Source: an optimization exercise on an open RTL-to-GDS flow (aim: a short achievable clock period and few clock cycles). Production flows keep margins and buffers that such runs may drop.
At most, simulation tests tie the RTL to the original design; equivalence was not proved.
Some runs may be left out. An edit can pass the tests and still lose a function that they never use.
Only the layout flow was run in runs 2 and 3; the RTL was not checked for function there.
Power and IR drop assume default switching activity.

==> flow/design.v <==
package rv32_pkg;
  typedef logic [31:0] u32;
  typedef enum logic [3:0] {
    ALU_ADD, ALU_SUB, ALU_AND, ALU_OR, ALU_XOR,
    ALU_SLT, ALU_SLTU, ALU_SLL, ALU_SRL, ALU_SRA
  } alu_op_e;
  typedef enum logic [2:0] {WB_NONE, WB_ALU, WB_MEM, WB_PC4, WB_IMM} wb_sel_e;
  typedef struct packed {
    logic valid;
    u32 pc;
    u32 instr;
    logic [4:0] rs1, rs2, rd;
    u32 rs1_val, rs2_val;
    u32 imm;
    logic regwrite;
    wb_sel_e wb_sel;
    logic memread;
    logic memwrite;
    logic [1:0] mem_size;  
    logic mem_sign;  
    logic is_branch;
    logic is_jal;
    logic is_jalr;
    logic [2:0] br_funct3;
    alu_op_e alu_op;
    logic alu_src_imm;  
  } idex_t;
  typedef struct packed {
    logic valid;
    u32 pc;
    u32 pc4;
    u32 alu_y;
    u32 rs2_fwd;  
    logic [4:0] rd;
    logic regwrite;
    wb_sel_e wb_sel;
    logic memread;
    logic memwrite;
    logic [1:0] mem_size;
    logic mem_sign;
    logic took_branch;
    u32 br_target;
  } exmem_t;
  typedef struct packed {
    logic valid;
    u32 pc4;
    u32 alu_y;
    u32 mem_rdata;
    logic [4:0] rd;
    logic regwrite;
    wb_sel_e wb_sel;
  } memwb_t;
endpackage
module rv32_alu (
  input rv32_pkg::alu_op_e op,
  input logic [31:0] a,
  input logic [31:0] b,
  output logic [31:0] y
);
  logic signed [31:0] as, bs;
  always_comb begin
    as = $signed(a);
    bs = $signed(b);
    y = 32'd0;
    unique case (op)
      rv32_pkg::ALU_ADD : y = a + b;
      rv32_pkg::ALU_SUB : y = a - b;
      rv32_pkg::ALU_AND : y = a & b;
      rv32_pkg::ALU_OR  : y = a | b;
      rv32_pkg::ALU_XOR : y = a ^ b;
      rv32_pkg::ALU_SLT : y = (as < bs) ? 32'd1 : 32'd0;
      rv32_pkg::ALU_SLTU: y = (a  < b ) ? 32'd1 : 32'd0;
      rv32_pkg::ALU_SLL : y = a << b[4:0];
      rv32_pkg::ALU_SRL : y = a >> b[4:0];
      rv32_pkg::ALU_SRA : y = as >>> b[4:0];
      default : y = 32'd0;
    endcase
  end
endmodule
module rv32_branch_unit (
  input logic is_branch,
  input logic [2:0] br_funct3,
  input logic is_jal,
  input logic is_jalr,
  input logic [31:0] pc,
  input logic [31:0] rs1,
  input logic [31:0] rs2,
  input logic [31:0] imm,
  output logic took,
  output logic [31:0] target
);
  logic signed [31:0] rs1s, rs2s;
  always_comb begin
    rs1s = $signed(rs1);
    rs2s = $signed(rs2);
    took = 1'b0;
    target = pc + 32'd4;
    if (is_jal) begin
      took = 1'b1;
      target = pc + imm;
    end else if (is_jalr) begin
      took = 1'b1;
      target = (rs1 + imm) & 32'hFFFF_FFFE;  
    end else if (is_branch) begin
      unique case (br_funct3)
        3'b000: took = (rs1 == rs2);  
        3'b001: took = (rs1 != rs2);  
        3'b100: took = (rs1s < rs2s);  
        3'b101: took = (rs1s >= rs2s);  
        3'b110: took = (rs1 < rs2);  
        3'b111: took = (rs1 >= rs2);  
        default: took = 1'b0;
      endcase
      target = pc + imm;
    end
  end
endmodule
module rv32_decode (
  input logic [31:0] instr,
  output logic regwrite,
  output rv32_pkg::wb_sel_e wb_sel,
  output logic memread,
  output logic memwrite,
  output logic [1:0] mem_size,  
  output logic mem_sign,  
  output rv32_pkg::alu_op_e alu_op,
  output logic alu_src_imm,
  output logic is_branch,
  output logic [2:0] br_funct3,
  output logic is_jal,
  output logic is_jalr,
  output logic [31:0] imm
);
  logic [6:0] opcode;
  logic [2:0] funct3;
  logic [6:0] funct7;
  function automatic logic [31:0] imm_i(input logic [31:0] i);
    imm_i = {{20{i[31]}}, i[31:20]};
  endfunction
  function automatic logic [31:0] imm_s(input logic [31:0] i);
    imm_s = {{20{i[31]}}, i[31:25], i[11:7]};
  endfunction
  function automatic logic [31:0] imm_b(input logic [31:0] i);
    imm_b = {{19{i[31]}}, i[31], i[7], i[30:25], i[11:8], 1'b0};
  endfunction
  function automatic logic [31:0] imm_u(input logic [31:0] i);
    imm_u = {i[31:12], 12'b0};
  endfunction
  function automatic logic [31:0] imm_j(input logic [31:0] i);
    imm_j = {{11{i[31]}}, i[31], i[19:12], i[20], i[30:21], 1'b0};
  endfunction
  always_comb begin
    opcode = instr[6:0];
    funct3 = instr[14:12];
    funct7 = instr[31:25];
    regwrite = 1'b0;
    wb_sel = rv32_pkg::WB_NONE;
    memread = 1'b0;
    memwrite = 1'b0;
    mem_size = 2'd2;  
    mem_sign = 1'b1;
    alu_op = rv32_pkg::ALU_ADD;
    alu_src_imm = 1'b0;
    is_branch = 1'b0;
    br_funct3 = funct3;
    is_jal = 1'b0;
    is_jalr = 1'b0;
    imm = 32'd0;
    unique case (opcode)
      7'b0110111: begin
        regwrite = 1'b1;
        wb_sel = rv32_pkg::WB_ALU;  
        alu_op = rv32_pkg::ALU_ADD;
        alu_src_imm = 1'b1;
        imm = imm_u(instr);
      end
      7'b0010111: begin
        regwrite = 1'b1;
        wb_sel = rv32_pkg::WB_ALU;  
        alu_op = rv32_pkg::ALU_ADD;
        alu_src_imm = 1'b1;
        imm = imm_u(instr);
      end
      7'b1101111: begin
        regwrite = 1'b1;
        wb_sel = rv32_pkg::WB_PC4;
        is_jal = 1'b1;
        imm = imm_j(instr);
      end
      7'b1100111: begin
        regwrite = 1'b1;
        wb_sel = rv32_pkg::WB_PC4;
        is_jalr = 1'b1;
        alu_op = rv32_pkg::ALU_ADD;
        alu_src_imm = 1'b1;
        imm = imm_i(instr);
      end
      7'b1100011: begin
        is_branch = 1'b1;
        br_funct3 = funct3;
        imm = imm_b(instr);
      end
      7'b0000011: begin
        regwrite = 1'b1;
        wb_sel = rv32_pkg::WB_MEM;
        memread = 1'b1;
        alu_op = rv32_pkg::ALU_ADD;
        alu_src_imm = 1'b1;
        imm = imm_i(instr);
        unique case (funct3)
          3'b000: begin mem_size = 2'd0; mem_sign = 1'b1; end  
          3'b001: begin mem_size = 2'd1; mem_sign = 1'b1; end  
          3'b010: begin mem_size = 2'd2; mem_sign = 1'b1; end  
          3'b100: begin mem_size = 2'd0; mem_sign = 1'b0; end  
          3'b101: begin mem_size = 2'd1; mem_sign = 1'b0; end  
          default: begin
            regwrite = 1'b0; memread = 1'b0; wb_sel = rv32_pkg::WB_NONE;
          end
        endcase
      end
      7'b0100011: begin
        memwrite = 1'b1;
        alu_op = rv32_pkg::ALU_ADD;
        alu_src_imm = 1'b1;
        imm = imm_s(instr);
        unique case (funct3)
          3'b000: mem_size = 2'd0;  
          3'b001: mem_size = 2'd1;  
          3'b010: mem_size = 2'd2;  
          default: begin
            memwrite = 1'b0;
          end
        endcase
      end
      7'b0010011: begin
        regwrite = 1'b1;
        wb_sel = rv32_pkg::WB_ALU;
        alu_src_imm = 1'b1;
        imm = imm_i(instr);
        unique case (funct3)
          3'b000: alu_op = rv32_pkg::ALU_ADD;  
          3'b010: alu_op = rv32_pkg::ALU_SLT;  
          3'b011: alu_op = rv32_pkg::ALU_SLTU;  
          3'b100: alu_op = rv32_pkg::ALU_XOR;  
          3'b110: alu_op = rv32_pkg::ALU_OR;  
          3'b111: alu_op = rv32_pkg::ALU_AND;  
          3'b001: alu_op = rv32_pkg::ALU_SLL;  
          3'b101: begin
            alu_op = (instr[30] == 1'b1) ? rv32_pkg::ALU_SRA : rv32_pkg::ALU_SRL;
          end
          default: begin
            regwrite = 1'b0; wb_sel = rv32_pkg::WB_NONE;
          end
        endcase
      end
      7'b0110011: begin
        regwrite = 1'b1;
        wb_sel = rv32_pkg::WB_ALU;
        alu_src_imm = 1'b0;
        unique case (funct3)
          3'b000: alu_op = (funct7 == 7'b0100000) ? rv32_pkg::ALU_SUB : rv32_pkg::ALU_ADD;
          3'b001: alu_op = rv32_pkg::ALU_SLL;
          3'b010: alu_op = rv32_pkg::ALU_SLT;
          3'b011: alu_op = rv32_pkg::ALU_SLTU;
          3'b100: alu_op = rv32_pkg::ALU_XOR;
          3'b101: alu_op = (funct7 == 7'b0100000) ? rv32_pkg::ALU_SRA : rv32_pkg::ALU_SRL;
          3'b110: alu_op = rv32_pkg::ALU_OR;
          3'b111: alu_op = rv32_pkg::ALU_AND;
          default: begin
            regwrite = 1'b0; wb_sel = rv32_pkg::WB_NONE;
          end
        endcase
      end
      default: begin
      end
    endcase
  end
endmodule
module rv32_forward (
  input logic [4:0] idex_rs1,
  input logic [4:0] idex_rs2,
  input logic exmem_regwrite,
  input logic [4:0] exmem_rd,
  input logic memwb_regwrite,
  input logic [4:0] memwb_rd,
  output logic [1:0] fwd_a_sel,
  output logic [1:0] fwd_b_sel
);
  always_comb begin
    fwd_a_sel = 2'b00;
    fwd_b_sel = 2'b00;
    if (exmem_regwrite && (exmem_rd != 5'd0) && (exmem_rd == idex_rs1)) fwd_a_sel = 2'b01;
    else if (memwb_regwrite && (memwb_rd != 5'd0) && (memwb_rd == idex_rs1)) fwd_a_sel = 2'b10;
    if (exmem_regwrite && (exmem_rd != 5'd0) && (exmem_rd == idex_rs2)) fwd_b_sel = 2'b01;
    else if (memwb_regwrite && (memwb_rd != 5'd0) && (memwb_rd == idex_rs2)) fwd_b_sel = 2'b10;
  end
endmodule
module rv32_hazard (
  input logic ifid_valid,
  input logic idex_valid,
  input logic idex_memread,
  input logic [4:0] ifid_rs1,
  input logic [4:0] ifid_rs2,
  input logic [4:0] idex_rd,
  output logic stall_if,
  output logic stall_id
);
  logic hazard;
  always_comb begin
    hazard = 1'b0;
    if (ifid_valid && idex_valid && idex_memread && (idex_rd != 5'd0)) begin
      if ((idex_rd == ifid_rs1) || (idex_rd == ifid_rs2)) hazard = 1'b1;
    end
    stall_if = hazard;
    stall_id = hazard;
  end
endmodule
module rv32_memmap (
  input logic [31:0] addr,
  output logic is_mmio,
  output logic mmio_we,
  output logic [31:0] mmio_addr
);
  always_comb begin
    is_mmio = 1'b0;
    mmio_we = 1'b0;
    mmio_addr = addr;
    if (addr[31:28] == 4'hF) begin
      is_mmio = 1'b1;
      mmio_we = 1'b0;
    end
  end
endmodule
module rv32_regfile (
  input logic clk,
  input logic rst_n,
  input logic [4:0] raddr1,
  input logic [4:0] raddr2,
  output logic [31:0] rdata1,
  output logic [31:0] rdata2,
  input logic we,
  input logic [4:0] waddr,
  input logic [31:0] wdata
);
  logic [31:0] regs [31:0];
  always_ff @(posedge clk) begin
    if (!rst_n) begin
    end else begin
      if (we && (waddr != 5'd0)) regs[waddr] <= wdata;
      regs[5'd0] <= 32'd0;
    end
  end
  always_comb begin
    rdata1 = (raddr1 == 5'd0) ? 32'd0 : regs[raddr1];
    rdata2 = (raddr2 == 5'd0) ? 32'd0 : regs[raddr2];
  end
endmodule
module rv32_core (
  input logic clk,
  input logic rst_n,
  output logic [31:0] imem_addr,
  input logic [31:0] imem_rdata,
  output logic dmem_valid,
  output logic dmem_we,
  output logic [31:0] dmem_addr,
  output logic [31:0] dmem_wdata,
  output logic [3:0] dmem_wstrb,
  input logic dmem_ready,
  input logic [31:0] dmem_rdata,
  output logic mmio_we,
  output logic [31:0] mmio_addr,
  output logic [31:0] mmio_wdata,
  input logic [31:0] mmio_rdata
);
  logic [31:0] pc_q, pc_d;
  logic [31:0] if_pc4;
  logic [31:0] if_instr;
  logic ifid_valid_q, ifid_valid_d;
  logic [31:0] ifid_pc_q, ifid_pc_d;
  logic [31:0] ifid_instr_q, ifid_instr_d;
  rv32_pkg::idex_t idex_q;
  rv32_pkg::idex_t idex_d;
  rv32_pkg::exmem_t exmem_q;
  rv32_pkg::exmem_t exmem_d;
  rv32_pkg::memwb_t memwb_q;
  rv32_pkg::memwb_t memwb_d;
  logic [4:0] rs1, rs2, rd;
  logic [31:0] rs1_val, rs2_val;
  logic dec_regwrite, dec_memread, dec_memwrite;
  logic [1:0] dec_mem_size;
  logic dec_mem_sign;
  rv32_pkg::wb_sel_e dec_wb_sel;
  rv32_pkg::alu_op_e dec_alu_op;
  logic dec_alu_src_imm;
  logic dec_is_branch, dec_is_jal, dec_is_jalr;
  logic [2:0] dec_br_funct3;
  logic [31:0] dec_imm;
  logic stall_if, stall_id;
  logic flush_ifid, flush_idex;
  logic [1:0] fwd_a_sel, fwd_b_sel;  
  logic [31:0] ex_op_a, ex_op_b, ex_op_b_raw;
  logic [31:0] alu_y;
  logic took_branch;
  logic [31:0] br_target;
  logic [31:0] pc_next_seq;
  logic [31:0] wb_data;
  assign imem_addr = pc_q;
  assign if_instr = imem_rdata;
  assign if_pc4 = pc_q + 32'd4;
  assign pc_next_seq = if_pc4;
  assign rs1 = ifid_instr_q[19:15];
  assign rs2 = ifid_instr_q[24:20];
  assign rd = ifid_instr_q[11:7];
  logic [31:0] rf_rdata1, rf_rdata2;
  rv32_regfile u_rf (
    .clk(clk), .rst_n(rst_n),
    .raddr1(rs1), .raddr2(rs2),
    .rdata1(rf_rdata1), .rdata2(rf_rdata2),
    .we(memwb_q.regwrite && memwb_q.valid && !stall_mem),
    .waddr(memwb_q.rd),
    .wdata(wb_data)
  );
  assign rs1_val = (memwb_q.regwrite && memwb_q.valid && (memwb_q.rd != 5'd0) && (memwb_q.rd == rs1)) ? wb_data : rf_rdata1;
  assign rs2_val = (memwb_q.regwrite && memwb_q.valid && (memwb_q.rd != 5'd0) && (memwb_q.rd == rs2)) ? wb_data : rf_rdata2;
  rv32_decode u_dec (
    .instr(ifid_instr_q),
    .regwrite(dec_regwrite),
    .wb_sel(dec_wb_sel),
    .memread(dec_memread),
    .memwrite(dec_memwrite),
    .mem_size(dec_mem_size),
    .mem_sign(dec_mem_sign),
    .alu_op(dec_alu_op),
    .alu_src_imm(dec_alu_src_imm),
    .is_branch(dec_is_branch),
    .br_funct3(dec_br_funct3),
    .is_jal(dec_is_jal),
    .is_jalr(dec_is_jalr),
    .imm(dec_imm)
  );
  rv32_hazard u_haz (
    .ifid_valid(ifid_valid_q),
    .idex_valid(idex_q.valid),
    .idex_memread(idex_q.memread),
    .ifid_rs1(rs1),
    .ifid_rs2(rs2),
    .idex_rd(idex_q.rd),
    .stall_if(stall_if),
    .stall_id(stall_id)
  );
  rv32_forward u_fwd (
    .idex_rs1(idex_q.rs1),
    .idex_rs2(idex_q.rs2),
    .exmem_regwrite(exmem_q.regwrite && exmem_q.valid),
    .exmem_rd(exmem_q.rd),
    .memwb_regwrite(memwb_q.regwrite && memwb_q.valid),
    .memwb_rd(memwb_q.rd),
    .fwd_a_sel(fwd_a_sel),
    .fwd_b_sel(fwd_b_sel)
  );
  always_comb begin
    flush_ifid = took_branch;
    flush_idex = took_branch;
  end
  always_comb begin
    idex_d = '0;
    idex_d.valid = ifid_valid_q && !flush_idex && !stall_id;
    idex_d.pc = ifid_pc_q;
    idex_d.instr = ifid_instr_q;
    idex_d.rs1 = rs1;
    idex_d.rs2 = rs2;
    idex_d.rd = rd;
    idex_d.rs1_val = rs1_val;
    idex_d.rs2_val = rs2_val;
    idex_d.imm = dec_imm;
    idex_d.regwrite = dec_regwrite;
    idex_d.wb_sel = dec_wb_sel;
    idex_d.memread = dec_memread;
    idex_d.memwrite = dec_memwrite;
    idex_d.mem_size = dec_mem_size;
    idex_d.mem_sign = dec_mem_sign;
    idex_d.is_branch = dec_is_branch;
    idex_d.br_funct3 = dec_br_funct3;
    idex_d.is_jal = dec_is_jal;
    idex_d.is_jalr = dec_is_jalr;
    idex_d.alu_op = dec_alu_op;
    idex_d.alu_src_imm = dec_alu_src_imm;
    if (stall_id) begin
      idex_d = '0;
    end
  end
  logic [6:0] ex_opcode;
  assign ex_opcode = idex_q.instr[6:0];
  always_comb begin
    ex_op_a = idex_q.rs1_val;
    ex_op_b_raw = idex_q.rs2_val;
    case (fwd_a_sel)
      2'b01: ex_op_a = exmem_q.alu_y;
      2'b10: ex_op_a = wb_data;
      default:   ;
    endcase
    case (fwd_b_sel)
      2'b01: ex_op_b_raw = exmem_q.alu_y;
      2'b10: ex_op_b_raw = wb_data;
      default:   ;
    endcase
    if (ex_opcode == 7'b0110111) begin
      ex_op_a = 32'd0;
    end else if (ex_opcode == 7'b0010111) begin
      ex_op_a = idex_q.pc;
    end
  end
  assign ex_op_b = (idex_q.alu_src_imm) ? idex_q.imm : ex_op_b_raw;
  rv32_alu u_alu (
    .op(idex_q.alu_op),
    .a(ex_op_a),
    .b(ex_op_b),
    .y(alu_y)
  );
  rv32_branch_unit u_bru (
    .is_branch(idex_q.is_branch && idex_q.valid),
    .br_funct3(idex_q.br_funct3),
    .is_jal(idex_q.is_jal && idex_q.valid),
    .is_jalr(idex_q.is_jalr && idex_q.valid),
    .pc(idex_q.pc),
    .rs1(ex_op_a),
    .rs2(ex_op_b_raw),
    .imm(idex_q.imm),
    .took(took_branch),
    .target(br_target)
  );
  always_comb begin
    pc_d = pc_q;
    if (!stall_if) begin
      pc_d = took_branch ? br_target : pc_next_seq;
    end
  end
  always_comb begin
    exmem_d = '0;
    exmem_d.valid = idex_q.valid;
    exmem_d.pc4 = idex_q.pc + 32'd4;
    exmem_d.alu_y = alu_y;
    exmem_d.rs2_fwd = ex_op_b_raw;
    exmem_d.rd = idex_q.rd;
    exmem_d.regwrite = idex_q.regwrite;
    exmem_d.wb_sel = idex_q.wb_sel;
    exmem_d.memread = idex_q.memread;
    exmem_d.memwrite = idex_q.memwrite;
    exmem_d.mem_size = idex_q.mem_size;
    exmem_d.mem_sign = idex_q.mem_sign;
    exmem_d.took_branch = took_branch;
    exmem_d.br_target = br_target;
  end
  logic mem_is_mmio, mem_mmio_we_unused;
  logic mem_rd, mem_wr;
  logic stall_mem;
  logic [3:0] mem_strb;
  logic [31:0] mem_wdata, mem_raw, mem_shifted, mem_load;
  rv32_memmap u_mm (
    .addr(exmem_q.alu_y),
    .is_mmio(mem_is_mmio),
    .mmio_we(mem_mmio_we_unused),
    .mmio_addr(mmio_addr)
  );
  assign mem_rd = exmem_q.valid && exmem_q.memread;
  assign mem_wr = exmem_q.valid && exmem_q.memwrite;
  always_comb begin
    unique case (exmem_q.mem_size)
      2'd0: begin
        mem_wdata = {4{exmem_q.rs2_fwd[7:0]}};
        mem_strb = 4'b0001 << exmem_q.alu_y[1:0];
      end
      2'd1: begin
        mem_wdata = {2{exmem_q.rs2_fwd[15:0]}};
        mem_strb = exmem_q.alu_y[1] ? 4'b1100 : 4'b0011;
      end
      default: begin
        mem_wdata = exmem_q.rs2_fwd;
        mem_strb = 4'b1111;
      end
    endcase
  end
  assign dmem_valid = (mem_rd || mem_wr) && !mem_is_mmio;
  assign dmem_we = mem_wr && !mem_is_mmio;
  assign dmem_addr = exmem_q.alu_y;
  assign dmem_wdata = mem_wdata;
  assign dmem_wstrb = mem_strb;
  assign mmio_we = mem_wr && mem_is_mmio;
  assign mmio_wdata = mem_wdata;
  assign stall_mem = dmem_valid && !dmem_ready;
  always_comb begin
    mem_raw = mem_is_mmio ? mmio_rdata : dmem_rdata;
    mem_shifted = mem_raw >> {exmem_q.alu_y[1:0], 3'b000};
    unique case (exmem_q.mem_size)
      2'd0: mem_load = {{24{exmem_q.mem_sign & mem_shifted[7]}}, mem_shifted[7:0]};
      2'd1: mem_load = {{16{exmem_q.mem_sign & mem_shifted[15]}}, mem_shifted[15:0]};
      default: mem_load = mem_shifted;
    endcase
  end
  always_comb begin
    memwb_d = '0;
    memwb_d.valid = exmem_q.valid;
    memwb_d.pc4 = exmem_q.pc4;
    memwb_d.alu_y = exmem_q.alu_y;
    memwb_d.mem_rdata = mem_load;
    memwb_d.rd = exmem_q.rd;
    memwb_d.regwrite = exmem_q.regwrite;
    memwb_d.wb_sel = exmem_q.wb_sel;
  end
  always_comb begin
    wb_data = 32'd0;
    unique case (memwb_q.wb_sel)
      rv32_pkg::WB_ALU: wb_data = memwb_q.alu_y;
      rv32_pkg::WB_MEM: wb_data = memwb_q.mem_rdata;
      rv32_pkg::WB_PC4: wb_data = memwb_q.pc4;
      rv32_pkg::WB_IMM: wb_data = memwb_q.alu_y;
      default: wb_data = 32'd0;
    endcase
  end
  always_ff @(posedge clk) begin
    if (!rst_n) begin
      pc_q <= 32'd0;
      ifid_valid_q <= 1'b0;
      ifid_pc_q <= 32'd0;
      ifid_instr_q <= 32'd0;
      idex_q <= '0;
      exmem_q <= '0;
      memwb_q <= '0;
    end else if (!stall_mem) begin
      pc_q <= pc_d;
      if (!stall_if) begin
        ifid_valid_q <= 1'b1;
        ifid_pc_q <= pc_q;
        ifid_instr_q <= if_instr;
      end
      if (flush_ifid) begin
        ifid_valid_q <= 1'b0;
      end
      idex_q <= idex_d;
      exmem_q <= exmem_d;
      memwb_q <= memwb_d;
    end
  end
endmodule
==> flow/run.sh <==
#!/bin/bash
# synth_recipe.tcl (not shown) runs the flow's synth.tcl, then flattens the netlist and writes it again
# the make line also repeats each setting of config.mk as NAME=value (left out here)
make -C /OpenROAD-flow-scripts/flow DESIGN_CONFIG=/design/flow/config.mk WORK_HOME=/design/flow/orfs CLKGATE_MAP_FILE= SYNTH_SCRIPT=/design/flow/synth_recipe.tcl finish
==> flow/config.mk <==
export PLATFORM = sky130hd
export DESIGN_NAME = rv32_core
export DESIGN_NICKNAME = rv32_core
export VERILOG_FILES = /design/flow/design.v
export SDC_FILE = /design/flow/constraint.sdc
export NUM_CORES = 4
export LEC_CHECK = 0
export CAP_MARGIN = 20
export CORE_MARGIN = 2
export CORE_UTILIZATION = 40
export PLACE_DENSITY = 0.6
export SLEW_MARGIN = 20
==> flow/constraint.sdc <==
create_clock -name core_clock -period 8.0 [get_ports {clk}]
set_input_delay 1.6000 -clock core_clock [delete_from_list [all_inputs] [get_ports {clk}]]
set_output_delay 1.6000 -clock core_clock [all_outputs]
set_load 0.01 [all_outputs]
==> out/qor.txt, run 1 <==
Clock Latency Late Sink -> 850 ps
number of global-route vias before repair -> 62800
setup violators final -> 0
IO Pins -> 266
Avg Cell Area, Syn -> 11.9 um^2
RSZ-0062 raised after global routing -> no
Die Y -> 462 um
worst slew pin tran -> 1160 ps
critical path data arrival time -> 8120 ps
Hold Path Class -> reg2reg
WHS -> 447 ps
Max Clock Skew -> 77.2 ps
Worst VDD drop -> 0.000231 V
CTS Root Cell -> clkbuf_16
non-filler instance count after layout -> 9999
Synth Instances -> 7022
Seq/Total Area, Yosys -> 0.480
Worst Path Required -> 8720 ps
fmax -> 135 MHz
Initial DRC Count -> 8398
Synth Area in Compound Gates -> 0.134
CP Class -> reg2reg
count of final hold-check violations -> 0
status -> finished clean
# port buffers -> 265
Die X -> 462 um
initial antenna violation count -> 12
gpl congestion -> 1.02
Synth async-reset ratio -> 0
final worst slack -> 596 ps
Nets -> 7350
post-synthesis mux area share -> 0.204
Synth top area share -> 0.355
distinct cell type count after synthesis -> 108
drt via density -> 6.47
H-tree Lvls -> 4
# Max-Cap Violations -> 0
first-pass detailed-route iteration total -> 6
pre-CTS setup slack -> 889 ps
Slew headroom -> 0.223
number of setup buffers added after CTS -> 0
combinational family with the most area after synthesis -> multiplexers
TritonCTS clock tree -> done
Total GRT Usage -> 0.311
Post-CTS Hold Buffers -> 0
Synth Area in Adders -> 0.0296
crit share post-route -> 0.926
leakage -> 34.4 nW
DRT Wirelength -> 336 mm
EDFF count, synth -> 992
most instantiated library cell after synthesis -> edfxtp_1
post-route ant nets -> 0
dpl hpwl -> 235 mm
CP startpoint kind -> flip-flop
initial core utilization -> 0.401
Max clock buf depth -> 3
Syn Nets -> 7317
dpl cells -> 9693
top cells by area, synth -> edfxtp_1, mux4_2, dfxtp_1
Post-CTS Resized -> 0
FP Rows -> 168
global-route wire length before repair -> 475 mm
Post-route DRC -> 0
Testbench counts for the RTL of run 1, summed over its fixed seeds: cycles 197,697.
## run 1: state kept, by name, indices dropped and copies added (netlist names), named ones only
signal / flops
exmem_q: 110
ifid_instr_q: 32
ifid_pc_q: 32
memwb_q: 105
idex_q: 170
u_rf.regs: 1024
ifid_valid_q: 1
pc_q: 32
## run 1: area by class of cell
type,count,area [um^2],share of cell area
multi-input combinational,4669,40300,0.425
sequential,1516,40300,0.424
timing repair buffer,510,4640,0.0488
clock buffer,216,4470,0.0471
tap,2805,3510,0.0369
clock inverter,89,1000,0.0106
inverter,193,732,0.00770
antenna,1,2.50,0.0000263
## run 1: power breakdown
group / total (W) / switching (W) / internal, W
registers: 0.00869 / 0.000326 / 0.00836
clock network: 0.00780 / 0.00339 / 0.00440
logic: 0.00243 / 0.00153 / 0.000899
## run 1: path summary, 6_finish.rpt
path,start,to,slack [ps],cells past startpoint
worst min register to register,memwb_q[41],memwb_q[41],450,2
worst max register to register,memwb_q[5],pc_q[29],600,20
worst min-delay path,memwb_q[41],memwb_q[41],450,2
worst max-delay path,memwb_q[5],pc_q[29],600,20
## run 1: stage by stage
stage	util	cell area [um^2]	power (W)
final	0.455	95000	0.0189
after global routing	0.455	95000	0.0194
after detailed placement	0.429	89500	0.0112
after CTS	0.455	95000	0.0189
after global placement	0.428	89500	0.0112
after floorplan	-	83900	0.0102
## run 1: cell usage in the layout, fill, tap and decap left out, types with 69 or more instances in the layout
cell             count
nor3_1             110
a22oi_1            201
inv_1              183
a211oi_1           116
mux2i_1            150
clkbuf_16          165
o21ai_0            240
nor2_1             521
mux4_2             643
a21o_1              69
o22ai_1            105
a31oi_1             83
buf_4              234
ha_1               192
mux2_2              93
clkdlybuf4s50_1    264
a21oi_1            493
edfxtp_1           992
nand3_1             88
dfxtp_1            512
nand2_1            644
xnor2_1             91
## run 1: worst max-delay path: stages, from the launching register on
cell,delay [ps]
dfxtp_1,780
xnor2_1,200
and2_1,420
nand3_2,540
buf_4,380
nor2_1,100
a21oi_1,100
o21ai_0,720
inv_1,240
ha_1,390
nand4_1,130
nor4_1,570
nand3_1,380
xnor2_1,230
a21oi_1,240
or4_1,250
or2_2,160
a21oi_1,100
nor2_1,880
a22oi_1,220
a41oi_1,270
## run 1: per-layer routing
metal  routed length, um  GRT usage  vias up
li1                    -          -    27300
met5                  46          0        -
met2              156000      0.494     3556
met3               26800     0.0475      812
met1              129000      0.399    33100
met4               24400      0.193        8
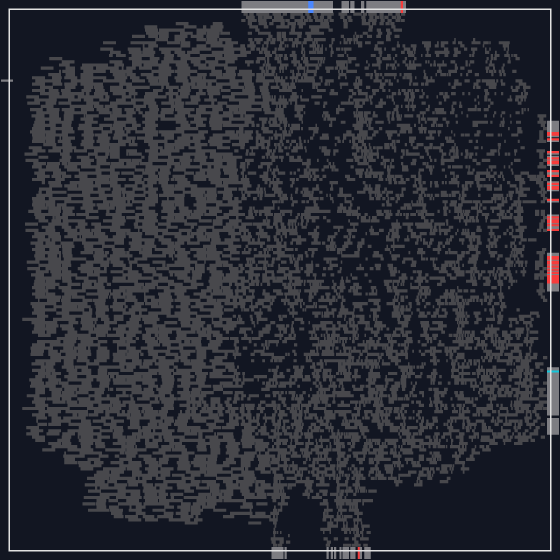
Run 1: pin placement
Pins as bars across the die edge, other pins in gray.
- `dmem_wstrb`: blue (pins 4; direction output; edge north)
- `rst_n`: cyan (pins 1; direction input; edge east)
- `mmio_addr`: red (pins 32; direction output; edge 30 east, 1 north, 1 south)
- all pins by edge: 130 north, 106 east, 29 south, 1 west

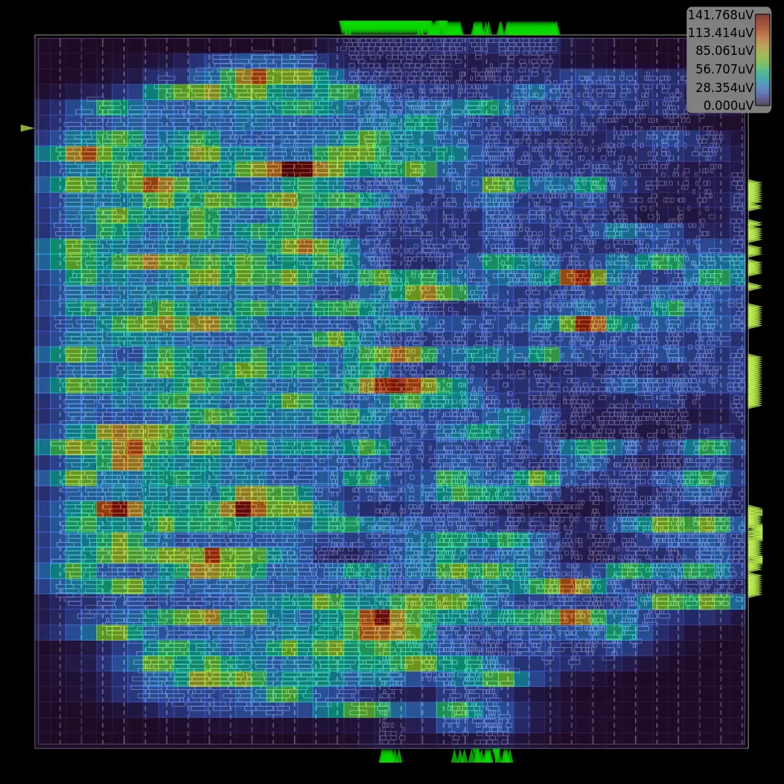
Run 1: IR drop over the die
Pwr Density: 199 mW/mm^2
Tot Pwr: 0.0189 W
cell-internal power: 0.0137 W
Psw: 0.00525 W

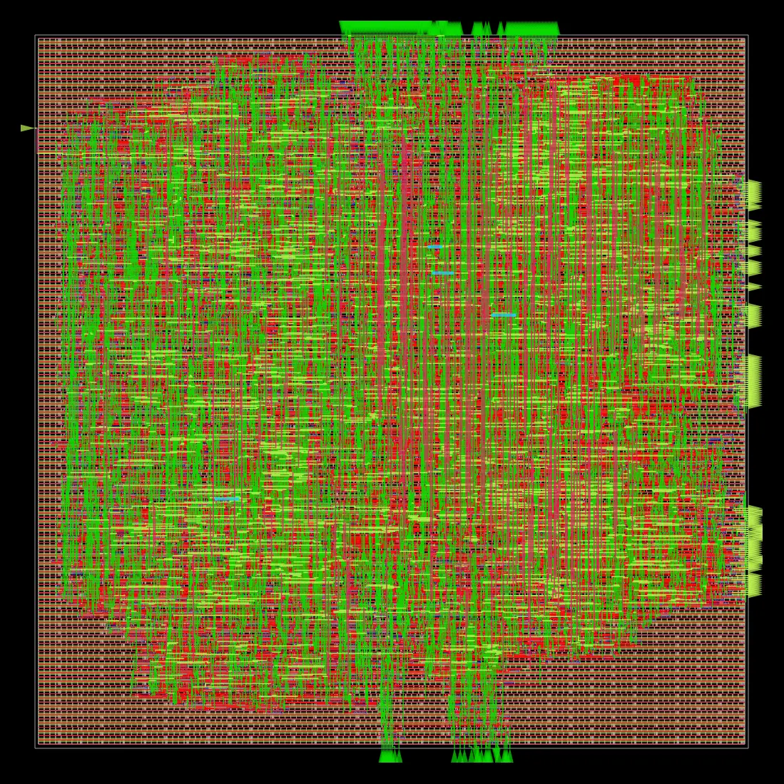
Run 1: signal routing as the flow saved it
Avg WL per Cell: 33.7 um
WL met3: 26.8 mm
max layer used: met5
Vias: 64700
Met2 Wirelength: 156 mm

Run 1, placement by cell class:
Scale bar: 100 um.
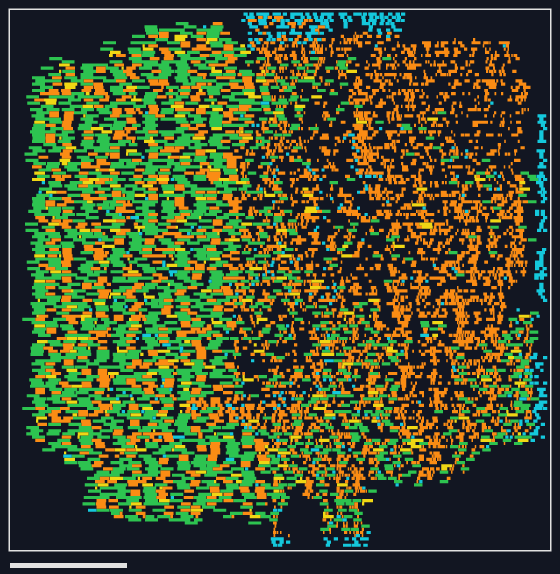

==> run 2: a larger rewrite; changed files in full <==
==> flow/design.v <==
package rv32_pkg;
  localparam logic [6:0] OP_LUI    = 7'b0110111;
  localparam logic [6:0] OP_AUIPC  = 7'b0010111;
  localparam logic [6:0] OP_JAL    = 7'b1101111;
  localparam logic [6:0] OP_JALR   = 7'b1100111;
  localparam logic [6:0] OP_BRANCH = 7'b1100011;
  localparam logic [6:0] OP_LOAD   = 7'b0000011;
  localparam logic [6:0] OP_STORE  = 7'b0100011;
  localparam logic [6:0] OP_IMM    = 7'b0010011;
  localparam logic [6:0] OP_REG    = 7'b0110011;
endpackage
module rv32_alu (
  input logic [31:0] a,
  input logic [31:0] b,
  input logic [31:0] link,
  input logic sub,
  input logic arith,
  input logic [8:0] sel,
  output logic [31:0] y,
  output logic [31:0] sum,
  output logic eq,
  output logic lt,
  output logic ltu
);
  logic [33:0] s34;
  logic [31:0] bx;
  logic [31:0] sll_y, sr_y;
  logic [32:0] sr_in;
  assign bx = b ^ {32{sub}};
  assign s34 = {1'b0, a, 1'b1} + {1'b0, bx, sub};
  assign sum = s34[32:1];
  assign ltu = ~s34[33];
  assign lt = (a[31] ^ b[31]) ? a[31] : s34[32];
  assign eq = (a == b);
  assign sll_y = a << b[4:0];
  assign sr_in = {arith & a[31], a};
  assign sr_y = 32'($signed(sr_in) >>> b[4:0]);
  assign y = ({32{sel[0]}} & sum)
           | ({32{sel[1]}} & (a & b))
           | ({32{sel[2]}} & (a | b))
           | ({32{sel[3]}} & (a ^ b))
           | {31'd0, (sel[4] & lt) | (sel[5] & ltu)}
           | ({32{sel[6]}} & sll_y)
           | ({32{sel[7]}} & sr_y)
           | ({32{sel[8]}} & link);
endmodule
module rv32_regfile (
  input logic clk,
  input logic [4:0] raddr1,
  input logic [4:0] raddr2,
  output logic [31:0] rdata1,
  output logic [31:0] rdata2,
  input logic we,
  input logic [4:0] waddr,
  input logic [31:0] wdata
);
  logic [31:0] regs [1:31];
  always_ff @(posedge clk) begin
    if (we && (waddr != 5'd0)) regs[waddr] <= wdata;
  end
  always_comb begin
    rdata1 = (raddr1 == 5'd0) ? 32'd0 : regs[raddr1];
    rdata2 = (raddr2 == 5'd0) ? 32'd0 : regs[raddr2];
  end
endmodule
module rv32_core (
  input logic clk,
  input logic rst_n,
  output logic [31:0] imem_addr,
  input logic [31:0] imem_rdata,
  output logic dmem_valid,
  output logic dmem_we,
  output logic [31:0] dmem_addr,
  output logic [31:0] dmem_wdata,
  output logic [3:0] dmem_wstrb,
  input logic dmem_ready,
  input logic [31:0] dmem_rdata,
  output logic mmio_we,
  output logic [31:0] mmio_addr,
  output logic [31:0] mmio_wdata,
  input logic [31:0] mmio_rdata
);
  localparam int BHT_N = 64;
  logic stall_mem;    
  logic stall_id;     
  logic redirect;     
  logic [31:0] redirect_pc;
  logic [31:0] pc_q, pc_d, if_pc4;
  logic [31:0] fi;
  logic f_is_jal, f_is_br, f_pred, f_bpred;
  logic [31:0] f_imm, f_target;
  logic [1:0] bht [0:BHT_N-1];
  logic [1:0] f_ctr;
  assign imem_addr = pc_q;
  assign fi = imem_rdata;
  assign if_pc4 = pc_q + 32'd4;
  assign f_is_jal = (fi[6:0] == rv32_pkg::OP_JAL);
  assign f_is_br = (fi[6:0] == rv32_pkg::OP_BRANCH);
  assign f_ctr = bht[pc_q[7:2]];
  assign f_bpred = (f_ctr == 2'b11) | ((f_ctr != 2'b00) & fi[31]);
  assign f_pred = f_is_jal | (f_is_br & f_bpred);
  assign f_imm = fi[3] ? {{12{fi[31]}}, fi[19:12], fi[20], fi[30:21], 1'b0}
                       : {{20{fi[31]}}, fi[7], fi[30:25], fi[11:8], 1'b0};
  assign f_target = pc_q + f_imm;
  always_comb begin
    if (redirect) pc_d = redirect_pc;
    else if (stall_id) pc_d = pc_q;
    else if (f_pred) pc_d = f_target;
    else pc_d = if_pc4;
  end
  logic ifid_valid;
  logic [31:0] ifid_pc, ifid_pc4, ifid_instr;
  logic ifid_pred;
  logic [31:0] di;
  logic [6:0] d_op;
  logic [2:0] d_f3;
  logic [4:0] d_rs1, d_rs2, d_rd;
  logic d_lui, d_auipc, d_jal, d_jalr, d_br, d_ld, d_st, d_opi, d_opr;
  logic d_use1, d_use2, d_regw, d_srcimm, d_sub, d_arith;
  logic [8:0] d_sel;
  logic [31:0] d_imm_i, d_imm_s, d_imm_b, d_imm_u, d_imm;
  logic [31:0] d_pcimm, d_alt;
  logic [31:0] rf_r1, rf_r2, d_v1, d_v2;
  assign di = ifid_instr;
  assign d_op = di[6:0];
  assign d_f3 = di[14:12];
  assign d_rs1 = di[19:15];
  assign d_rs2 = di[24:20];
  assign d_rd = di[11:7];
  assign d_lui = (d_op == rv32_pkg::OP_LUI);
  assign d_auipc = (d_op == rv32_pkg::OP_AUIPC);
  assign d_jal = (d_op == rv32_pkg::OP_JAL);
  assign d_jalr = (d_op == rv32_pkg::OP_JALR);
  assign d_br = (d_op == rv32_pkg::OP_BRANCH);
  assign d_ld = (d_op == rv32_pkg::OP_LOAD);
  assign d_st = (d_op == rv32_pkg::OP_STORE);
  assign d_opi = (d_op == rv32_pkg::OP_IMM);
  assign d_opr = (d_op == rv32_pkg::OP_REG);
  assign d_use1 = d_jalr | d_br | d_ld | d_st | d_opi | d_opr;
  assign d_use2 = d_br | d_st | d_opr;
  assign d_regw = (d_lui | d_auipc | d_jal | d_jalr | d_ld | d_opi | d_opr) && (d_rd != 5'd0);
  assign d_srcimm = !(d_opr | d_br);
  assign d_sub = (d_opr & (d_f3 == 3'b000) & di[30]) | ((d_opr | d_opi) & (d_f3[2:1] == 2'b01)) | d_br;
  assign d_arith = di[30];
  always_comb begin
    d_sel = 9'd0;
    if (d_opr | d_opi) begin
      unique case (d_f3)
        3'b000: d_sel[0] = 1'b1;
        3'b001: d_sel[6] = 1'b1;
        3'b010: d_sel[4] = 1'b1;
        3'b011: d_sel[5] = 1'b1;
        3'b100: d_sel[3] = 1'b1;
        3'b101: d_sel[7] = 1'b1;
        3'b110: d_sel[2] = 1'b1;
        default: d_sel[1] = 1'b1;
      endcase
    end else if (d_jal | d_jalr) begin
      d_sel[8] = 1'b1;
    end else begin
      d_sel[0] = 1'b1;    
    end
  end
  assign d_imm_i = {{20{di[31]}}, di[31:20]};
  assign d_imm_s = {{20{di[31]}}, di[31:25], di[11:7]};
  assign d_imm_b = {{20{di[31]}}, di[7], di[30:25], di[11:8], 1'b0};
  assign d_imm_u = {di[31:12], 12'd0};
  assign d_pcimm = ifid_pc + (d_auipc ? d_imm_u : d_imm_b);
  assign d_alt = ifid_pred ? ifid_pc4 : d_pcimm;
  always_comb begin
    if (d_st) d_imm = d_imm_s;
    else if (d_lui) d_imm = d_imm_u;
    else if (d_auipc) d_imm = d_pcimm;
    else d_imm = d_imm_i;
  end
  logic exmem_wr, exmem_ld, exmem_st, exmem_sign;
  logic [1:0] exmem_size;
  logic [4:0] exmem_rd;
  logic [31:0] exmem_res, exmem_sdata;
  logic memwb_wr;
  logic [4:0] memwb_rd;
  logic [31:0] memwb_res;
  rv32_regfile u_rf (
    .clk(clk),
    .raddr1(d_rs1), .raddr2(d_rs2),
    .rdata1(rf_r1), .rdata2(rf_r2),
    .we(memwb_wr), .waddr(memwb_rd), .wdata(memwb_res)
  );
  assign d_v1 = !d_use1 ? 32'd0 : (memwb_wr && memwb_rd == d_rs1) ? memwb_res : rf_r1;
  assign d_v2 = (memwb_wr && memwb_rd == d_rs2) ? memwb_res : rf_r2;
  logic idex_valid, idex_wr, idex_ld, idex_st, idex_br, idex_jalr;
  logic idex_pred, idex_sub, idex_arith, idex_srcimm, idex_sign;
  logic [1:0] idex_size;
  logic [2:0] idex_f3;
  logic [8:0] idex_sel;
  logic [4:0] idex_rd;
  logic [5:0] idex_bidx;
  logic [31:0] idex_v1, idex_v2, idex_imm, idex_link, idex_alt;
  logic idex_fa_m, idex_fa_w, idex_fb_m, idex_fb_w;
  assign stall_id = ifid_valid && idex_ld && idex_wr &&
                    ((d_use1 && idex_rd == d_rs1) || (d_use2 && idex_rd == d_rs2));
  logic d_go;
  assign d_go = ifid_valid && !redirect && !stall_id;
  logic d_fa_m, d_fa_w, d_fb_m, d_fb_w;
  assign d_fa_m = d_use1 && idex_wr && idex_rd == d_rs1;
  assign d_fa_w = d_use1 && !d_fa_m && exmem_wr && exmem_rd == d_rs1;
  assign d_fb_m = idex_wr && idex_rd == d_rs2;
  assign d_fb_w = !d_fb_m && exmem_wr && exmem_rd == d_rs2;
  logic [31:0] ex_a, ex_rs2, ex_b, ex_y, ex_sum, ex_sdata;
  logic ex_eq, ex_lt, ex_ltu, ex_cond, ex_taken;
  assign ex_a = ({32{idex_fa_m}} & exmem_res)
              | ({32{idex_fa_w}} & memwb_res)
              | ({32{!idex_fa_m && !idex_fa_w}} & idex_v1);
  assign ex_rs2 = ({32{idex_fb_m}} & exmem_res)
                | ({32{idex_fb_w}} & memwb_res)
                | ({32{!idex_fb_m && !idex_fb_w}} & idex_v2);
  assign ex_b = idex_srcimm ? idex_imm : ex_rs2;
  rv32_alu u_alu (
    .a(ex_a), .b(ex_b), .link(idex_link),
    .sub(idex_sub), .arith(idex_arith), .sel(idex_sel),
    .y(ex_y), .sum(ex_sum), .eq(ex_eq), .lt(ex_lt), .ltu(ex_ltu)
  );
  assign ex_cond = idex_f3[2] ? (idex_f3[1] ? ex_ltu : ex_lt) : ex_eq;
  assign ex_taken = ex_cond ^ idex_f3[0];
  assign redirect = idex_valid && (idex_jalr || (idex_br && (ex_taken != idex_pred)));
  assign redirect_pc = idex_jalr ? {ex_sum[31:1], 1'b0} : idex_alt;
  always_comb begin
    unique case (idex_size)
      2'd0: ex_sdata = {4{ex_rs2[7:0]}};
      2'd1: ex_sdata = {2{ex_rs2[15:0]}};
      default: ex_sdata = ex_rs2;
    endcase
  end
  logic mem_mmio;
  logic [31:0] mem_raw, mem_sh, mem_load, mem_res;
  assign mem_mmio = (exmem_res[31:28] == 4'hF);
  assign dmem_valid = (exmem_ld || exmem_st) && !mem_mmio;
  assign dmem_we = exmem_st && !mem_mmio;
  assign dmem_addr = exmem_res;
  assign dmem_wdata = exmem_sdata;
  always_comb begin
    unique case (exmem_size)
      2'd0: dmem_wstrb = 4'b0001 << exmem_res[1:0];
      2'd1: dmem_wstrb = exmem_res[1] ? 4'b1100 : 4'b0011;
      default: dmem_wstrb = 4'b1111;
    endcase
  end
  assign mmio_we = exmem_st && mem_mmio;
  assign mmio_addr = exmem_res;
  assign mmio_wdata = exmem_sdata;
  assign stall_mem = dmem_valid && !dmem_ready;
  always_comb begin
    mem_raw = mem_mmio ? mmio_rdata : dmem_rdata;
    mem_sh = mem_raw >> {exmem_res[1:0], 3'b000};
    unique case (exmem_size)
      2'd0: mem_load = {{24{exmem_sign & mem_sh[7]}}, mem_sh[7:0]};
      2'd1: mem_load = {{16{exmem_sign & mem_sh[15]}}, mem_sh[15:0]};
      default: mem_load = mem_sh;
    endcase
    mem_res = exmem_ld ? mem_load : exmem_res;
  end
  always_ff @(posedge clk) begin
    if (!rst_n) begin
      pc_q <= 32'd0;
      ifid_valid <= 1'b0;
      idex_valid <= 1'b0;
      idex_wr <= 1'b0;
      idex_ld <= 1'b0;
      idex_st <= 1'b0;
      idex_br <= 1'b0;
      idex_jalr <= 1'b0;
      exmem_wr <= 1'b0;
      exmem_ld <= 1'b0;
      exmem_st <= 1'b0;
      memwb_wr <= 1'b0;
    end else if (!stall_mem) begin
      pc_q <= pc_d;
      if (redirect) ifid_valid <= 1'b0;
      else if (!stall_id) ifid_valid <= 1'b1;
      idex_valid <= d_go;
      idex_wr <= d_go && d_regw;
      idex_ld <= d_go && d_ld;
      idex_st <= d_go && d_st;
      idex_br <= d_go && d_br;
      idex_jalr <= d_go && d_jalr;
      exmem_wr <= idex_wr;
      exmem_ld <= idex_ld;
      exmem_st <= idex_st;
      memwb_wr <= exmem_wr;
    end
  end
  always_ff @(posedge clk) begin
    if (!stall_mem) begin
      if (!stall_id) begin
        ifid_pc <= pc_q;
        ifid_pc4 <= if_pc4;
        ifid_instr <= fi;
        ifid_pred <= f_pred;
      end
      idex_pred <= ifid_pred;
      idex_sub <= d_sub;
      idex_arith <= d_arith;
      idex_srcimm <= d_srcimm;
      idex_sign <= !d_f3[2];
      idex_size <= d_f3[1:0];
      idex_f3 <= d_f3;
      idex_sel <= d_sel;
      idex_rd <= d_rd;
      idex_bidx <= ifid_pc[7:2];
      idex_v1 <= d_v1;
      idex_v2 <= d_v2;
      idex_imm <= d_imm;
      idex_link <= ifid_pc4;
      idex_alt <= d_alt;
      idex_fa_m <= d_fa_m;
      idex_fa_w <= d_fa_w;
      idex_fb_m <= d_fb_m;
      idex_fb_w <= d_fb_w;
      exmem_rd <= idex_rd;
      exmem_res <= ex_y;
      exmem_sdata <= ex_sdata;
      exmem_size <= idex_size;
      exmem_sign <= idex_sign;
      memwb_rd <= exmem_rd;
      memwb_res <= mem_res;
    end
  end
  always_ff @(posedge clk) begin
    if (!rst_n) begin
      for (int i = 0; i < BHT_N; i++) bht[i] <= 2'b01;
    end else if (!stall_mem && idex_valid && idex_br) begin
      if (ex_taken && bht[idex_bidx] != 2'b11) bht[idex_bidx] <= bht[idex_bidx] + 2'd1;
      if (!ex_taken && bht[idex_bidx] != 2'b00) bht[idex_bidx] <= bht[idex_bidx] - 2'd1;
    end
  end
endmodule
==> flow/config.mk <==
export PLATFORM = sky130hd
export DESIGN_NAME = rv32_core
export DESIGN_NICKNAME = rv32_core
export VERILOG_FILES = /design/flow/design.v
export SDC_FILE = /design/flow/constraint.sdc
export NUM_CORES = 4
export LEC_CHECK = 0
export ABC_CLOCK_PERIOD_IN_PS = 4500
export CAP_MARGIN = 20
export CORE_MARGIN = 2
export CORE_UTILIZATION = 40
export PLACE_DENSITY = 0.6
export SETUP_SLACK_MARGIN = 3.5
export SLEW_MARGIN = 20
export TNS_END_PERCENT = 100
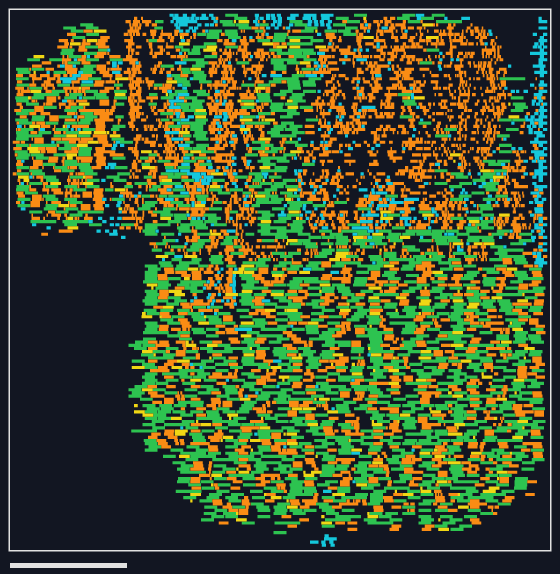
Run 2: placement by cell class
Scale bar: 100 um.
- flops: green (cells 1581)
- clock drivers and dummy loads: yellow (cells 320)
- other buffers and delay cells: cyan (cells 668)
- all other logic: orange (cells 4028)
sequential share of cell area: 0.463
CORE AREA: 0.209 mm^2
final design utilization: 0.484
FP Rows: 168

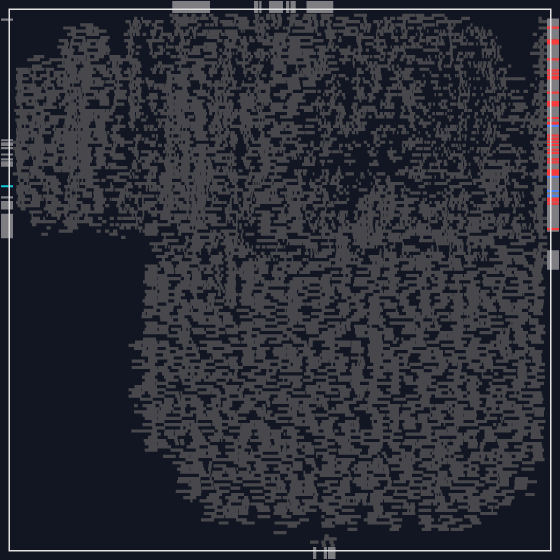
Run 2: pin placement
Pins as bars across the die edge, other pins in gray.
- `dmem_wstrb`: blue (pins 4; direction output; edge east)
- `mmio_addr`: red (pins 32; direction output; edge east)
- `rst_n`: cyan (pins 1; direction input; edge west)
- all pins by edge: 146 east, 78 north, 32 west, 10 south
# port buffers: 265
Die Y: 463 um
Die X: 463 um

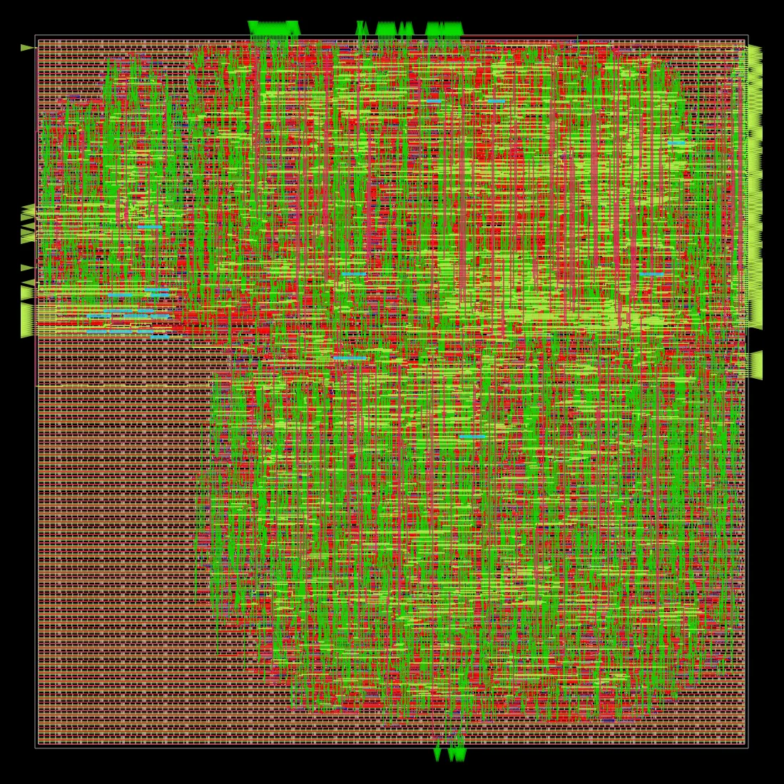
Run 2: signal routing as the flow saved it
Avg WL per Cell: 33.7 um
Total GRT Usage: 0.289
Vias: 60100
DRT Wirelength: 318 mm
WL met3: 34.3 mm

==> run 2 against run 1 <==
Net effect:
- still clean
- critical path depth rose by 1
- design area increased by 6.6%
- combinational power up 22%
- routed wire length fell by 5.6%
- area after synthesis increased by 0.43%
- synthesized cell count is 13% lower
- non-clock buffer count increased by 158
- largest power group unchanged
==> out/qor.txt, run 2 <==
Top Registers -> u_rf.regs: 992 flops, bht: 128 flops
CP max stage delay -> 410 ps (-470 ps)
Slowest cell on crit path -> edfxtp_1
busiest layer in global routing -> met2
CTS sink cnt -> 1581
Largest register FFs -> 992 (-3.1%)
Initial DRC Count -> 8926 (+6.3%)
CP startpoint kind -> flip-flop
total global routing overflow -> 0
distinct cell type count after synthesis -> 83 (-23%)
drt via density -> 6.38 (-1.5%)
Synth Cell Area -> 0.0842 mm^2
Post-route DRC -> 0 (unchanged)
Post-CTS Hold Buffers -> 0 (unchanged)
Avg Cell Area, Syn -> 13.8 um^2 (+15%)
first-pass detailed-route iteration total -> 7 (+1)
Slew headroom -> 0.0809 (-0.142)
Setup crit end kind -> flip-flop
Met2 Wirelength -> 141 mm (-9.7%)
Pwr Density -> 207 mW/mm^2 (+3.8%)
Syn Nets -> 6374 (-13%)
Fin Setup TNS -> 0 ps
max-slew violation count -> 0
gpl congestion -> 1.01 (-0.67%)
pin count of the biggest net entering global routing -> 157
number of synthesized register bits -> 1581
worst slew pin tran -> 1380 ps (+217 ps)
synth cell count leaders -> edfxtp_1, mux4_2, nand2_1
post-route ant nets -> 0 (unchanged)
Primary FF master, synth -> edfxtp_1
die area -> 0.214 mm^2
Worst VDD drop -> 0.000222 V (-3.9%)
Clock Pin Slew Worst Setup and Hold Paths -> 60 ps
count of final hold-check violations -> 0 (unchanged)
Max Clock Skew -> 86.4 ps (+9.28 ps)
worst-path fanout max -> 8
Max clock buf depth -> 3 (unchanged)
Clock Latency Late Sink -> 860 ps (about the same)
initial core utilization -> 0.402 (+0.000915)
H-tree Lvls -> 4 (unchanged)
YS warnings -> 2
setup violators final -> 0 (unchanged)
Hold Path Class -> reg2reg
leading area contributor after synthesis -> edfxtp_1
EDFF count, synth -> 1516 (+53%)
critical path data arrival time -> 5720 ps (-2400 ps)
routing usage on met3 -> 0.0662 (+0.0186)
TritonCTS clock tree -> done
met1 Resource Use GR -> 0.403 (+0.00381)
CP Class -> reg2reg
most instantiated library cell after synthesis -> edfxtp_1
fmax -> 192 MHz (+42%)
met2 Track Usage GR -> 0.432 (-0.0613)
Most flops, register -> u_rf.regs
status -> finished clean
CTS Buf Count -> 173
Seq/Total Area, Yosys -> 0.556 (+0.0757)
Synth top area share -> 0.541 (+0.185)
Nets -> 6711 (-8.7%)
most frequent cells in the layout -> edfxtp_1, mux4_2, nand2_1
leakage -> 34.7 nW (+0.80%)
Synth async-reset ratio -> 0 (unchanged)
number of global-route vias before repair -> 58200 (-7.3%)
Tot Pwr -> 0.0209 W (+11%)
initial antenna violation count -> 37 (+25)
crit share post-route -> 0.651 (-0.275)
layout cells sized above 1 -> 0.276
max layer used -> met5
WHS -> 420 ps (-27.1 ps)
top cells by area, synth -> edfxtp_1, mux4_2, mux2i_1
IO Pins -> 266 (unchanged)
global-route wire length before repair -> 443 mm (-6.8%)
Met1 Wirelength -> 126 mm (-2.9%)
Synth Instances -> 6115 (-13%)
CTS Root Cell -> clkbuf_16
area grow syn2layout -> 20.3%
Placed Area -> 0.0902 mm^2 (+0.76%)
most common cell after layout, fill and taps aside -> edfxtp_1
Design Area, Final -> 0.101 mm^2 (+6.6%)
RSZ-0062 raised after global routing -> yes
cell-by-cell trace of the critical path -> buf_6 > buf_6 > buf_16 > a22oi_2 > nand2_2 > mux2i_4 > xnor2_2 > ha_1 > buf_6 > a21oi_4 > nor2_2 > a311oi_2 > nor3b_4 > a21oi_4 > mux2i_4 > a2111oi_4 > or3_4 > mux2i_4 > and3_4 > nand3_4 > o21ai_4
dpl hpwl -> 203 mm (-14%)
Final min period -> 5200 ps
# Max-Cap Violations -> 0 (unchanged)
Worst Path Required -> 8510 ps (-210 ps)
[run 2: cell types whose count changed after synthesis, moves of 84 or more]
cell,previous run,this run
o22ai_1,105,10
a21oi_1,493,332
dfxtp_1,524,65
mux2i_1,150,234
edfxtp_1,992,1516
a22oi_1,201,62
[run 2: stage by stage]
stage / setup slack, ps / cells
6_report: 2800 / 9417
3_5_place_dp: 1310 / 8833
5_1_grt: 2670 / 9410
3_3_place_gp: 1390 / 8833
4_1_cts: 2920 / 9356
2_1_floorplan: 2900 / 6115
[run 2: cell type report]
class / instances / area [um^2]
Timing Repair Buffer: 668 / 6710
Clock buffer: 219 / 4680
Tap cell: 2805 / 3510
Multi-Input combinational cell: 3913 / 37900
Clock inverter: 101 / 1160
Antenna cell: 15 / 37.5
Fill cell: 18000 / 108000
Inverter: 115 / 452
Sequential cell: 1581 / 46900
[run 2: critical path, delay by kind of cell, from the launching register on]
| kind | cells | cell delay [ps] |
|---|---|---|
| buffers and inverters | 4 | 590 |
| xor gates and xnor gates | 1 | 80 |
| muxes | 3 | 710 |
| adders and majority gates | 1 | 360 |
| DFF | 1 | 410 |
| AOI/OAI and AO/OA | 6 | 1410 |
| and+or+nand+nor | 6 | 1320 |
[run 2: logic make-up (layout without fill, tap and decap cells)]
family                     count (synthesis)  count (layout)  share of synthesized area
AOI/OAI and AO/OA                       1229            1230                     0.0930
DFF                                     1581            1581                      0.556
and+or+nand+nor                         1422            1428                     0.0722
other                                      0              15                          0
muxes                                    922             924                      0.206
adders and majority gates                161             161                     0.0241
xor gates and xnor gates                 170             170                     0.0177
buffers and inverters                    630            1103                     0.0315
[run 2: path summary, 6_finish.rpt]
path	cells after the start	slack (ps)	from	endpoint
hold / removal	0	420	idex_sign	exmem_sign
setup / recovery	21	2800	idex_fb_m	bht[54][0]
hold reg to reg	0	420	idex_sign	exmem_sign
setup reg to reg	21	2800	idex_fb_m	bht[54][0]
[run 2: power by group]
| group | switching [W] | internal (W) | total (W) |
|---|---|---|---|
| Clock | 0.00352 | 0.00470 | 0.00822 |
| Sequential | 0.000306 | 0.00943 | 0.00973 |
| Combinational | 0.00180 | 0.00117 | 0.00297 |
[run 2: repair_timing]
item,in CTS,in global routing
cloned,23,2
endpoints found under the setup margin,408,345
pin swaps,92,84
gates resized for setup,409,208
setup buffers,180,41
Run 2, wiring by layer:
Only two layers are drawn.
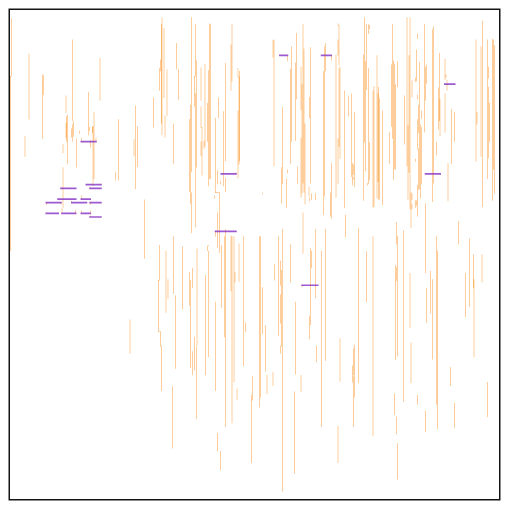

## Run 3: files that changed since run 2, shown whole
==> flow/design.v <==
package rv32_pkg;
  localparam logic [6:0] OP_LUI    = 7'b0110111;
  localparam logic [6:0] OP_AUIPC  = 7'b0010111;
  localparam logic [6:0] OP_JAL    = 7'b1101111;
  localparam logic [6:0] OP_JALR   = 7'b1100111;
  localparam logic [6:0] OP_BRANCH = 7'b1100011;
  localparam logic [6:0] OP_LOAD   = 7'b0000011;
  localparam logic [6:0] OP_STORE  = 7'b0100011;
  localparam logic [6:0] OP_IMM    = 7'b0010011;
  localparam logic [6:0] OP_REG    = 7'b0110011;
endpackage
module rv32_alu (
  input logic [31:0] a,
  input logic [31:0] b,
  input logic [31:0] link,
  input logic arith,
  input logic [9:0] sel,
  output logic [31:0] y
);
  logic [31:0] sum, diff;
  logic lt, ltu;
  logic [31:0] sll_y, sr_y;
  logic [32:0] sr_in;
  logic co_s, co_d;
  rv32_add u_sum (.a(a), .b(b), .ci(1'b0), .y(sum), .co(co_s));
  rv32_add u_diff (.a(a), .b(~b), .ci(1'b1), .y(diff), .co(co_d));
  rv32_ltu u_ltu (.a(a), .b(b), .ltu(ltu));
  assign lt = ltu ^ a[31] ^ b[31];
  assign sll_y = a << b[4:0];
  assign sr_in = {arith & a[31], a};
  assign sr_y = 32'($signed(sr_in) >>> b[4:0]);
  assign y = ({32{sel[0]}} & sum)
           | ({32{sel[9]}} & diff)
           | ({32{sel[1]}} & (a & b))
           | ({32{sel[2]}} & (a | b))
           | ({32{sel[3]}} & (a ^ b))
           | {31'd0, (sel[4] & lt) | (sel[5] & ltu)}
           | ({32{sel[6]}} & sll_y)
           | ({32{sel[7]}} & sr_y)
           | ({32{sel[8]}} & link);
endmodule
module rv32_branch_unit (
  input logic [5:0] csel,
  input logic [31:0] a,
  input logic [31:0] b,
  output logic hit
);
  logic eq, lt, ltu;
  assign eq = (a == b);
  rv32_ltu u_ltu (.a(a), .b(b), .ltu(ltu));
  assign lt = ltu ^ a[31] ^ b[31];
  assign hit = (csel[0] & eq) | (csel[1] & !eq) | (csel[2] & lt) | (csel[3] & !lt)
             | (csel[4] & ltu) | (csel[5] & !ltu);
endmodule
module rv32_add #(parameter int W = 32) (
  input logic [W-1:0] a,
  input logic [W-1:0] b,
  input logic ci,
  output logic [W-1:0] y,
  output logic co
);
  localparam int L = $clog2(W);
  logic [W-1:0] g [0:L];
  logic [W-1:0] p [0:L];
  logic [W-1:0] x;
  always_comb begin
    x = a ^ b;
    g[0] = a & b;
    p[0] = x;
    g[0][0] = (a[0] & b[0]) | (x[0] & ci);
    for (int k = 0; k < L; k++) begin
      for (int i = 0; i < W; i++) begin
        if (i >= (1 << k)) begin
          g[k+1][i] = g[k][i] | (p[k][i] & g[k][i - (1 << k)]);
          p[k+1][i] = p[k][i] & p[k][i - (1 << k)];
        end else begin
          g[k+1][i] = g[k][i];
          p[k+1][i] = p[k][i];
        end
      end
    end
    y[0] = x[0] ^ ci;
    for (int i = 1; i < W; i++) y[i] = x[i] ^ g[L][i-1];
    co = g[L][W-1];
  end
endmodule
module rv32_ltu #(parameter int W = 32) (
  input logic [W-1:0] a,
  input logic [W-1:0] b,
  output logic ltu
);
  localparam int L = $clog2(W);
  logic [W-1:0] g [0:L];
  logic [W-1:0] p [0:L];
  always_comb begin
    g[0] = a & ~b;
    p[0] = a | ~b;
    for (int k = 0; k < L; k++) begin
      for (int i = 0; i < W; i++) begin
        if (i >= (1 << k)) begin
          g[k+1][i] = g[k][i] | (p[k][i] & g[k][i - (1 << k)]);
          p[k+1][i] = p[k][i] & p[k][i - (1 << k)];
        end else begin
          g[k+1][i] = g[k][i];
          p[k+1][i] = p[k][i];
        end
      end
    end
    ltu = !(g[L][W-1] | p[L][W-1]);
  end
endmodule
module rv32_regfile (
  input logic clk,
  input logic [4:0] raddr1,
  input logic [4:0] raddr2,
  output logic [31:0] rdata1,
  output logic [31:0] rdata2,
  input logic we,
  input logic [4:0] waddr,
  input logic [31:0] wdata
);
  logic [31:0] regs [1:31];
  always_ff @(posedge clk) begin
    if (we && (waddr != 5'd0)) regs[waddr] <= wdata;
  end
  always_comb begin
    rdata1 = (raddr1 == 5'd0) ? 32'd0 : regs[raddr1];
    rdata2 = (raddr2 == 5'd0) ? 32'd0 : regs[raddr2];
  end
endmodule
module rv32_core (
  input logic clk,
  input logic rst_n,
  output logic [31:0] imem_addr,
  input logic [31:0] imem_rdata,
  output logic dmem_valid,
  output logic dmem_we,
  output logic [31:0] dmem_addr,
  output logic [31:0] dmem_wdata,
  output logic [3:0] dmem_wstrb,
  input logic dmem_ready,
  input logic [31:0] dmem_rdata,
  output logic mmio_we,
  output logic [31:0] mmio_addr,
  output logic [31:0] mmio_wdata,
  input logic [31:0] mmio_rdata
);
  localparam int BHT_N = 64;
  logic stall_mem;    
  logic stall_id;     
  logic redirect;     
  logic [31:0] redirect_pc;
  logic [31:0] pc_q, pc_a, pc_b, pc_b_d, if_pc4;
  logic pc_sel;
  logic [31:0] fi;
  logic f_is_jal, f_is_br, f_pred, f_bpred;
  logic [31:0] f_target;
  logic [1:0] bht [0:BHT_N-1];
  logic [1:0] f_ctr;
  assign pc_q = pc_sel ? pc_a : pc_b;
  assign imem_addr = pc_q;
  assign fi = imem_rdata;
  assign if_pc4 = pc_q + 32'd4;
  assign f_is_jal = (fi[6:0] == rv32_pkg::OP_JAL);
  assign f_is_br = (fi[6:0] == rv32_pkg::OP_BRANCH);
  assign f_ctr = bht[pc_q[7:2]];
  assign f_bpred = (f_ctr == 2'b11) | ((f_ctr != 2'b00) & fi[31]);
  assign f_pred = f_is_jal | (f_is_br & f_bpred);
  logic [31:0] f_tj, f_tb;
  assign f_tj = pc_q + {{12{fi[31]}}, fi[19:12], fi[20], fi[30:21], 1'b0};
  assign f_tb = pc_q + {{20{fi[31]}}, fi[7], fi[30:25], fi[11:8], 1'b0};
  assign f_target = ({32{fi[3]}} & f_tj) | ({32{!fi[3]}} & f_tb);
  always_comb begin
    if (stall_id) pc_b_d = pc_q;
    else if (f_pred) pc_b_d = f_target;
    else pc_b_d = if_pc4;
  end
  logic ifid_valid;
  logic [31:0] ifid_pc, ifid_pc4, ifid_instr;
  logic ifid_pred;
  logic [31:0] di;
  logic [6:0] d_op;
  logic [2:0] d_f3;
  logic [4:0] d_rs1, d_rs2, d_rd;
  logic d_lui, d_auipc, d_jal, d_jalr, d_br, d_ld, d_st, d_opi, d_opr;
  logic d_use1, d_use2, d_regw, d_srcimm, d_arith;
  logic [9:0] d_sel;
  logic [31:0] d_imm_i, d_imm_s, d_imm_b, d_imm_u, d_imm;
  logic [31:0] d_pcimm, d_alt;
  logic [31:0] rf_r1, rf_r2, d_v1, d_v2;
  assign di = ifid_instr;
  assign d_op = di[6:0];
  assign d_f3 = di[14:12];
  assign d_rs1 = di[19:15];
  assign d_rs2 = di[24:20];
  assign d_rd = di[11:7];
  assign d_lui = (d_op == rv32_pkg::OP_LUI);
  assign d_auipc = (d_op == rv32_pkg::OP_AUIPC);
  assign d_jal = (d_op == rv32_pkg::OP_JAL);
  assign d_jalr = (d_op == rv32_pkg::OP_JALR);
  assign d_br = (d_op == rv32_pkg::OP_BRANCH);
  assign d_ld = (d_op == rv32_pkg::OP_LOAD);
  assign d_st = (d_op == rv32_pkg::OP_STORE);
  assign d_opi = (d_op == rv32_pkg::OP_IMM);
  assign d_opr = (d_op == rv32_pkg::OP_REG);
  assign d_use1 = d_jalr | d_br | d_ld | d_st | d_opi | d_opr;
  assign d_use2 = d_br | d_st | d_opr;
  assign d_regw = (d_lui | d_auipc | d_jal | d_jalr | d_ld | d_opi | d_opr) && (d_rd != 5'd0);
  assign d_srcimm = !(d_opr | d_br);
  assign d_arith = di[30];
  always_comb begin
    d_sel = 10'd0;
    if (d_opr | d_opi) begin
      unique case (d_f3)
        3'b000: if (d_opr & di[30]) d_sel[9] = 1'b1; else d_sel[0] = 1'b1;
        3'b001: d_sel[6] = 1'b1;
        3'b010: d_sel[4] = 1'b1;
        3'b011: d_sel[5] = 1'b1;
        3'b100: d_sel[3] = 1'b1;
        3'b101: d_sel[7] = 1'b1;
        3'b110: d_sel[2] = 1'b1;
        default: d_sel[1] = 1'b1;
      endcase
    end else if (d_jal | d_jalr) begin
      d_sel[8] = 1'b1;
    end else begin
      d_sel[0] = 1'b1;    
    end
  end
  assign d_imm_i = {{20{di[31]}}, di[31:20]};
  assign d_imm_s = {{20{di[31]}}, di[31:25], di[11:7]};
  assign d_imm_b = {{20{di[31]}}, di[7], di[30:25], di[11:8], 1'b0};
  assign d_imm_u = {di[31:12], 12'd0};
  logic [31:0] d_pcu;
  assign d_pcimm = ifid_pc + d_imm_b;
  assign d_pcu = ifid_pc + d_imm_u;
  assign d_alt = ifid_pred ? ifid_pc4 : d_pcimm;
  always_comb begin
    if (d_st) d_imm = d_imm_s;
    else if (d_lui) d_imm = d_imm_u;
    else if (d_auipc) d_imm = d_pcu;
    else d_imm = d_imm_i;
  end
  logic exmem_wr, exmem_ld, exmem_st, exmem_sign;
  logic [1:0] exmem_size;
  logic [4:0] exmem_rd;
  logic [31:0] exmem_res, exmem_sdata;
  logic memwb_wr;
  logic [4:0] memwb_rd;
  logic [31:0] memwb_res;
  rv32_regfile u_rf (
    .clk(clk),
    .raddr1(d_rs1), .raddr2(d_rs2),
    .rdata1(rf_r1), .rdata2(rf_r2),
    .we(memwb_wr), .waddr(memwb_rd), .wdata(memwb_res)
  );
  assign d_v1 = !d_use1 ? 32'd0 : (memwb_wr && memwb_rd == d_rs1) ? memwb_res : rf_r1;
  assign d_v2 = (memwb_wr && memwb_rd == d_rs2) ? memwb_res : rf_r2;
  logic idex_valid, idex_wr, idex_ld, idex_st, idex_br, idex_jalr;
  logic idex_pred, idex_arith, idex_sign;
  logic [1:0] idex_size;
  logic [9:0] idex_sel;
  logic [4:0] idex_rd;
  logic [5:0] idex_bidx;
  logic [31:0] idex_v1, idex_v2, idex_imm, idex_link, idex_alt;
  logic idex_fa_m, idex_fa_w, idex_fb_m, idex_fb_w;
  logic [2:0] idex_sa;
  logic [8:0] idex_pair;
  logic [5:0] idex_csel;    
  logic [8:0] idex_pbr;    
  logic idex_sbv, idex_sbm, idex_sbw;
  logic [31:0] idex_bv;
  assign stall_id = ifid_valid && idex_ld && idex_wr &&
                    ((d_use1 && idex_rd == d_rs1) || (d_use2 && idex_rd == d_rs2));
  logic d_go;
  assign d_go = ifid_valid && !redirect && !stall_id;
  logic d_fa_m, d_fa_w, d_fb_m, d_fb_w;
  assign d_fa_m = d_use1 && idex_wr && idex_rd == d_rs1;
  assign d_fa_w = d_use1 && !d_fa_m && exmem_wr && exmem_rd == d_rs1;
  assign d_fb_m = idex_wr && idex_rd == d_rs2;
  assign d_fb_w = !d_fb_m && exmem_wr && exmem_rd == d_rs2;
  logic [2:0] d_sa, d_sb;    
  assign d_sa = {d_fa_w, d_fa_m, !d_fa_m && !d_fa_w};
  assign d_sb = {d_fb_w, d_fb_m, !d_fb_m && !d_fb_w};
  logic [31:0] ex_a, ex_rs2, ex_b, ex_y, ex_sdata;
  logic ex_cond, ex_taken;
  logic [31:0] src [0:2];
  assign src[0] = idex_v1;
  assign src[1] = exmem_res;
  assign src[2] = memwb_res;
  logic [31:0] srcb [0:2];
  assign srcb[0] = idex_v2;
  assign srcb[1] = exmem_res;
  assign srcb[2] = memwb_res;
  assign ex_a = ({32{idex_sa[0]}} & idex_v1)
              | ({32{idex_sa[1]}} & exmem_res)
              | ({32{idex_sa[2]}} & memwb_res);
  assign ex_rs2 = ({32{idex_fb_m}} & exmem_res)
                | ({32{idex_fb_w}} & memwb_res)
                | ({32{!idex_fb_m && !idex_fb_w}} & idex_v2);
  assign ex_b = ({32{idex_sbv}} & idex_bv)
              | ({32{idex_sbm}} & exmem_res)
              | ({32{idex_sbw}} & memwb_res);
  rv32_alu u_alu (
    .a(ex_a), .b(ex_b), .link(idex_link),
    .arith(idex_arith), .sel(idex_sel), .y(ex_y)
  );
  logic [8:0] ex_pcond;
  logic [31:0] ex_jt [0:2];
  logic [31:0] ex_jtarget;
  for (genvar i = 0; i < 3; i++) begin : g_a
    for (genvar j = 0; j < 3; j++) begin : g_b
      rv32_branch_unit u_bru (.csel(idex_csel), .a(src[i]), .b(srcb[j]), .hit(ex_pcond[3*i+j]));
    end
    assign ex_jt[i] = src[i] + idex_imm;
  end
  assign ex_cond = |(ex_pcond & idex_pair);
  assign ex_taken = ex_cond ^ idex_pred;
  assign ex_jtarget = ({32{idex_sa[0]}} & ex_jt[0])
                    | ({32{idex_sa[1]}} & ex_jt[1])
                    | ({32{idex_sa[2]}} & ex_jt[2]);
  assign redirect = idex_jalr || |(ex_pcond & idex_pbr);
  assign redirect_pc = idex_jalr ? {ex_jtarget[31:1], 1'b0} : idex_alt;
  always_comb begin
    unique case (idex_size)
      2'd0: ex_sdata = {4{ex_rs2[7:0]}};
      2'd1: ex_sdata = {2{ex_rs2[15:0]}};
      default: ex_sdata = ex_rs2;
    endcase
  end
  logic mem_mmio;
  logic [31:0] mem_raw, mem_sh, mem_load, mem_res;
  assign mem_mmio = (exmem_res[31:28] == 4'hF);
  assign dmem_valid = (exmem_ld || exmem_st) && !mem_mmio;
  assign dmem_we = exmem_st && !mem_mmio;
  assign dmem_addr = exmem_res;
  assign dmem_wdata = exmem_sdata;
  always_comb begin
    unique case (exmem_size)
      2'd0: dmem_wstrb = 4'b0001 << exmem_res[1:0];
      2'd1: dmem_wstrb = exmem_res[1] ? 4'b1100 : 4'b0011;
      default: dmem_wstrb = 4'b1111;
    endcase
  end
  assign mmio_we = exmem_st && mem_mmio;
  assign mmio_addr = exmem_res;
  assign mmio_wdata = exmem_sdata;
  assign stall_mem = dmem_valid && !dmem_ready;
  always_comb begin
    mem_raw = mem_mmio ? mmio_rdata : dmem_rdata;
    mem_sh = mem_raw >> {exmem_res[1:0], 3'b000};
    unique case (exmem_size)
      2'd0: mem_load = {{24{exmem_sign & mem_sh[7]}}, mem_sh[7:0]};
      2'd1: mem_load = {{16{exmem_sign & mem_sh[15]}}, mem_sh[15:0]};
      default: mem_load = mem_sh;
    endcase
    mem_res = exmem_ld ? mem_load : exmem_res;
  end
  always_ff @(posedge clk) begin
    if (!rst_n) begin
      pc_b <= 32'd0;
      pc_sel <= 1'b0;
      ifid_valid <= 1'b0;
      idex_valid <= 1'b0;
      idex_wr <= 1'b0;
      idex_ld <= 1'b0;
      idex_st <= 1'b0;
      idex_br <= 1'b0;
      idex_jalr <= 1'b0;
      exmem_wr <= 1'b0;
      exmem_ld <= 1'b0;
      exmem_st <= 1'b0;
      memwb_wr <= 1'b0;
    end else if (!stall_mem) begin
      pc_b <= pc_b_d;
      pc_sel <= redirect;
      if (redirect) ifid_valid <= 1'b0;
      else if (!stall_id) ifid_valid <= 1'b1;
      idex_valid <= d_go;
      idex_wr <= d_go && d_regw;
      idex_ld <= d_go && d_ld;
      idex_st <= d_go && d_st;
      idex_br <= d_go && d_br;
      idex_jalr <= d_go && d_jalr;
      exmem_wr <= idex_wr;
      exmem_ld <= idex_ld;
      exmem_st <= idex_st;
      memwb_wr <= exmem_wr;
    end
  end
  always_ff @(posedge clk) begin
    if (!stall_mem) begin
      if (!stall_id) begin
        ifid_pc <= pc_q;
        ifid_pc4 <= if_pc4;
        ifid_instr <= fi;
        ifid_pred <= f_pred;
      end
      pc_a <= redirect_pc;
      idex_pred <= ifid_pred;
      idex_arith <= d_arith;
      idex_sign <= !d_f3[2];
      idex_size <= d_f3[1:0];
      idex_sel <= d_sel;
      idex_rd <= d_rd;
      idex_bidx <= ifid_pc[7:2];
      idex_v1 <= d_v1;
      idex_v2 <= d_v2;
      idex_imm <= d_imm_i;
      idex_link <= ifid_pc4;
      idex_alt <= d_alt;
      idex_fa_m <= d_fa_m;
      idex_fa_w <= d_fa_w;
      idex_fb_m <= d_fb_m;
      idex_fb_w <= d_fb_w;
      idex_sa <= d_sa;
      for (int i = 0; i < 3; i++)
        for (int j = 0; j < 3; j++)
          idex_pair[3*i+j] <= d_sa[i] & d_sb[j];
      for (int i = 0; i < 3; i++)
        for (int j = 0; j < 3; j++)
          idex_pbr[3*i+j] <= d_go && d_br && d_sa[i] && d_sb[j];
      idex_csel <= '0;
      unique case ({d_f3[2:1], d_f3[0] ^ ifid_pred})
        3'b000: idex_csel[0] <= 1'b1;
        3'b001: idex_csel[1] <= 1'b1;
        3'b100: idex_csel[2] <= 1'b1;
        3'b101: idex_csel[3] <= 1'b1;
        3'b110: idex_csel[4] <= 1'b1;
        3'b111: idex_csel[5] <= 1'b1;
        default: ;
      endcase
      idex_bv <= d_srcimm ? d_imm : d_v2;
      idex_sbv <= d_srcimm || d_sb[0];
      idex_sbm <= !d_srcimm && d_sb[1];
      idex_sbw <= !d_srcimm && d_sb[2];
      exmem_rd <= idex_rd;
      exmem_res <= ex_y;
      exmem_sdata <= ex_sdata;
      exmem_size <= idex_size;
      exmem_sign <= idex_sign;
      memwb_rd <= exmem_rd;
      memwb_res <= mem_res;
    end
  end
  logic bu_en, bu_taken;
  logic [5:0] bu_idx;
  always_ff @(posedge clk) begin
    if (!rst_n) bu_en <= 1'b0;
    else bu_en <= !stall_mem && idex_valid && idex_br;
    bu_taken <= ex_taken;
    bu_idx <= idex_bidx;
  end
  always_ff @(posedge clk) begin
    if (!rst_n) begin
      for (int i = 0; i < BHT_N; i++) bht[i] <= 2'b01;
    end else if (bu_en) begin
      if (bu_taken && bht[bu_idx] != 2'b11) bht[bu_idx] <= bht[bu_idx] + 2'd1;
      if (!bu_taken && bht[bu_idx] != 2'b00) bht[bu_idx] <= bht[bu_idx] - 2'd1;
    end
  end
endmodule
==> flow/config.mk <==
export PLATFORM = sky130hd
export DESIGN_NAME = rv32_core
export DESIGN_NICKNAME = rv32_core
export VERILOG_FILES = /design/flow/design.v
export SDC_FILE = /design/flow/constraint.sdc
export NUM_CORES = 4
export LEC_CHECK = 0
export ABC_CLOCK_PERIOD_IN_PS = 4000
export CAP_MARGIN = 20
export CORE_MARGIN = 2
export CORE_UTILIZATION = 40
export PLACE_DENSITY = 0.6
export SETUP_SLACK_MARGIN = 4.0
export SLEW_MARGIN = 20
export TNS_END_PERCENT = 100
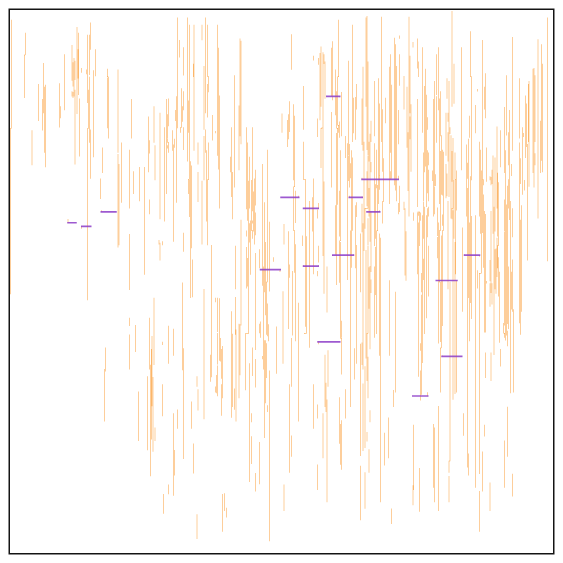
Run 3: wiring by layer
Only two layers are drawn.
- met5: purple (wire length 267 um)
- met4: orange (wire length 31.6 mm)
Avg WL per Cell: 35.4 um
Total GRT Usage: 0.334
Vias: 83900
DRT Wirelength: 455 mm

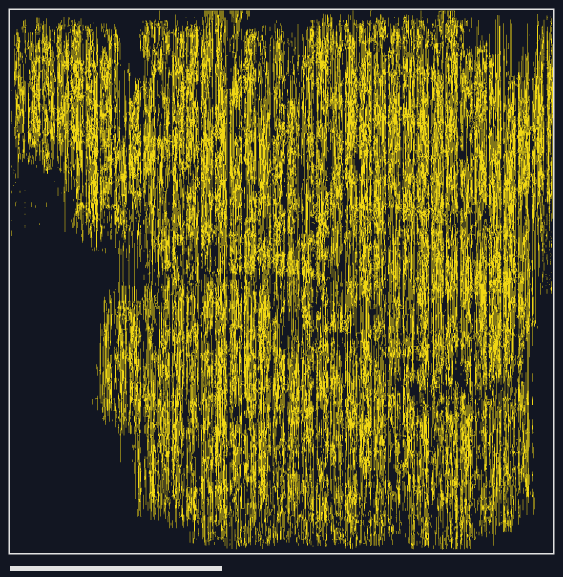
Run 3: signal wires on met2
Scale bar: 200 um.
- wire length on this layer: 196 mm
- main direction: vertical
met2 Track Usage GR: 0.497

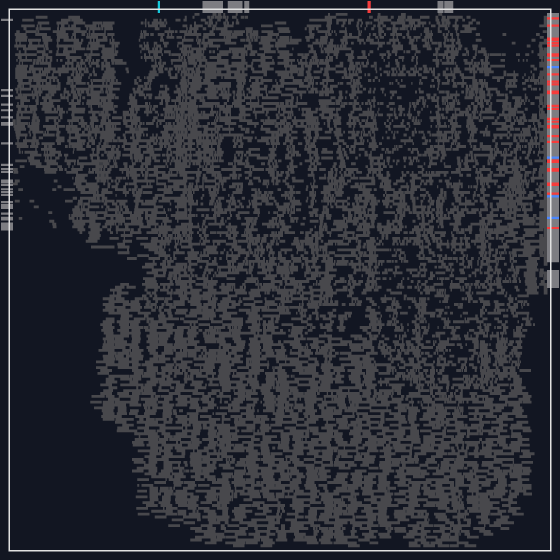
Run 3: pin placement
Pins as bars across the die edge, other pins in gray.
- `mmio_addr`: red (pins 32; direction output; edge 30 east, 2 north)
- `dmem_wstrb`: blue (pins 4; direction output; edge east)
- `rst_n`: cyan (pins 1; direction input; edge north)
Die Y: 511 um
Die X: 511 um

==> run 3 against run 2 <==
Net effect:
- hold slack got worse by 84 ps
- sequential cell count up 66
- first-iteration DRC count grew 38%
- routed wire length increased by 43%
- power increased by 15%
- maximum frequency is 20% higher
- largest power group unchanged
- global-route usage increased by 4.5 points
- die area grew 22%
- clock power increased by 6.0%
- still clean on timing, DRC and antenna
- register-to-register slack gained 860 ps
- highest routed layer unchanged
==> out/qor.txt, run 3 <==
status -> finished clean
CTS Buf Count -> 182 (+5.2%)
post-route ant nets -> 0 (unchanged)
most instantiated library cell after synthesis -> edfxtp_1
Synth Area in Adders -> 0.0863 (+0.0622)
combinational family with the most area after synthesis -> multiplexers
post-synthesis simple-gate area fraction -> 0.0905 (+0.0183)
initial core utilization -> 0.402 (-0.000594)
Final min period -> 4340 ps (-863 ps)
# Max-Cap Violations -> 0 (unchanged)
critical path data arrival time -> 4930 ps (-790 ps)
Synth async-reset ratio -> 0 (unchanged)
Worst Path Required -> 8580 ps (+70 ps)
final worst slack -> 3660 ps (+863 ps)
CTS sink cnt -> 1647 (+4.2%)
CORE AREA -> 0.256 mm^2 (+22%)
Initial DRC Count -> 12300 (+38%)
combinational share of power -> 0.215 (+0.073)
Most flops, register -> u_rf.regs
P_clk -> 0.00871 W (+6.0%)
CTS Root Cell -> clkbuf_16
leading area contributor after synthesis -> edfxtp_1
FP Rows -> 186 (+11%)
Avg Cell Area, Syn -> 11.9 um^2 (-13%)
leakage -> 46.7 nW (+34%)
Clock Latency Late Sink -> 910 ps (+50 ps)
worst slew pin tran -> 1220 ps (-159 ps)
number of global-route vias before repair -> 80600 (+39%)
Synth top area share -> 0.462 (-0.0785)
layout cells sized above 1 -> 0.241 (-0.0355)
Clock Pin Slew Worst Setup and Hold Paths -> 60 ps (about the same)
Slew headroom -> 0.181 (+0.100)
Synth Cell Area -> 0.103 mm^2 (+22%)
distinct cell type count after synthesis -> 95 (+14%)
area grow syn2layout -> 21.6%
max-slew violation count -> 0 (unchanged)
Seq pwr share -> 0.422 (-0.043)
YS warnings -> 14 (+12)
Synth Area in Compound Gates -> 0.132 (+0.0387)
first-pass detailed-route iteration total -> 13 (+6)
Post-CTS Hold Buffers -> 0 (unchanged)
Synth Instances -> 8623 (+41%)
Net Sw Frac -> 0.303 (+0.0341)
Fin Setup TNS -> 0 ps (unchanged)
RSZ-0062 raised after global routing -> yes
IO Pins -> 266 (unchanged)
# port buffers -> 265 (unchanged)
count of final hold-check violations -> 0 (unchanged)
Hold Path Class -> reg2reg
Synth Area in XOR/XNOR -> 0.0190 (+0.00128)
pin count of the biggest net entering global routing -> 128 (-18%)
initial antenna violation count -> 35 (-5.4%)
setup violators final -> 0 (unchanged)
Largest register FFs -> 992 (unchanged)
total combinational power -> 0.00517 W (+74%)
post-synthesis mux area share -> 0.159 (-0.0467)
final design utilization -> 0.488 (+0.00436)
most frequent cells in the layout -> edfxtp_1, nor2_1, nand2_1
CP Class -> reg2reg
CP startpoint kind -> flip-flop
gpl congestion -> 1.03 (+2.3%)
Sequential Power -> 0.0101 W (+4%)
pre-CTS setup slack -> 2430 ps (+1120 ps)
Psw -> 0.00728 W (+29%)
clock share of power -> 0.363 (-0.030)
TritonCTS clock tree -> done
Post-route DRC -> 0 (unchanged)
Worst VDD drop -> 0.000237 V (+6.5%)
die area -> 0.262 mm^2 (+22%)
Pwr Density -> 192 mW/mm^2 (-7.2%)
Seq/Total Area, Yosys -> 0.474 (-0.0819)
number of synthesized register bits -> 1647 (+4.2%)
Main power group -> registers
Primary FF master, synth -> edfxtp_1
top cells by area, synth -> edfxtp_1, mux4_2, ha_1
Nets -> 10100 (+50%)
synth cell count leaders -> edfxtp_1, nor2_1, ha_1
crit share post-route -> 0.543 (-0.108)
dpl hpwl -> 298 mm (+47%)
EDFF count, synth -> 1585 (+4.6%)
cell-internal power -> 0.0167 W (+9.3%)
fmax -> 230 MHz (+20%)
most common cell after layout, fill and taps aside -> edfxtp_1
Syn Nets -> 9427 (+48%)
global-route wire length before repair -> 622 mm (+40%)
total global routing overflow -> 0 (unchanged)
Setup crit end kind -> flip-flop
Max clock buf depth -> 3 (unchanged)
Top Registers -> u_rf.regs: 992 flops, bht: 128 flops
drt via density -> 6.53 (+2.4%)
worst-path fanout max -> 7 (-1)
Max Clock Skew -> 89.5 ps (+3.05 ps)
H-tree Lvls -> 4 (unchanged)
## run 3: cells by family after synthesis
group | Yosys count
multiplexers | 913
AO/OA/AOI/OAI | 2084
flip-flops | 1647
XOR/XNOR | 223
adder cells (fa/ha/maj) | 705
buffers and inverters | 987
AND/OR/NAND/NOR | 2064
## run 3: final cells by class
| type | count | area, um^2 |
|---|---|---|
| Tap cell | 3384 | 4230 |
| Timing Repair inverter | 7 | 66.3 |
| Antenna cell | 12 | 30.0 |
| Clock buffer | 218 | 4730 |
| Sequential cell | 1647 | 48900 |
| Multi-Input combinational cell | 5993 | 53400 |
| Fill cell | 22500 | 131000 |
| Inverter | 410 | 1780 |
| Timing Repair Buffer | 1052 | 10700 |
| Clock inverter | 119 | 1430 |
## run 3: metal layers
| metal | GRT usage | vias to the layer above | wire [um] |
|---|---|---|---|
| met5 | 0 | - | 266 |
| met4 | 0.185 | 34 | 31600 |
| met3 | 0.0847 | 1204 | 51700 |
| met2 | 0.497 | 5621 | 196000 |
| met1 | 0.445 | 42400 | 176000 |
| li1 | - | 34700 | - |
## run 3: what timing repair did
action / in CTS / in global routing
pin swaps: 129 / 167
resized for setup: 639 / 347
gates cloned: 32 / 14
buffers inserted: 360 / 125
setup endpoints to repair: 835 / 393
## run 3: path summary, 6_finish.rpt
path | start | cells past startpoint | endpoint | slack (ps)
max | idex_sa[2] | 19 | exmem_res[28] | 3660
min | idex_bidx[1] | 0 | bu_idx[1] | 340
max reg2reg | idex_sa[2] | 19 | exmem_res[28] | 3660
min reg2reg | idex_bidx[1] | 0 | bu_idx[1] | 340
## run 3: critical path, stage by stage (launching register included)
cell	delay, ps
edfxtp_1	520
buf_6	200
a222oi_1	330
buf_4	220
inv_4	60
ha_4	160
fa_2	360
nor2b_4	150
o21a_1	210
o21bai_2	160
a21oi_2	100
o21a_2	260
o211ai_1	190
buf_4	180
buf_6	120
a2111oi_4	80
o41ai_2	280
inv_1	100
a221oi_2	270
o221ai_1	130
## run 3: metrics by stage
stage,instances,hold slack [ps],total power (W),area (um^2)
floorplan,8623,323,0.0126,104000
global placement,12000,340,0.0144,110000
detailed placement,12000,327,0.0145,110000
CTS,12700,339,0.0237,123000
global route,12800,345,0.0246,125000
finish,12800,336,0.0240,125000
Run 3, placement by cell class:
Scale bar: 200 um.
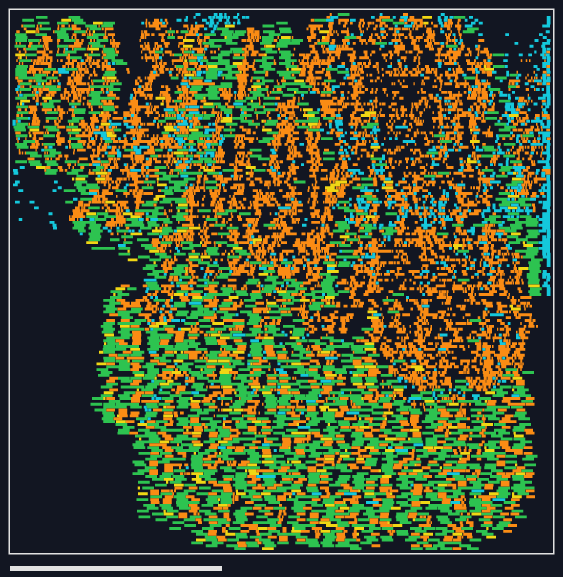

--- run 4 (changed files replaced; the others as in run 3) ---
==> flow/design.v <==
package rv32_pkg;
  localparam logic [6:0] OP_LUI    = 7'b0110111;
  localparam logic [6:0] OP_AUIPC  = 7'b0010111;
  localparam logic [6:0] OP_JAL    = 7'b1101111;
  localparam logic [6:0] OP_JALR   = 7'b1100111;
  localparam logic [6:0] OP_BRANCH = 7'b1100011;
  localparam logic [6:0] OP_LOAD   = 7'b0000011;
  localparam logic [6:0] OP_STORE  = 7'b0100011;
  localparam logic [6:0] OP_IMM    = 7'b0010011;
  localparam logic [6:0] OP_REG    = 7'b0110011;
endpackage
module rv32_alu (
  input logic [31:0] sum_a, sum_b,      
  input logic [31:0] dif_a, dif_b,      
  input logic [31:0] oth_a, oth_b,      
  input logic [2:0] lg_sel,             
  input logic [1:0] cmp_sel,            
  input logic [1:0] sh_sel,             
  input logic sr_arith,
  input logic [4:0] shamt,
  output logic [31:0] y,
  output logic [31:0] sum_y
);
  logic [31:0] sum, diff, lg, sll_y, sr_y;
  logic lt, ltu, co_s, co_d;
  logic [32:0] sr_in;
  rv32_add u_sum (.a(sum_a), .b(sum_b), .ci(1'b0), .y(sum), .co(co_s));
  rv32_add u_diff (.a(dif_a), .b(~dif_b), .ci(1'b1), .y(diff), .co(co_d));
  rv32_ltu u_ltu (.a(oth_a), .b(oth_b), .ltu(ltu));
  assign lt = ltu ^ oth_a[31] ^ oth_b[31];
  assign lg = ({32{lg_sel[0]}} & (oth_a & oth_b))
            | ({32{lg_sel[1]}} & (oth_a | oth_b))
            | ({32{lg_sel[2]}} & (oth_a ^ oth_b));
  assign sll_y = oth_a << shamt;
  assign sr_in = {sr_arith & oth_a[31], oth_a};
  assign sr_y = 32'($signed(sr_in) >>> shamt);
  assign sum_y = sum;
  assign y = sum | diff | lg | ({32{sh_sel[0]}} & sll_y) | ({32{sh_sel[1]}} & sr_y)
           | {31'd0, (cmp_sel[0] & lt) | (cmp_sel[1] & ltu)};
endmodule
module rv32_branch_unit (
  input logic [5:0] csel,
  input logic [31:0] a,
  input logic [31:0] b,
  output logic hit
);
  logic eq, lt, ltu;
  assign eq = (a == b);
  rv32_ltu u_ltu (.a(a), .b(b), .ltu(ltu));
  assign lt = ltu ^ a[31] ^ b[31];
  assign hit = (csel[0] & eq) | (csel[1] & !eq) | (csel[2] & lt) | (csel[3] & !lt)
             | (csel[4] & ltu) | (csel[5] & !ltu);
endmodule
module rv32_add #(parameter int W = 32) (
  input logic [W-1:0] a,
  input logic [W-1:0] b,
  input logic ci,
  output logic [W-1:0] y,
  output logic co
);
  localparam int L = 5;    
  logic [W-1:0] g [0:L];
  logic [W-1:0] p [0:L];
  logic [W-1:0] x;
  always_comb begin
    x = a ^ b;
    g[0] = a & b;
    p[0] = x;
    g[0][0] = (a[0] & b[0]) | (x[0] & ci);
    for (int k = 0; k < L; k++) begin
      for (int i = 0; i < W; i++) begin
        if (i >= (1 << k)) begin
          g[k+1][i] = g[k][i] | (p[k][i] & g[k][i - (1 << k)]);
          p[k+1][i] = p[k][i] & p[k][i - (1 << k)];
        end else begin
          g[k+1][i] = g[k][i];
          p[k+1][i] = p[k][i];
        end
      end
    end
    y[0] = x[0] ^ ci;
    for (int i = 1; i < W; i++) y[i] = x[i] ^ g[L][i-1];
    co = g[L][W-1];
  end
endmodule
module rv32_ltu #(parameter int W = 32) (
  input logic [W-1:0] a,
  input logic [W-1:0] b,
  output logic ltu
);
  localparam int L = 5;    
  logic [W-1:0] g [0:L];
  logic [W-1:0] p [0:L];
  always_comb begin
    g[0] = a & ~b;
    p[0] = a | ~b;
    for (int k = 0; k < L; k++) begin
      for (int i = 0; i < W; i++) begin
        if (i >= (1 << k)) begin
          g[k+1][i] = g[k][i] | (p[k][i] & g[k][i - (1 << k)]);
          p[k+1][i] = p[k][i] & p[k][i - (1 << k)];
        end else begin
          g[k+1][i] = g[k][i];
          p[k+1][i] = p[k][i];
        end
      end
    end
    ltu = !(g[L][W-1] | p[L][W-1]);
  end
endmodule
module rv32_regfile (
  input logic clk,
  input logic [31:1] rsel1,
  input logic [31:1] rsel2,
  output logic [31:0] rdata1,
  output logic [31:0] rdata2,
  input logic we,
  input logic [4:0] waddr,
  input logic [31:0] wdata
);
  logic [31:0] regs [1:31];
  always_ff @(posedge clk) begin
    if (we && (waddr != 5'd0)) regs[waddr] <= wdata;
  end
  always_comb begin
    rdata1 = 32'd0;
    rdata2 = 32'd0;
    for (int i = 1; i < 32; i++) begin
      rdata1 = rdata1 | ({32{rsel1[i]}} & regs[i]);
      rdata2 = rdata2 | ({32{rsel2[i]}} & regs[i]);
    end
  end
endmodule
module rv32_core (
  input logic clk,
  input logic rst_n,
  output logic [31:0] imem_addr,
  input logic [31:0] imem_rdata,
  output logic dmem_valid,
  output logic dmem_we,
  output logic [31:0] dmem_addr,
  output logic [31:0] dmem_wdata,
  output logic [3:0] dmem_wstrb,
  input logic dmem_ready,
  input logic [31:0] dmem_rdata,
  output logic mmio_we,
  output logic [31:0] mmio_addr,
  output logic [31:0] mmio_wdata,
  input logic [31:0] mmio_rdata
);
  localparam int BHT_N = 64;
  logic stall_mem;    
  logic stall_id;     
  logic redirect;     
  logic [31:0] redirect_pc;
  logic [31:0] pc_q, pc_a, pc_b, pc_b_d, if_pc4;
  logic pc_sel;
  logic [31:0] fi;
  logic f_is_jal, f_is_br, f_pred, f_bpred;
  logic [1:0] bht [0:BHT_N-1];
  logic [1:0] f_ctr;
  assign pc_q = ({32{pc_sel}} & pc_a) | ({32{!pc_sel}} & pc_b);
  assign imem_addr = pc_q;
  assign fi = imem_rdata;
  logic [31:0] imm_fj, imm_fb;
  logic [31:0] pa4, pb4, pa_tj, pb_tj, pa_tb, pb_tb;
  logic [1:0] ctr_a, ctr_b;
  assign imm_fj = {{12{fi[31]}}, fi[19:12], fi[20], fi[30:21], 1'b0};
  assign imm_fb = {{20{fi[31]}}, fi[7], fi[30:25], fi[11:8], 1'b0};
  assign pa4 = pc_a + 32'd4;
  assign pb4 = pc_b + 32'd4;
  assign pa_tj = pc_a + imm_fj;
  assign pb_tj = pc_b + imm_fj;
  assign pa_tb = pc_a + imm_fb;
  assign pb_tb = pc_b + imm_fb;
  assign ctr_a = bht[pc_a[7:2]];
  assign ctr_b = bht[pc_b[7:2]];
  assign if_pc4 = ({32{pc_sel}} & pa4) | ({32{!pc_sel}} & pb4);
  assign f_ctr = ({2{pc_sel}} & ctr_a) | ({2{!pc_sel}} & ctr_b);
  assign f_is_jal = (fi[6:0] == rv32_pkg::OP_JAL);
  assign f_is_br = (fi[6:0] == rv32_pkg::OP_BRANCH);
  assign f_bpred = (f_ctr == 2'b11) | ((f_ctr != 2'b00) & fi[31]);
  assign f_pred = f_is_jal | (f_is_br & f_bpred);
  logic s_hold, s_aj, s_bj, s_ab, s_bb, s_a4, s_b4;
  assign s_hold = stall_id;
  assign s_aj = !stall_id && f_pred && pc_sel && fi[3];
  assign s_bj = !stall_id && f_pred && !pc_sel && fi[3];
  assign s_ab = !stall_id && f_pred && pc_sel && !fi[3];
  assign s_bb = !stall_id && f_pred && !pc_sel && !fi[3];
  assign s_a4 = !stall_id && !f_pred && pc_sel;
  assign s_b4 = !stall_id && !f_pred && !pc_sel;
  assign pc_b_d = ({32{s_hold && pc_sel}} & pc_a) | ({32{s_hold && !pc_sel}} & pc_b)
                | ({32{s_aj}} & pa_tj) | ({32{s_bj}} & pb_tj)
                | ({32{s_ab}} & pa_tb) | ({32{s_bb}} & pb_tb)
                | ({32{s_a4}} & pa4) | ({32{s_b4}} & pb4);
  logic ifid_valid;
  logic [31:0] ifid_pc, ifid_pc4, ifid_instr;
  logic ifid_pred;
  logic [31:1] ifid_rs1oh, ifid_rs2oh;    
  logic [31:0] di;
  logic [6:0] d_op;
  logic [2:0] d_f3;
  logic [4:0] d_rs1, d_rs2, d_rd;
  logic d_lui, d_auipc, d_jal, d_jalr, d_br, d_ld, d_st, d_opi, d_opr;
  logic d_use1, d_use2, d_regw, d_srcimm, d_arith;
  logic [31:0] d_imm_i, d_imm_s, d_imm_b, d_imm_u, d_imm;
  logic [31:0] d_pcimm, d_alt;
  logic [31:0] rf_r1, rf_r2, d_v1, d_v2;
  assign di = ifid_instr;
  assign d_op = di[6:0];
  assign d_f3 = di[14:12];
  assign d_rs1 = di[19:15];
  assign d_rs2 = di[24:20];
  assign d_rd = di[11:7];
  assign d_lui = (d_op == rv32_pkg::OP_LUI);
  assign d_auipc = (d_op == rv32_pkg::OP_AUIPC);
  assign d_jal = (d_op == rv32_pkg::OP_JAL);
  assign d_jalr = (d_op == rv32_pkg::OP_JALR);
  assign d_br = (d_op == rv32_pkg::OP_BRANCH);
  assign d_ld = (d_op == rv32_pkg::OP_LOAD);
  assign d_st = (d_op == rv32_pkg::OP_STORE);
  assign d_opi = (d_op == rv32_pkg::OP_IMM);
  assign d_opr = (d_op == rv32_pkg::OP_REG);
  assign d_use1 = d_jalr | d_br | d_ld | d_st | d_opi | d_opr;
  assign d_use2 = d_br | d_st | d_opr;
  assign d_regw = (d_lui | d_auipc | d_jal | d_jalr | d_ld | d_opi | d_opr) && (d_rd != 5'd0);
  assign d_srcimm = !(d_opr | d_br);
  assign d_arith = di[30];
  logic d_alu, u_add, u_sub, u_lg, u_cmp, u_sll, u_sr;
  logic [2:0] d_lgsel;
  logic [1:0] d_cmpsel;
  assign d_alu = d_opr | d_opi;
  assign u_sub = d_opr & (d_f3 == 3'b000) & di[30];
  assign u_add = (d_alu & (d_f3 == 3'b000) & !u_sub) | d_lui | d_auipc | d_ld | d_st | d_jal | d_jalr;
  assign u_lg = d_alu & (d_f3[2:1] == 2'b11 || d_f3 == 3'b100);
  assign u_cmp = d_alu & (d_f3[2:1] == 2'b01);
  assign u_sll = d_alu & (d_f3 == 3'b001);
  assign u_sr = d_alu & (d_f3 == 3'b101);
  assign d_lgsel = {d_f3 == 3'b100, d_f3 == 3'b110, d_f3 == 3'b111};
  assign d_cmpsel = {d_f3[0], !d_f3[0]};
  assign d_imm_i = {{20{di[31]}}, di[31:20]};
  assign d_imm_s = {{20{di[31]}}, di[31:25], di[11:7]};
  assign d_imm_b = {{20{di[31]}}, di[7], di[30:25], di[11:8], 1'b0};
  assign d_imm_u = {di[31:12], 12'd0};
  assign d_pcimm = ifid_pc + d_imm_b;
  assign d_alt = ifid_pred ? ifid_pc4 : d_pcimm;
  always_comb begin
    if (d_st) d_imm = d_imm_s;
    else if (d_lui || d_auipc) d_imm = d_imm_u;
    else d_imm = d_imm_i;
  end
  logic exmem_wr, exmem_ld, exmem_st, exmem_sign;
  logic [1:0] exmem_size;
  logic [4:0] exmem_rd;
  logic [31:0] exmem_res, exmem_sdata;
  logic memwb_wr;
  logic [4:0] memwb_rd;
  logic [31:0] memwb_res;
  logic [31:0] memwb_rfd;    
  logic [31:0] exmem_addr;   
  rv32_regfile u_rf (
    .clk(clk),
    .rsel1(ifid_rs1oh), .rsel2(ifid_rs2oh),
    .rdata1(rf_r1), .rdata2(rf_r2),
    .we(memwb_wr), .waddr(memwb_rd), .wdata(memwb_rfd)
  );
  assign d_v1 = d_auipc ? ifid_pc : !d_use1 ? 32'd0 : (memwb_wr && memwb_rd == d_rs1) ? memwb_rfd : rf_r1;
  assign d_v2 = (memwb_wr && memwb_rd == d_rs2) ? memwb_rfd : rf_r2;
  logic idex_kill;    
  logic idex_wr, idex_ld, idex_st, idex_br, idex_jalr;
  logic idex_pred, idex_arith, idex_sign;
  logic [1:0] idex_size;
  logic [4:0] idex_rd;
  logic [5:0] idex_bidx;
  logic [31:0] idex_v1, idex_v2, idex_imm, idex_alt;
  logic [2:0] idex_sa_sum, idex_sb_sum, idex_sa_dif, idex_sb_dif, idex_sa_oth, idex_sb_oth;
  logic [2:0] idex_ss;
  logic [1:0] idex_shsel;
  logic [2:0] idex_lgsel;
  logic [1:0] idex_cmpsel;
  logic [2:0] idex_sa_br, idex_sb_br;
  logic [5:0] idex_csel;    
  logic [31:0] idex_bv;
  assign stall_id = ifid_valid && idex_ld && idex_wr &&
                    ((d_use1 && idex_rd == d_rs1) || (d_use2 && idex_rd == d_rs2));
  logic d_go;
  assign d_go = ifid_valid && !stall_id;
  logic d_fa_m, d_fa_w, d_fb_m, d_fb_w;
  assign d_fa_m = d_use1 && idex_wr && idex_rd == d_rs1;
  assign d_fa_w = d_use1 && !d_fa_m && exmem_wr && exmem_rd == d_rs1;
  assign d_fb_m = idex_wr && idex_rd == d_rs2;
  assign d_fb_w = !d_fb_m && exmem_wr && exmem_rd == d_rs2;
  logic [2:0] d_sa, d_sb;    
  assign d_sa = {d_fa_w, d_fa_m, !d_fa_m && !d_fa_w};
  assign d_sb = {d_fb_w, d_fb_m, !d_fb_m && !d_fb_w};
  logic [2:0] d_sbi;         
  assign d_sbi = {!d_srcimm && d_fb_w, !d_srcimm && d_fb_m, d_srcimm || d_sb[0]};
  logic [31:0] ex_rs2, ex_y, ex_sum, ex_sdata;
  logic ex_taken;
  function automatic logic [31:0] pick(input logic [2:0] sel, input logic [31:0] v,
                                       input logic [31:0] m, input logic [31:0] w);
    pick = ({32{sel[0]}} & v) | ({32{sel[1]}} & m) | ({32{sel[2]}} & w);
  endfunction
  logic [4:0] ex_shamt;
  assign ex_shamt = ({5{idex_ss[0]}} & idex_bv[4:0])
                  | ({5{idex_ss[1]}} & exmem_res[4:0])
                  | ({5{idex_ss[2]}} & memwb_res[4:0]);
  logic [31:0] ex_sum_a, ex_sum_b;
  assign ex_sum_a = pick(idex_sa_sum, idex_v1, exmem_res, memwb_res);
  assign ex_sum_b = pick(idex_sb_sum, idex_bv, exmem_res, memwb_res);
  rv32_alu u_alu (
    .sum_a(ex_sum_a), .sum_b(ex_sum_b),
    .dif_a(pick(idex_sa_dif, idex_v1, exmem_res, memwb_res)),
    .dif_b(pick(idex_sb_dif, idex_bv, exmem_res, memwb_res)),
    .oth_a(pick(idex_sa_oth, idex_v1, exmem_res, memwb_res)),
    .oth_b(pick(idex_sb_oth, idex_bv, exmem_res, memwb_res)),
    .lg_sel(idex_lgsel),
    .cmp_sel(idex_cmpsel),
    .sh_sel(idex_shsel),
    .sr_arith(idex_arith), .shamt(ex_shamt), .y(ex_y), .sum_y(ex_sum)
  );
  logic [31:0] ex_ra, ex_jtarget;
  logic ex_hit;
  assign ex_ra = pick(idex_sa_br, idex_v1, exmem_res, memwb_res);
  assign ex_rs2 = pick(idex_sb_br, idex_v2, exmem_res, memwb_res);
  rv32_branch_unit u_bru (.csel(idex_csel), .a(ex_ra), .b(ex_rs2), .hit(ex_hit));
  assign ex_jtarget = ex_ra + idex_imm;
  assign ex_taken = ex_hit ^ idex_pred;
  assign redirect = !idex_kill && (idex_jalr || (idex_br && ex_hit));
  assign redirect_pc = idex_jalr ? {ex_jtarget[31:1], 1'b0} : idex_alt;
  always_comb begin
    unique case (idex_size)
      2'd0: ex_sdata = {4{ex_rs2[7:0]}};
      2'd1: ex_sdata = {2{ex_rs2[15:0]}};
      default: ex_sdata = ex_rs2;
    endcase
  end
  logic mem_mmio;
  logic [31:0] mem_raw, mem_sh, mem_load, mem_res;
  assign mem_mmio = (exmem_addr[31:28] == 4'hF);
  assign dmem_valid = (exmem_ld || exmem_st) && !mem_mmio;
  assign dmem_we = exmem_st && !mem_mmio;
  assign dmem_addr = exmem_addr;
  assign dmem_wdata = exmem_sdata;
  always_comb begin
    unique case (exmem_size)
      2'd0: dmem_wstrb = 4'b0001 << exmem_addr[1:0];
      2'd1: dmem_wstrb = exmem_addr[1] ? 4'b1100 : 4'b0011;
      default: dmem_wstrb = 4'b1111;
    endcase
  end
  assign mmio_we = exmem_st && mem_mmio;
  assign mmio_addr = exmem_addr;
  assign mmio_wdata = exmem_sdata;
  assign stall_mem = dmem_valid && !dmem_ready;
  always_comb begin
    mem_raw = mem_mmio ? mmio_rdata : dmem_rdata;
    mem_sh = mem_raw >> {exmem_addr[1:0], 3'b000};
    unique case (exmem_size)
      2'd0: mem_load = {{24{exmem_sign & mem_sh[7]}}, mem_sh[7:0]};
      2'd1: mem_load = {{16{exmem_sign & mem_sh[15]}}, mem_sh[15:0]};
      default: mem_load = mem_sh;
    endcase
    mem_res = exmem_ld ? mem_load : exmem_res;
  end
  always_ff @(posedge clk) begin
    if (!rst_n) begin
      pc_b <= 32'd0;
      pc_sel <= 1'b0;
      ifid_valid <= 1'b0;
      idex_kill <= 1'b0;
      idex_wr <= 1'b0;
      idex_ld <= 1'b0;
      idex_st <= 1'b0;
      idex_br <= 1'b0;
      idex_jalr <= 1'b0;
      exmem_wr <= 1'b0;
      exmem_ld <= 1'b0;
      exmem_st <= 1'b0;
      memwb_wr <= 1'b0;
    end else if (!stall_mem) begin
      pc_b <= pc_b_d;
      pc_sel <= redirect;
      if (redirect) ifid_valid <= 1'b0;
      else if (!stall_id) ifid_valid <= 1'b1;
      idex_kill <= redirect;
      idex_wr <= d_go && d_regw;
      idex_ld <= d_go && d_ld;
      idex_st <= d_go && d_st;
      idex_br <= d_go && d_br;
      idex_jalr <= d_go && d_jalr;
      exmem_wr <= idex_wr && !idex_kill;
      exmem_ld <= idex_ld && !idex_kill;
      exmem_st <= idex_st && !idex_kill;
      memwb_wr <= exmem_wr;
    end
  end
  always_ff @(posedge clk) begin
    if (!stall_mem) begin
      if (!stall_id) begin
        ifid_pc <= pc_q;
        ifid_pc4 <= if_pc4;
        ifid_instr <= fi;
        for (int i = 1; i < 32; i++) begin
          ifid_rs1oh[i] <= (fi[19:15] == 5'(i));
          ifid_rs2oh[i] <= (fi[24:20] == 5'(i));
        end
        ifid_pred <= f_pred;
      end
      pc_a <= redirect_pc;
      idex_pred <= ifid_pred;
      idex_arith <= d_arith;
      idex_sign <= !d_f3[2];
      idex_size <= d_f3[1:0];
      idex_rd <= d_rd;
      idex_bidx <= ifid_pc[7:2];
      idex_v1 <= d_v1;
      idex_v2 <= d_v2;
      idex_imm <= d_imm_i;
      idex_alt <= d_alt;
      idex_sa_br <= d_sa & {3{d_br || d_jalr}};
      idex_sb_br <= d_sb & {3{d_br || d_st}};
      idex_csel <= '0;
      unique case ({d_f3[2:1], d_f3[0] ^ ifid_pred})
        3'b000: idex_csel[0] <= 1'b1;
        3'b001: idex_csel[1] <= 1'b1;
        3'b100: idex_csel[2] <= 1'b1;
        3'b101: idex_csel[3] <= 1'b1;
        3'b110: idex_csel[4] <= 1'b1;
        3'b111: idex_csel[5] <= 1'b1;
        default: ;
      endcase
      idex_bv <= (d_jal || d_jalr) ? ifid_pc4 : d_srcimm ? d_imm : d_v2;
      idex_sa_sum <= d_sa & {3{u_add && !d_jalr}};
      idex_sb_sum <= d_sbi & {3{u_add}};
      idex_sa_dif <= d_sa & {3{u_sub}};
      idex_sb_dif <= d_sbi & {3{u_sub}};
      idex_sa_oth <= d_sa & {3{u_lg || u_cmp || u_sll || u_sr}};
      idex_sb_oth <= d_sbi & {3{u_lg || u_cmp}};
      idex_shsel <= {u_sr, u_sll};
      idex_ss <= d_sbi & {3{u_sll || u_sr}};
      idex_lgsel <= d_lgsel & {3{u_lg}};
      idex_cmpsel <= d_cmpsel & {2{u_cmp}};
      exmem_rd <= idex_rd;
      exmem_addr <= ex_sum;
      exmem_sdata <= ex_sdata;
      exmem_size <= idex_size;
      exmem_sign <= idex_sign;
      memwb_rd <= exmem_rd;
      memwb_res <= mem_res;
      memwb_rfd <= exmem_wr ? mem_res : 32'd0;
    end
  end
  always_ff @(posedge clk) exmem_res <= ex_y;
  logic [BHT_N-1:0] bu_we;
  logic [1:0] bu_inc, bu_dec, ex_ctr;
  logic bu_taken;
  assign ex_ctr = bht[idex_bidx];
  always_ff @(posedge clk) begin
    for (int i = 0; i < BHT_N; i++) begin
      if (!rst_n) bu_we[i] <= 1'b0;
      else bu_we[i] <= !stall_mem && idex_br && !idex_kill && (idex_bidx == 6'(i));
    end
    bu_taken <= ex_taken;
    bu_inc <= (ex_ctr == 2'b11) ? 2'b11 : ex_ctr + 2'd1;
    bu_dec <= (ex_ctr == 2'b00) ? 2'b00 : ex_ctr - 2'd1;
  end
  always_ff @(posedge clk) begin
    for (int i = 0; i < BHT_N; i++) begin
      if (!rst_n) bht[i] <= 2'b01;
      else if (bu_we[i]) bht[i] <= bu_taken ? bu_inc : bu_dec;
    end
  end
endmodule
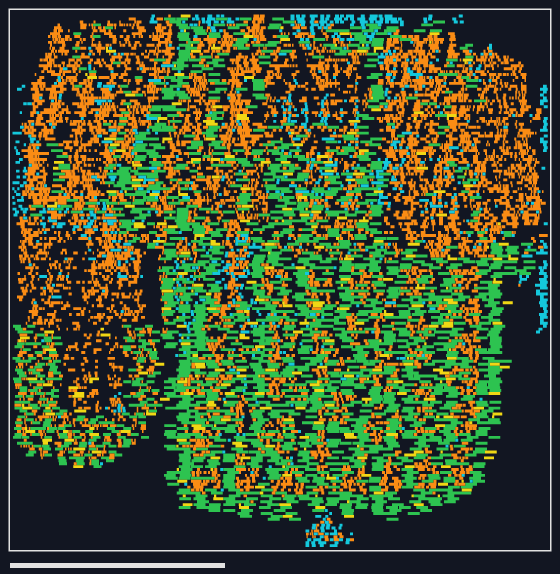
Run 4: placement by cell class
Scale bar: 200 um.
- clock drivers and dummy loads: yellow (cells 353)
- other buffers and delay cells: cyan (cells 942)
- flops: green (cells 1789)
- all other logic: orange (cells 6742)

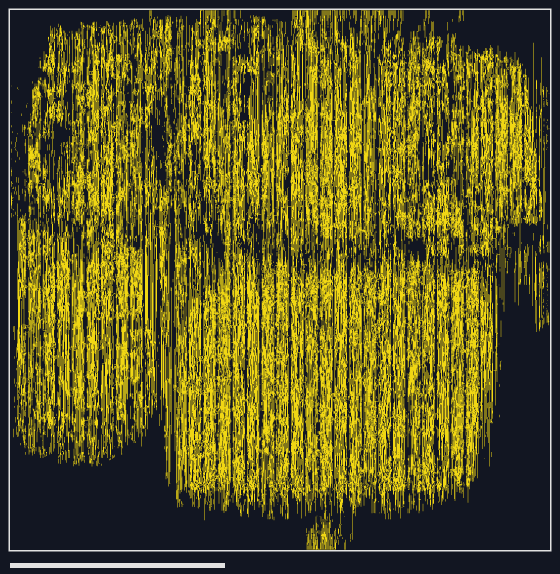
Run 4: signal wires on met2
Scale bar: 200 um.
- wire length on this layer: 202 mm
- share of all routed wire: 39%
- nets with wire on the layer: 8554
- main direction: vertical
- longest straight run: 151 um

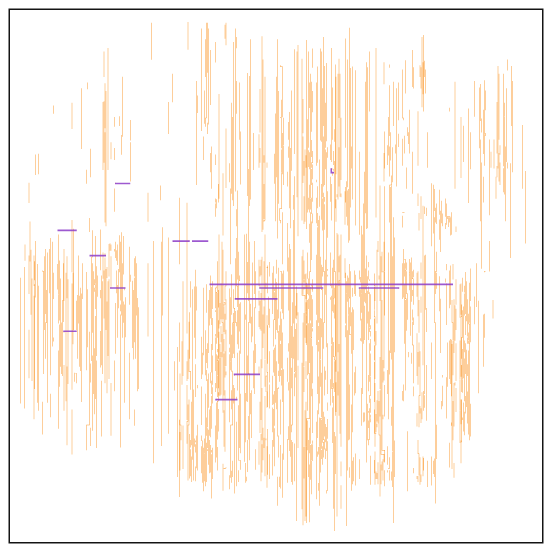
Run 4: wiring by layer
Only two layers are drawn.
- met5: purple (wire length 505 um)
- met4: orange (wire length 48.3 mm)

==> run 4 against run 3 <==
Net effect:
- utilization is 1.0 points lower
- routed wire length grew 13%
- maximum frequency decreased by 1.3%
- largest cell class is now sequential cells
- critical path type unchanged
- hold slack better by 110 ps
- largest power group unchanged
- clock-buffer cell count up 31
- sequential power hardly changed
- final cell count is 2.5% higher
- die area decreased by 3.7%
- combinational power decreased by 47%
- highest routed layer unchanged
- register-to-register slack got worse by 60 ps
- critical endpoint is now idex_bv[31]
==> out/qor.txt, run 4 <==
most common cell after layout, fill and taps aside -> edfxtp_1
combinational share of power -> 0.121 (-0.094)
leakage -> 44.7 nW (-4.1%)
Die Y -> 502 um (-1.8%)
Nets -> 10200 (+0.84%)
Final min period -> 4400 ps (+55.2 ps)
worst-path fanout max -> 17 (+10)
reg2reg end -> idex_bv[31]
gpl congestion -> 1.06 (+2.2%)
Max clock buf depth -> 3 (unchanged)
critical path data arrival time -> 5030 ps (+100 ps)
cell-internal power -> 0.0164 W (-2.0%)
Setup crit end kind -> flip-flop
R2R cell count -> 8 (-11)
Most flops, register -> u_rf.regs
most frequent cells in the layout -> edfxtp_1, nand2_1, nor2_1
total global routing overflow -> 0 (unchanged)
setup violators final -> 0 (unchanged)
worst slew pin tran -> 1330 ps (+112 ps)
Top Registers -> u_rf.regs: 992 flops, bht: 128 flops, bu_we: 64 flops
dpl hpwl -> 329 mm (+11%)
CP Class -> reg2reg
status -> finished clean
drt via density -> 7.14 (+9.3%)
fmax -> 227 MHz (-1.3%)
Synth top area share -> 0.459 (-0.00290)
layout cells sized above 1 -> 0.146 (-0.0949)
max layer used -> met5
clock share of power -> 0.414 (+0.051)
Total GRT Usage -> 0.388 (+0.0543)
Synth Cell Area -> 0.0992 mm^2 (-3.7%)
Synth Instances -> 9282 (+7.6%)
register-to-register setup slack -> 3600 ps (-60 ps)
crit share post-route -> 0.550 (+0.00690)
distinct cell type count after synthesis -> 100 (+5.3%)
Largest register FFs -> 992 (unchanged)
Hold Path Depth -> 0 (unchanged)
max-slew violation count -> 0 (unchanged)
synth cell count leaders -> edfxtp_1, nand2_1, nor2_1
CTS sink cnt -> 1789 (+8.6%)
Hold EP -> exmem_sign
# port buffers -> 265 (unchanged)
routing usage on met3 -> 0.152 (+0.0670)
H-tree Lvls -> 4 (unchanged)
worst reg2reg startpoint -> ifid_rs2oh[30]
top cells by area, synth -> edfxtp_1, dfxtp_1, ha_1
Avg WL per Cell -> 38.9 um (+9.8%)
busiest layer in global routing -> met2
leading area contributor after synthesis -> edfxtp_1
number of global-route vias before repair -> 85800 (+6.4%)
Net Sw Frac -> 0.271 (-0.0325)
area grow syn2layout -> 18.7%
Avg Cell Area, Syn -> 10.7 um^2 (-11%)
Met2 Wirelength -> 202 mm (+3.0%)
count of final hold-check violations -> 0 (unchanged)
Synth async-reset ratio -> 0 (unchanged)
Pwr Density -> 191 mW/mm^2 (-0.36%)
CTS Root Cell -> clkbuf_16
CTS Buf Count -> 190 (+4.4%)
Clock Pin Slew Worst Setup and Hold Paths -> 60 ps (about the same)
post-route ant nets -> 0 (unchanged)
Seq pwr share -> 0.464 (+0.042)
initial antenna violation count -> 22 (-37%)
global-route wire length before repair -> 687 mm (+10%)
FP Rows -> 182 (-2.2%)
Clock Latency Late Sink -> 910 ps (about the same)
Fin Setup TNS -> 0 ps (unchanged)
Primary FF master, synth -> edfxtp_1
Slew headroom -> 0.105 (-0.0763)
Post-route DRC -> 0 (unchanged)
most instantiated library cell after synthesis -> edfxtp_1
Worst VDD drop -> 0.000212 V (-10%)
Initial DRC Count -> 21300 (+74%)
final design utilization -> 0.478 (-0.0105)
TritonCTS clock tree -> done
die area -> 0.252 mm^2 (-3.7%)
Max Clock Skew -> 79.6 ps (-9.84 ps)
pin count of the biggest net entering global routing -> 177 (+38%)
first-pass detailed-route iteration total -> 23 (+10)
Psw -> 0.00609 W (-16%)
Syn Nets -> 9799 (+3.9%)
EDFF count, synth -> 1517 (-4.3%)
Seq/Total Area, Yosys -> 0.514 (+0.0399)
RSZ-0062 raised after global routing -> yes
CORE AREA -> 0.246 mm^2 (-3.9%)
Testbench counts for the RTL of run 4, summed over its fixed seeds: cycles 174,594.
==> run 4: logic make-up after synthesis <==
kind of cell,after synthesis,synth area share
buffers and inverters,1125,0.0466
adder cells (fa/ha/maj),418,0.0533
AO/OA/AOI/OAI,3045,0.227
AND/OR/NAND/NOR,2469,0.117
flip-flops,1789,0.514
XOR/XNOR,280,0.0247
multiplexers,156,0.0169
==> run 4: critical path, cell delays in order, from the launching register on <==
cell	delay, ps
edfxtp_1	780
buf_4	420
buf_4	350
a221oi_1	390
nand4_1	170
nor3_1	920
a21oi_1	640
mux2i_1	300
o21ai_0	100
==> run 4: stage by stage <==
step	instance area, um^2	worst slack, ps	total power [W]	instances
finish	118000	3600	0.0225	13200
global route	118000	3730	0.0229	13100
CTS	115000	3910	0.0222	13000
detailed placement	106000	2310	0.0129	12400
global placement	106000	2280	0.0129	12400
floorplan	99500	3280	0.0119	9282
==> run 4: area by class of cell <==
class,count,area (um^2)
Inverter,372,1430
Sequential cell,1789,51000
Multi-Input combinational cell,6369,45800
Antenna cell,24,60.1
Fill cell,22300,129000
Tap cell,3312,4140
Clock buffer,249,5170
Clock inverter,104,1310
Timing Repair Buffer,942,8740
Timing Repair inverter,1,7.51
==> run 4: power groups by stage <==
| stage | Sequential (W) | Clock (W) | Combinational [W] |
|---|---|---|---|
| floorplan | 0.0105 | 0 | 0.00141 |
| global placement | 0.0106 | 0 | 0.00227 |
| detailed placement | 0.0106 | 0 | 0.00227 |
| CTS | 0.0104 | 0.00929 | 0.00245 |
| global route | 0.0104 | 0.00964 | 0.00280 |
| finish | 0.0104 | 0.00931 | 0.00273 |
==> run 4: repair_timing <==
action / 4_1_cts / 5_1_grt
hold buffers: 0 / 0
setup endpoints to repair: 371 / 281
gates cloned: 10 / 9
gates resized for setup: 341 / 277
pin swaps: 120 / 186
buffers inserted: 196 / 117
==> run 4: worst max-delay path by stage <==
| stage | endpoint | slack [ps] | start |
|---|---|---|---|
| finish | idex_bv[31] | 3600 | ifid_rs2oh[30] |
| global route | exmem_res[31] | 3730 | idex_sa_sum[1] |
| CTS | imem_addr[29] | 3910 | idex_kill |
| detailed placement | pc_b[23] | 2310 | imem_rdata[21] |
| global placement | pc_b[23] | 2280 | imem_rdata[21] |
| floorplan | ifid_instr[0] | 3280 | dmem_ready |
Run 4, pin placement:
Pins as bars across the die edge, other pins in gray.
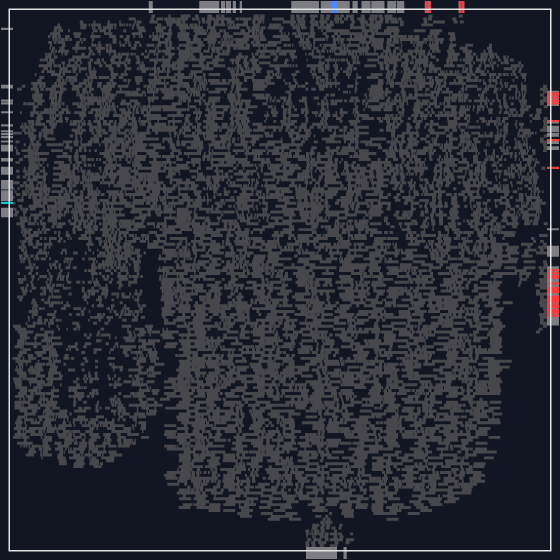

==> run 5, diff against run 4 <==
--- a/flow/design.v
+++ b/flow/design.v
@@ -255,2 +255,3 @@
   logic [31:0] exmem_res, exmem_sdata;
+  logic [31:0] exmem_fwd;
   logic memwb_wr;
@@ -305,4 +306,4 @@
   assign ex_shamt = ({5{idex_ss[0]}} & idex_bv[4:0])
-                  | ({5{idex_ss[1]}} & exmem_res[4:0])
-                  | ({5{idex_ss[2]}} & memwb_res[4:0]);
+                  | ({5{idex_ss[1]}} & exmem_fwd[4:0])
+                  | ({5{idex_ss[2]}} & memwb_rfd[4:0]);
   logic [31:0] ex_sum_a, ex_sum_b;
@@ -314,4 +315,4 @@
     .dif_b(pick(idex_sb_dif, idex_bv, exmem_res, memwb_res)),
-    .oth_a(pick(idex_sa_oth, idex_v1, exmem_res, memwb_res)),
-    .oth_b(pick(idex_sb_oth, idex_bv, exmem_res, memwb_res)),
+    .oth_a(pick(idex_sa_oth, idex_v1, exmem_fwd, memwb_rfd)),
+    .oth_b(pick(idex_sb_oth, idex_bv, exmem_fwd, memwb_rfd)),
     .lg_sel(idex_lgsel),
@@ -323,4 +324,4 @@
   logic ex_hit;
-  assign ex_ra = pick(idex_sa_br, idex_v1, exmem_res, memwb_res);
-  assign ex_rs2 = pick(idex_sb_br, idex_v2, exmem_res, memwb_res);
+  assign ex_ra = pick(idex_sa_br, idex_v1, exmem_fwd, memwb_rfd);
+  assign ex_rs2 = pick(idex_sb_br, idex_v2, exmem_fwd, memwb_rfd);
   rv32_branch_unit u_bru (.csel(idex_csel), .a(ex_ra), .b(ex_rs2), .hit(ex_hit));
@@ -363,3 +364,3 @@
     endcase
-    mem_res = exmem_ld ? mem_load : exmem_res;
+    mem_res = exmem_ld ? mem_load : exmem_fwd;
   end
@@ -453,3 +454,6 @@
   end
-  always_ff @(posedge clk) exmem_res <= ex_y;
+  always_ff @(posedge clk) begin
+    exmem_res <= ex_y;
+    exmem_fwd <= (idex_wr && !idex_kill) ? ex_y : 32'd0;
+  end
   logic [BHT_N-1:0] bu_we;
--- a/flow/config.mk
+++ b/flow/config.mk
@@ -7,7 +7,6 @@
 export LEC_CHECK = 0
-export ABC_CLOCK_PERIOD_IN_PS = 4000
 export CAP_MARGIN = 20
 export CORE_MARGIN = 2
-export CORE_UTILIZATION = 40
-export PLACE_DENSITY = 0.6
+export CORE_UTILIZATION = 35
+export PLACE_DENSITY = 0.5
 export SETUP_SLACK_MARGIN = 4.0
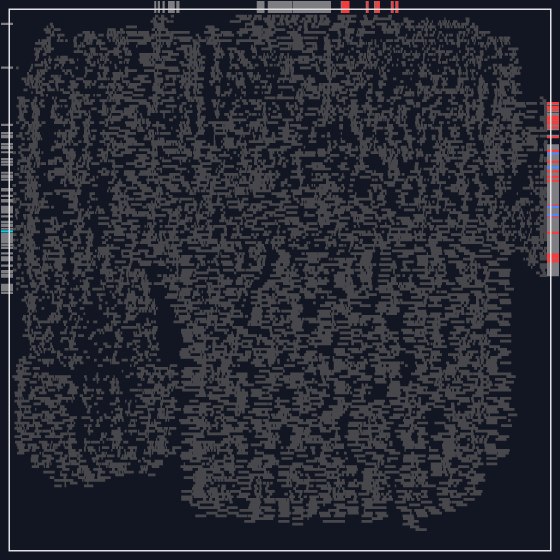
Run 5: pin placement
Pins as bars across the die edge, other pins in gray.
- `rst_n`: cyan (pins 1; direction input; edge west)
- `mmio_addr`: red (pins 32; direction output; edge 23 east, 9 north)
- `dmem_wstrb`: blue (pins 4; direction output; edge east)
Die Y: 538 um
Die X: 538 um

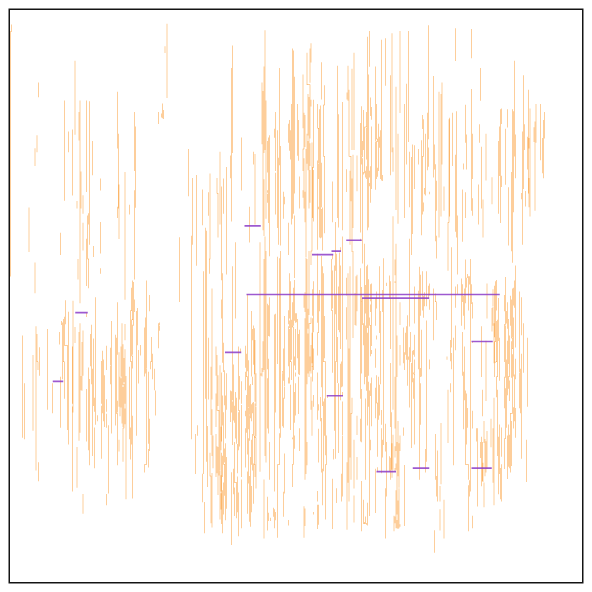
Run 5: wiring by layer
Only two layers are drawn.
- met5: purple (wire length 463 um)
- met4: orange (wire length 40.5 mm)

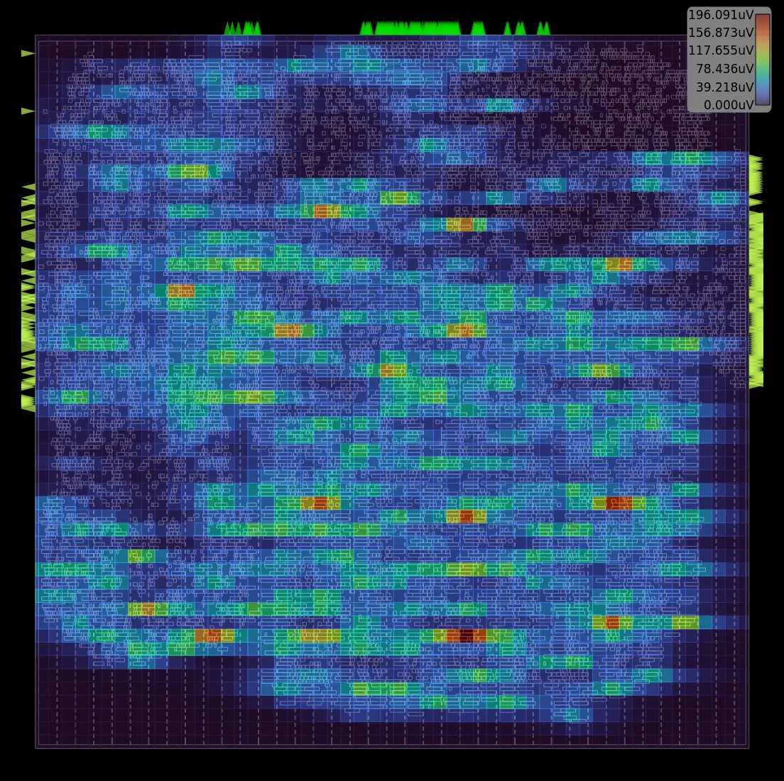
Run 5: IR drop over the die
cell-internal power: 0.0177 W
Psw: 0.00699 W
Pwr Density: 206 mW/mm^2

==> run 5 against run 4 <==
Net effect:
- combinational power is 42% higher
- sequential cell count grew 32
- maximum frequency up 4.8%
- synthesized cell count decreased by 0.79%
- clock-buffer cell count rose by 8
- register-to-register slack better by 200 ps
- critical path depth is 1 higher
- global-route usage is 3.1 points lower
- sequential share of layout area shrank 0.27 points
==> out/qor.txt, run 5 <==
Vias -> 92900
Worst VDD drop -> 0.000175 V (-18%)
synth cell count leaders -> edfxtp_1, nor2_1, nand2_1
max-slew violation count -> 0 (unchanged)
layout cells sized above 1 -> 0.153 (+0.00658)
RSZ-0062 raised after global routing -> yes
CP startpoint kind -> flip-flop
YS warnings -> 9
Max clock buf depth -> 4 (+1)
worst slew pin tran -> 1350 ps (+20.1 ps)
Max Clock Skew -> 106 ps (+25.9 ps)
Worst Path Required -> 8560 ps
Clock Pin Slew Worst Setup and Hold Paths -> 60 ps (about the same)
# port buffers -> 265 (unchanged)
Synth async-reset ratio -> 0 (unchanged)
Hold Path Class -> reg2reg
crit share post-route -> 0.524 (-0.0253)
Fin Setup TNS -> 0 ps (unchanged)
leakage -> 44.6 nW (-0.39%)
fmax -> 238 MHz (+4.8%)
area grow syn2layout -> 20.3%
Final min period -> 4190 ps (-203 ps)
Design Area, Final -> 0.120 mm^2 (+1.9%)
leading area contributor after synthesis -> edfxtp_1
worst-path fanout max -> 20 (+3)
drt via density -> 6.83 (-4.3%)
setup violators final -> 0 (unchanged)
Avg WL per Cell -> 39.8 um (+2.2%)
first-pass detailed-route iteration total -> 14 (-39%)
WHS -> 420 ps
number of global-route vias before repair -> 85600 (-0.21%)
status -> finished clean
FP Rows -> 195 (+7.1%)
Top Registers -> u_rf.regs: 992 flops, bht: 128 flops, bu_we: 64 flops
CTS Root Cell -> clkbuf_16
Seq/Total Area, Yosys -> 0.518 (+0.00381)
top cells by area, synth -> edfxtp_1, dfxtp_1, ha_1
Initial DRC Count -> 18700 (-12%)
CORE AREA -> 0.283 mm^2 (+15%)
Largest register FFs -> 992 (unchanged)
Placed Area -> 0.107 mm^2 (+1.2%)
dpl hpwl -> 344 mm (+4.4%)
Most flops, register -> u_rf.regs
count of final hold-check violations -> 0 (unchanged)
Synth top area share -> 0.457 (-0.00233)
post-route ant nets -> 0 (unchanged)
IO Pins -> 266
CTS Buf Count -> 211 (+11%)
H-tree Lvls -> 4 (unchanged)
CTS sink cnt -> 1821 (+1.8%)
Synth Instances -> 9209 (-0.79%)
initial antenna violation count -> 38 (+73%)
EDFF count, synth -> 1517 (unchanged)
Synth Cell Area -> 0.0997 mm^2 (+0.51%)
DRT Wirelength -> 541 mm
number of synthesized register bits -> 1821
gpl congestion -> 1.01 (-4.1%)
Avg Cell Area, Syn -> 10.8 um^2 (+1.3%)
final design utilization -> 0.424 (-0.0535)
TritonCTS clock tree -> done
total global routing overflow -> 0 (unchanged)
Syn Nets -> 9726 (-0.74%)
pin count of the biggest net entering global routing -> 163 (-7.9%)
critical path data arrival time -> 4760 ps (-270 ps)
Post-route DRC -> 0 (unchanged)
Slew headroom -> 0.0934 (-0.0115)
distinct cell type count after synthesis -> 113 (+13%)
Clock Latency Late Sink -> 930 ps (+20 ps)
initial core utilization -> 0.353
Primary FF master, synth -> edfxtp_1
most frequent cells in the layout -> edfxtp_1, nor2_1, nand2_1
global-route wire length before repair -> 718 mm (+4.5%)
Setup crit end kind -> flip-flop
# Max-Cap Violations -> 0
most common cell after layout, fill and taps aside -> edfxtp_1
register-to-register setup slack -> 3810 ps (+200 ps)
die area -> 0.289 mm^2 (+15%)
most instantiated library cell after synthesis -> edfxtp_1
# fillers -> 26500 (+19%)
CP Class -> reg2reg
Total GRT Usage -> 0.357 (-0.0312)
Nets -> 10200 (+0.098%)
Testbench counts for the RTL of run 5, summed over its fixed seeds: cycles 174,594.
-- run 5: cells by family after synthesis --
group,Yosys count,synth area share
AOI/OAI and AO/OA,2995,0.221
and+or+nand+nor,2504,0.121
DFF,1821,0.518
buffers and inverters,1015,0.0439
adders and majority gates,419,0.0532
xor gates and xnor gates,286,0.0251
muxes,169,0.0182
-- run 5: power by group --
| group | total, W | switching (W) | internal [W] | leakage (nW) |
|---|---|---|---|---|
| clock | 0.0101 | 0.00417 | 0.00594 | 3.41 |
| sequential | 0.0108 | 0.000350 | 0.0104 | 17.8 |
| combinational | 0.00387 | 0.00247 | 0.00140 | 23.4 |
-- run 5: repair_timing --
action | in CTS | in global routing
endpoints found under the hold margin | 0 | 0
cloned | 18 | 7
buffers inserted | 201 | 93
setup endpoints to repair | 381 | 134
pin swaps | 157 | 150
resized for setup | 356 | 335
hold buffers | 0 | 0
-- run 5: area by class of cell --
class                   count  area (um^2)  share of cell area
flip-flops and latches   1821        51700               0.431
multi-input cells        6376        46500               0.387
repair buffers            928         8820              0.0735
clock buffers             257         5540              0.0462
well taps                3743         4680              0.0390
clock inverters           116         1430              0.0119
inverters                 336         1290              0.0108
diodes                     22         55.1            0.000459
repair inverters            1         5.00           0.0000417
-- run 5: per-layer routing --
| layer | part of all wire | wire (um) | GRT usage |
|---|---|---|---|
| met5 | 0.00085 | 462 | 0.00724 |
| met4 | 0.075 | 40500 | 0.206 |
| met3 | 0.14 | 75000 | 0.115 |
| met2 | 0.41 | 220000 | 0.512 |
| met1 | 0.38 | 205000 | 0.470 |
-- run 5: through the flow --
stage / instances / total power [W] / setup slack, ps
floorplan: 9209 / 0.0129 / 3310
global placement: 12900 / 0.0142 / 2370
detailed placement: 12900 / 0.0142 / 2370
CTS: 13500 / 0.0244 / 3820
global route: 13600 / 0.0253 / 3670
finish: 13600 / 0.0247 / 3810
-- run 5: final timing paths --
path / cells past startpoint / from / end
max: 9 / ifid_rs2oh[12] / idex_bv[24]
min: 1 / bu_we[7] / bht[7][1]
max reg2reg: 9 / ifid_rs2oh[12] / idex_bv[24]
min reg2reg: 1 / bu_we[7] / bht[7][1]
-- run 5: critical path: stages (launching register included) --
cell	delay (ps)
edfxtp_1	350
buf_4	350
buf_4	390
a22o_1	270
a221oi_1	230
nand4_1	190
nor3_2	1100
a21oi_1	600
a21oi_1	280
o21ai_0	80

-- port drivers added, routing unchanged --
How much do the figures lean on ideal ports? The routed layouts below were timed once more, with nothing changed but the port constraints. Step 1, drivers: a clkbuf_16 drives clk and a buf_2 each remaining input, both assumed. Step 2, shift: input delay + t, output delay - t, t = (earliest + latest rising clock arrival at the registers) / 2. This alone moves slack from input paths to output paths. Slacks: no drivers / after step 1 / after step 2; pairs: no drivers / after step 1.
run | shift t [ns] | setup slack, ns
run 1 | 0.907 | 0.596 / 0.596 / 0.596
run 2 | 0.904 | 2.796 / 2.796 / 2.281
run 3 | 0.955 | 3.659 / 3.659 / 3.075
run 4 | 0.983 | 3.604 / 3.604 / 3.024
run 5 | 0.978 | 3.806 / 3.806 / 3.150
After both steps setup and hold are still met in every run listed.
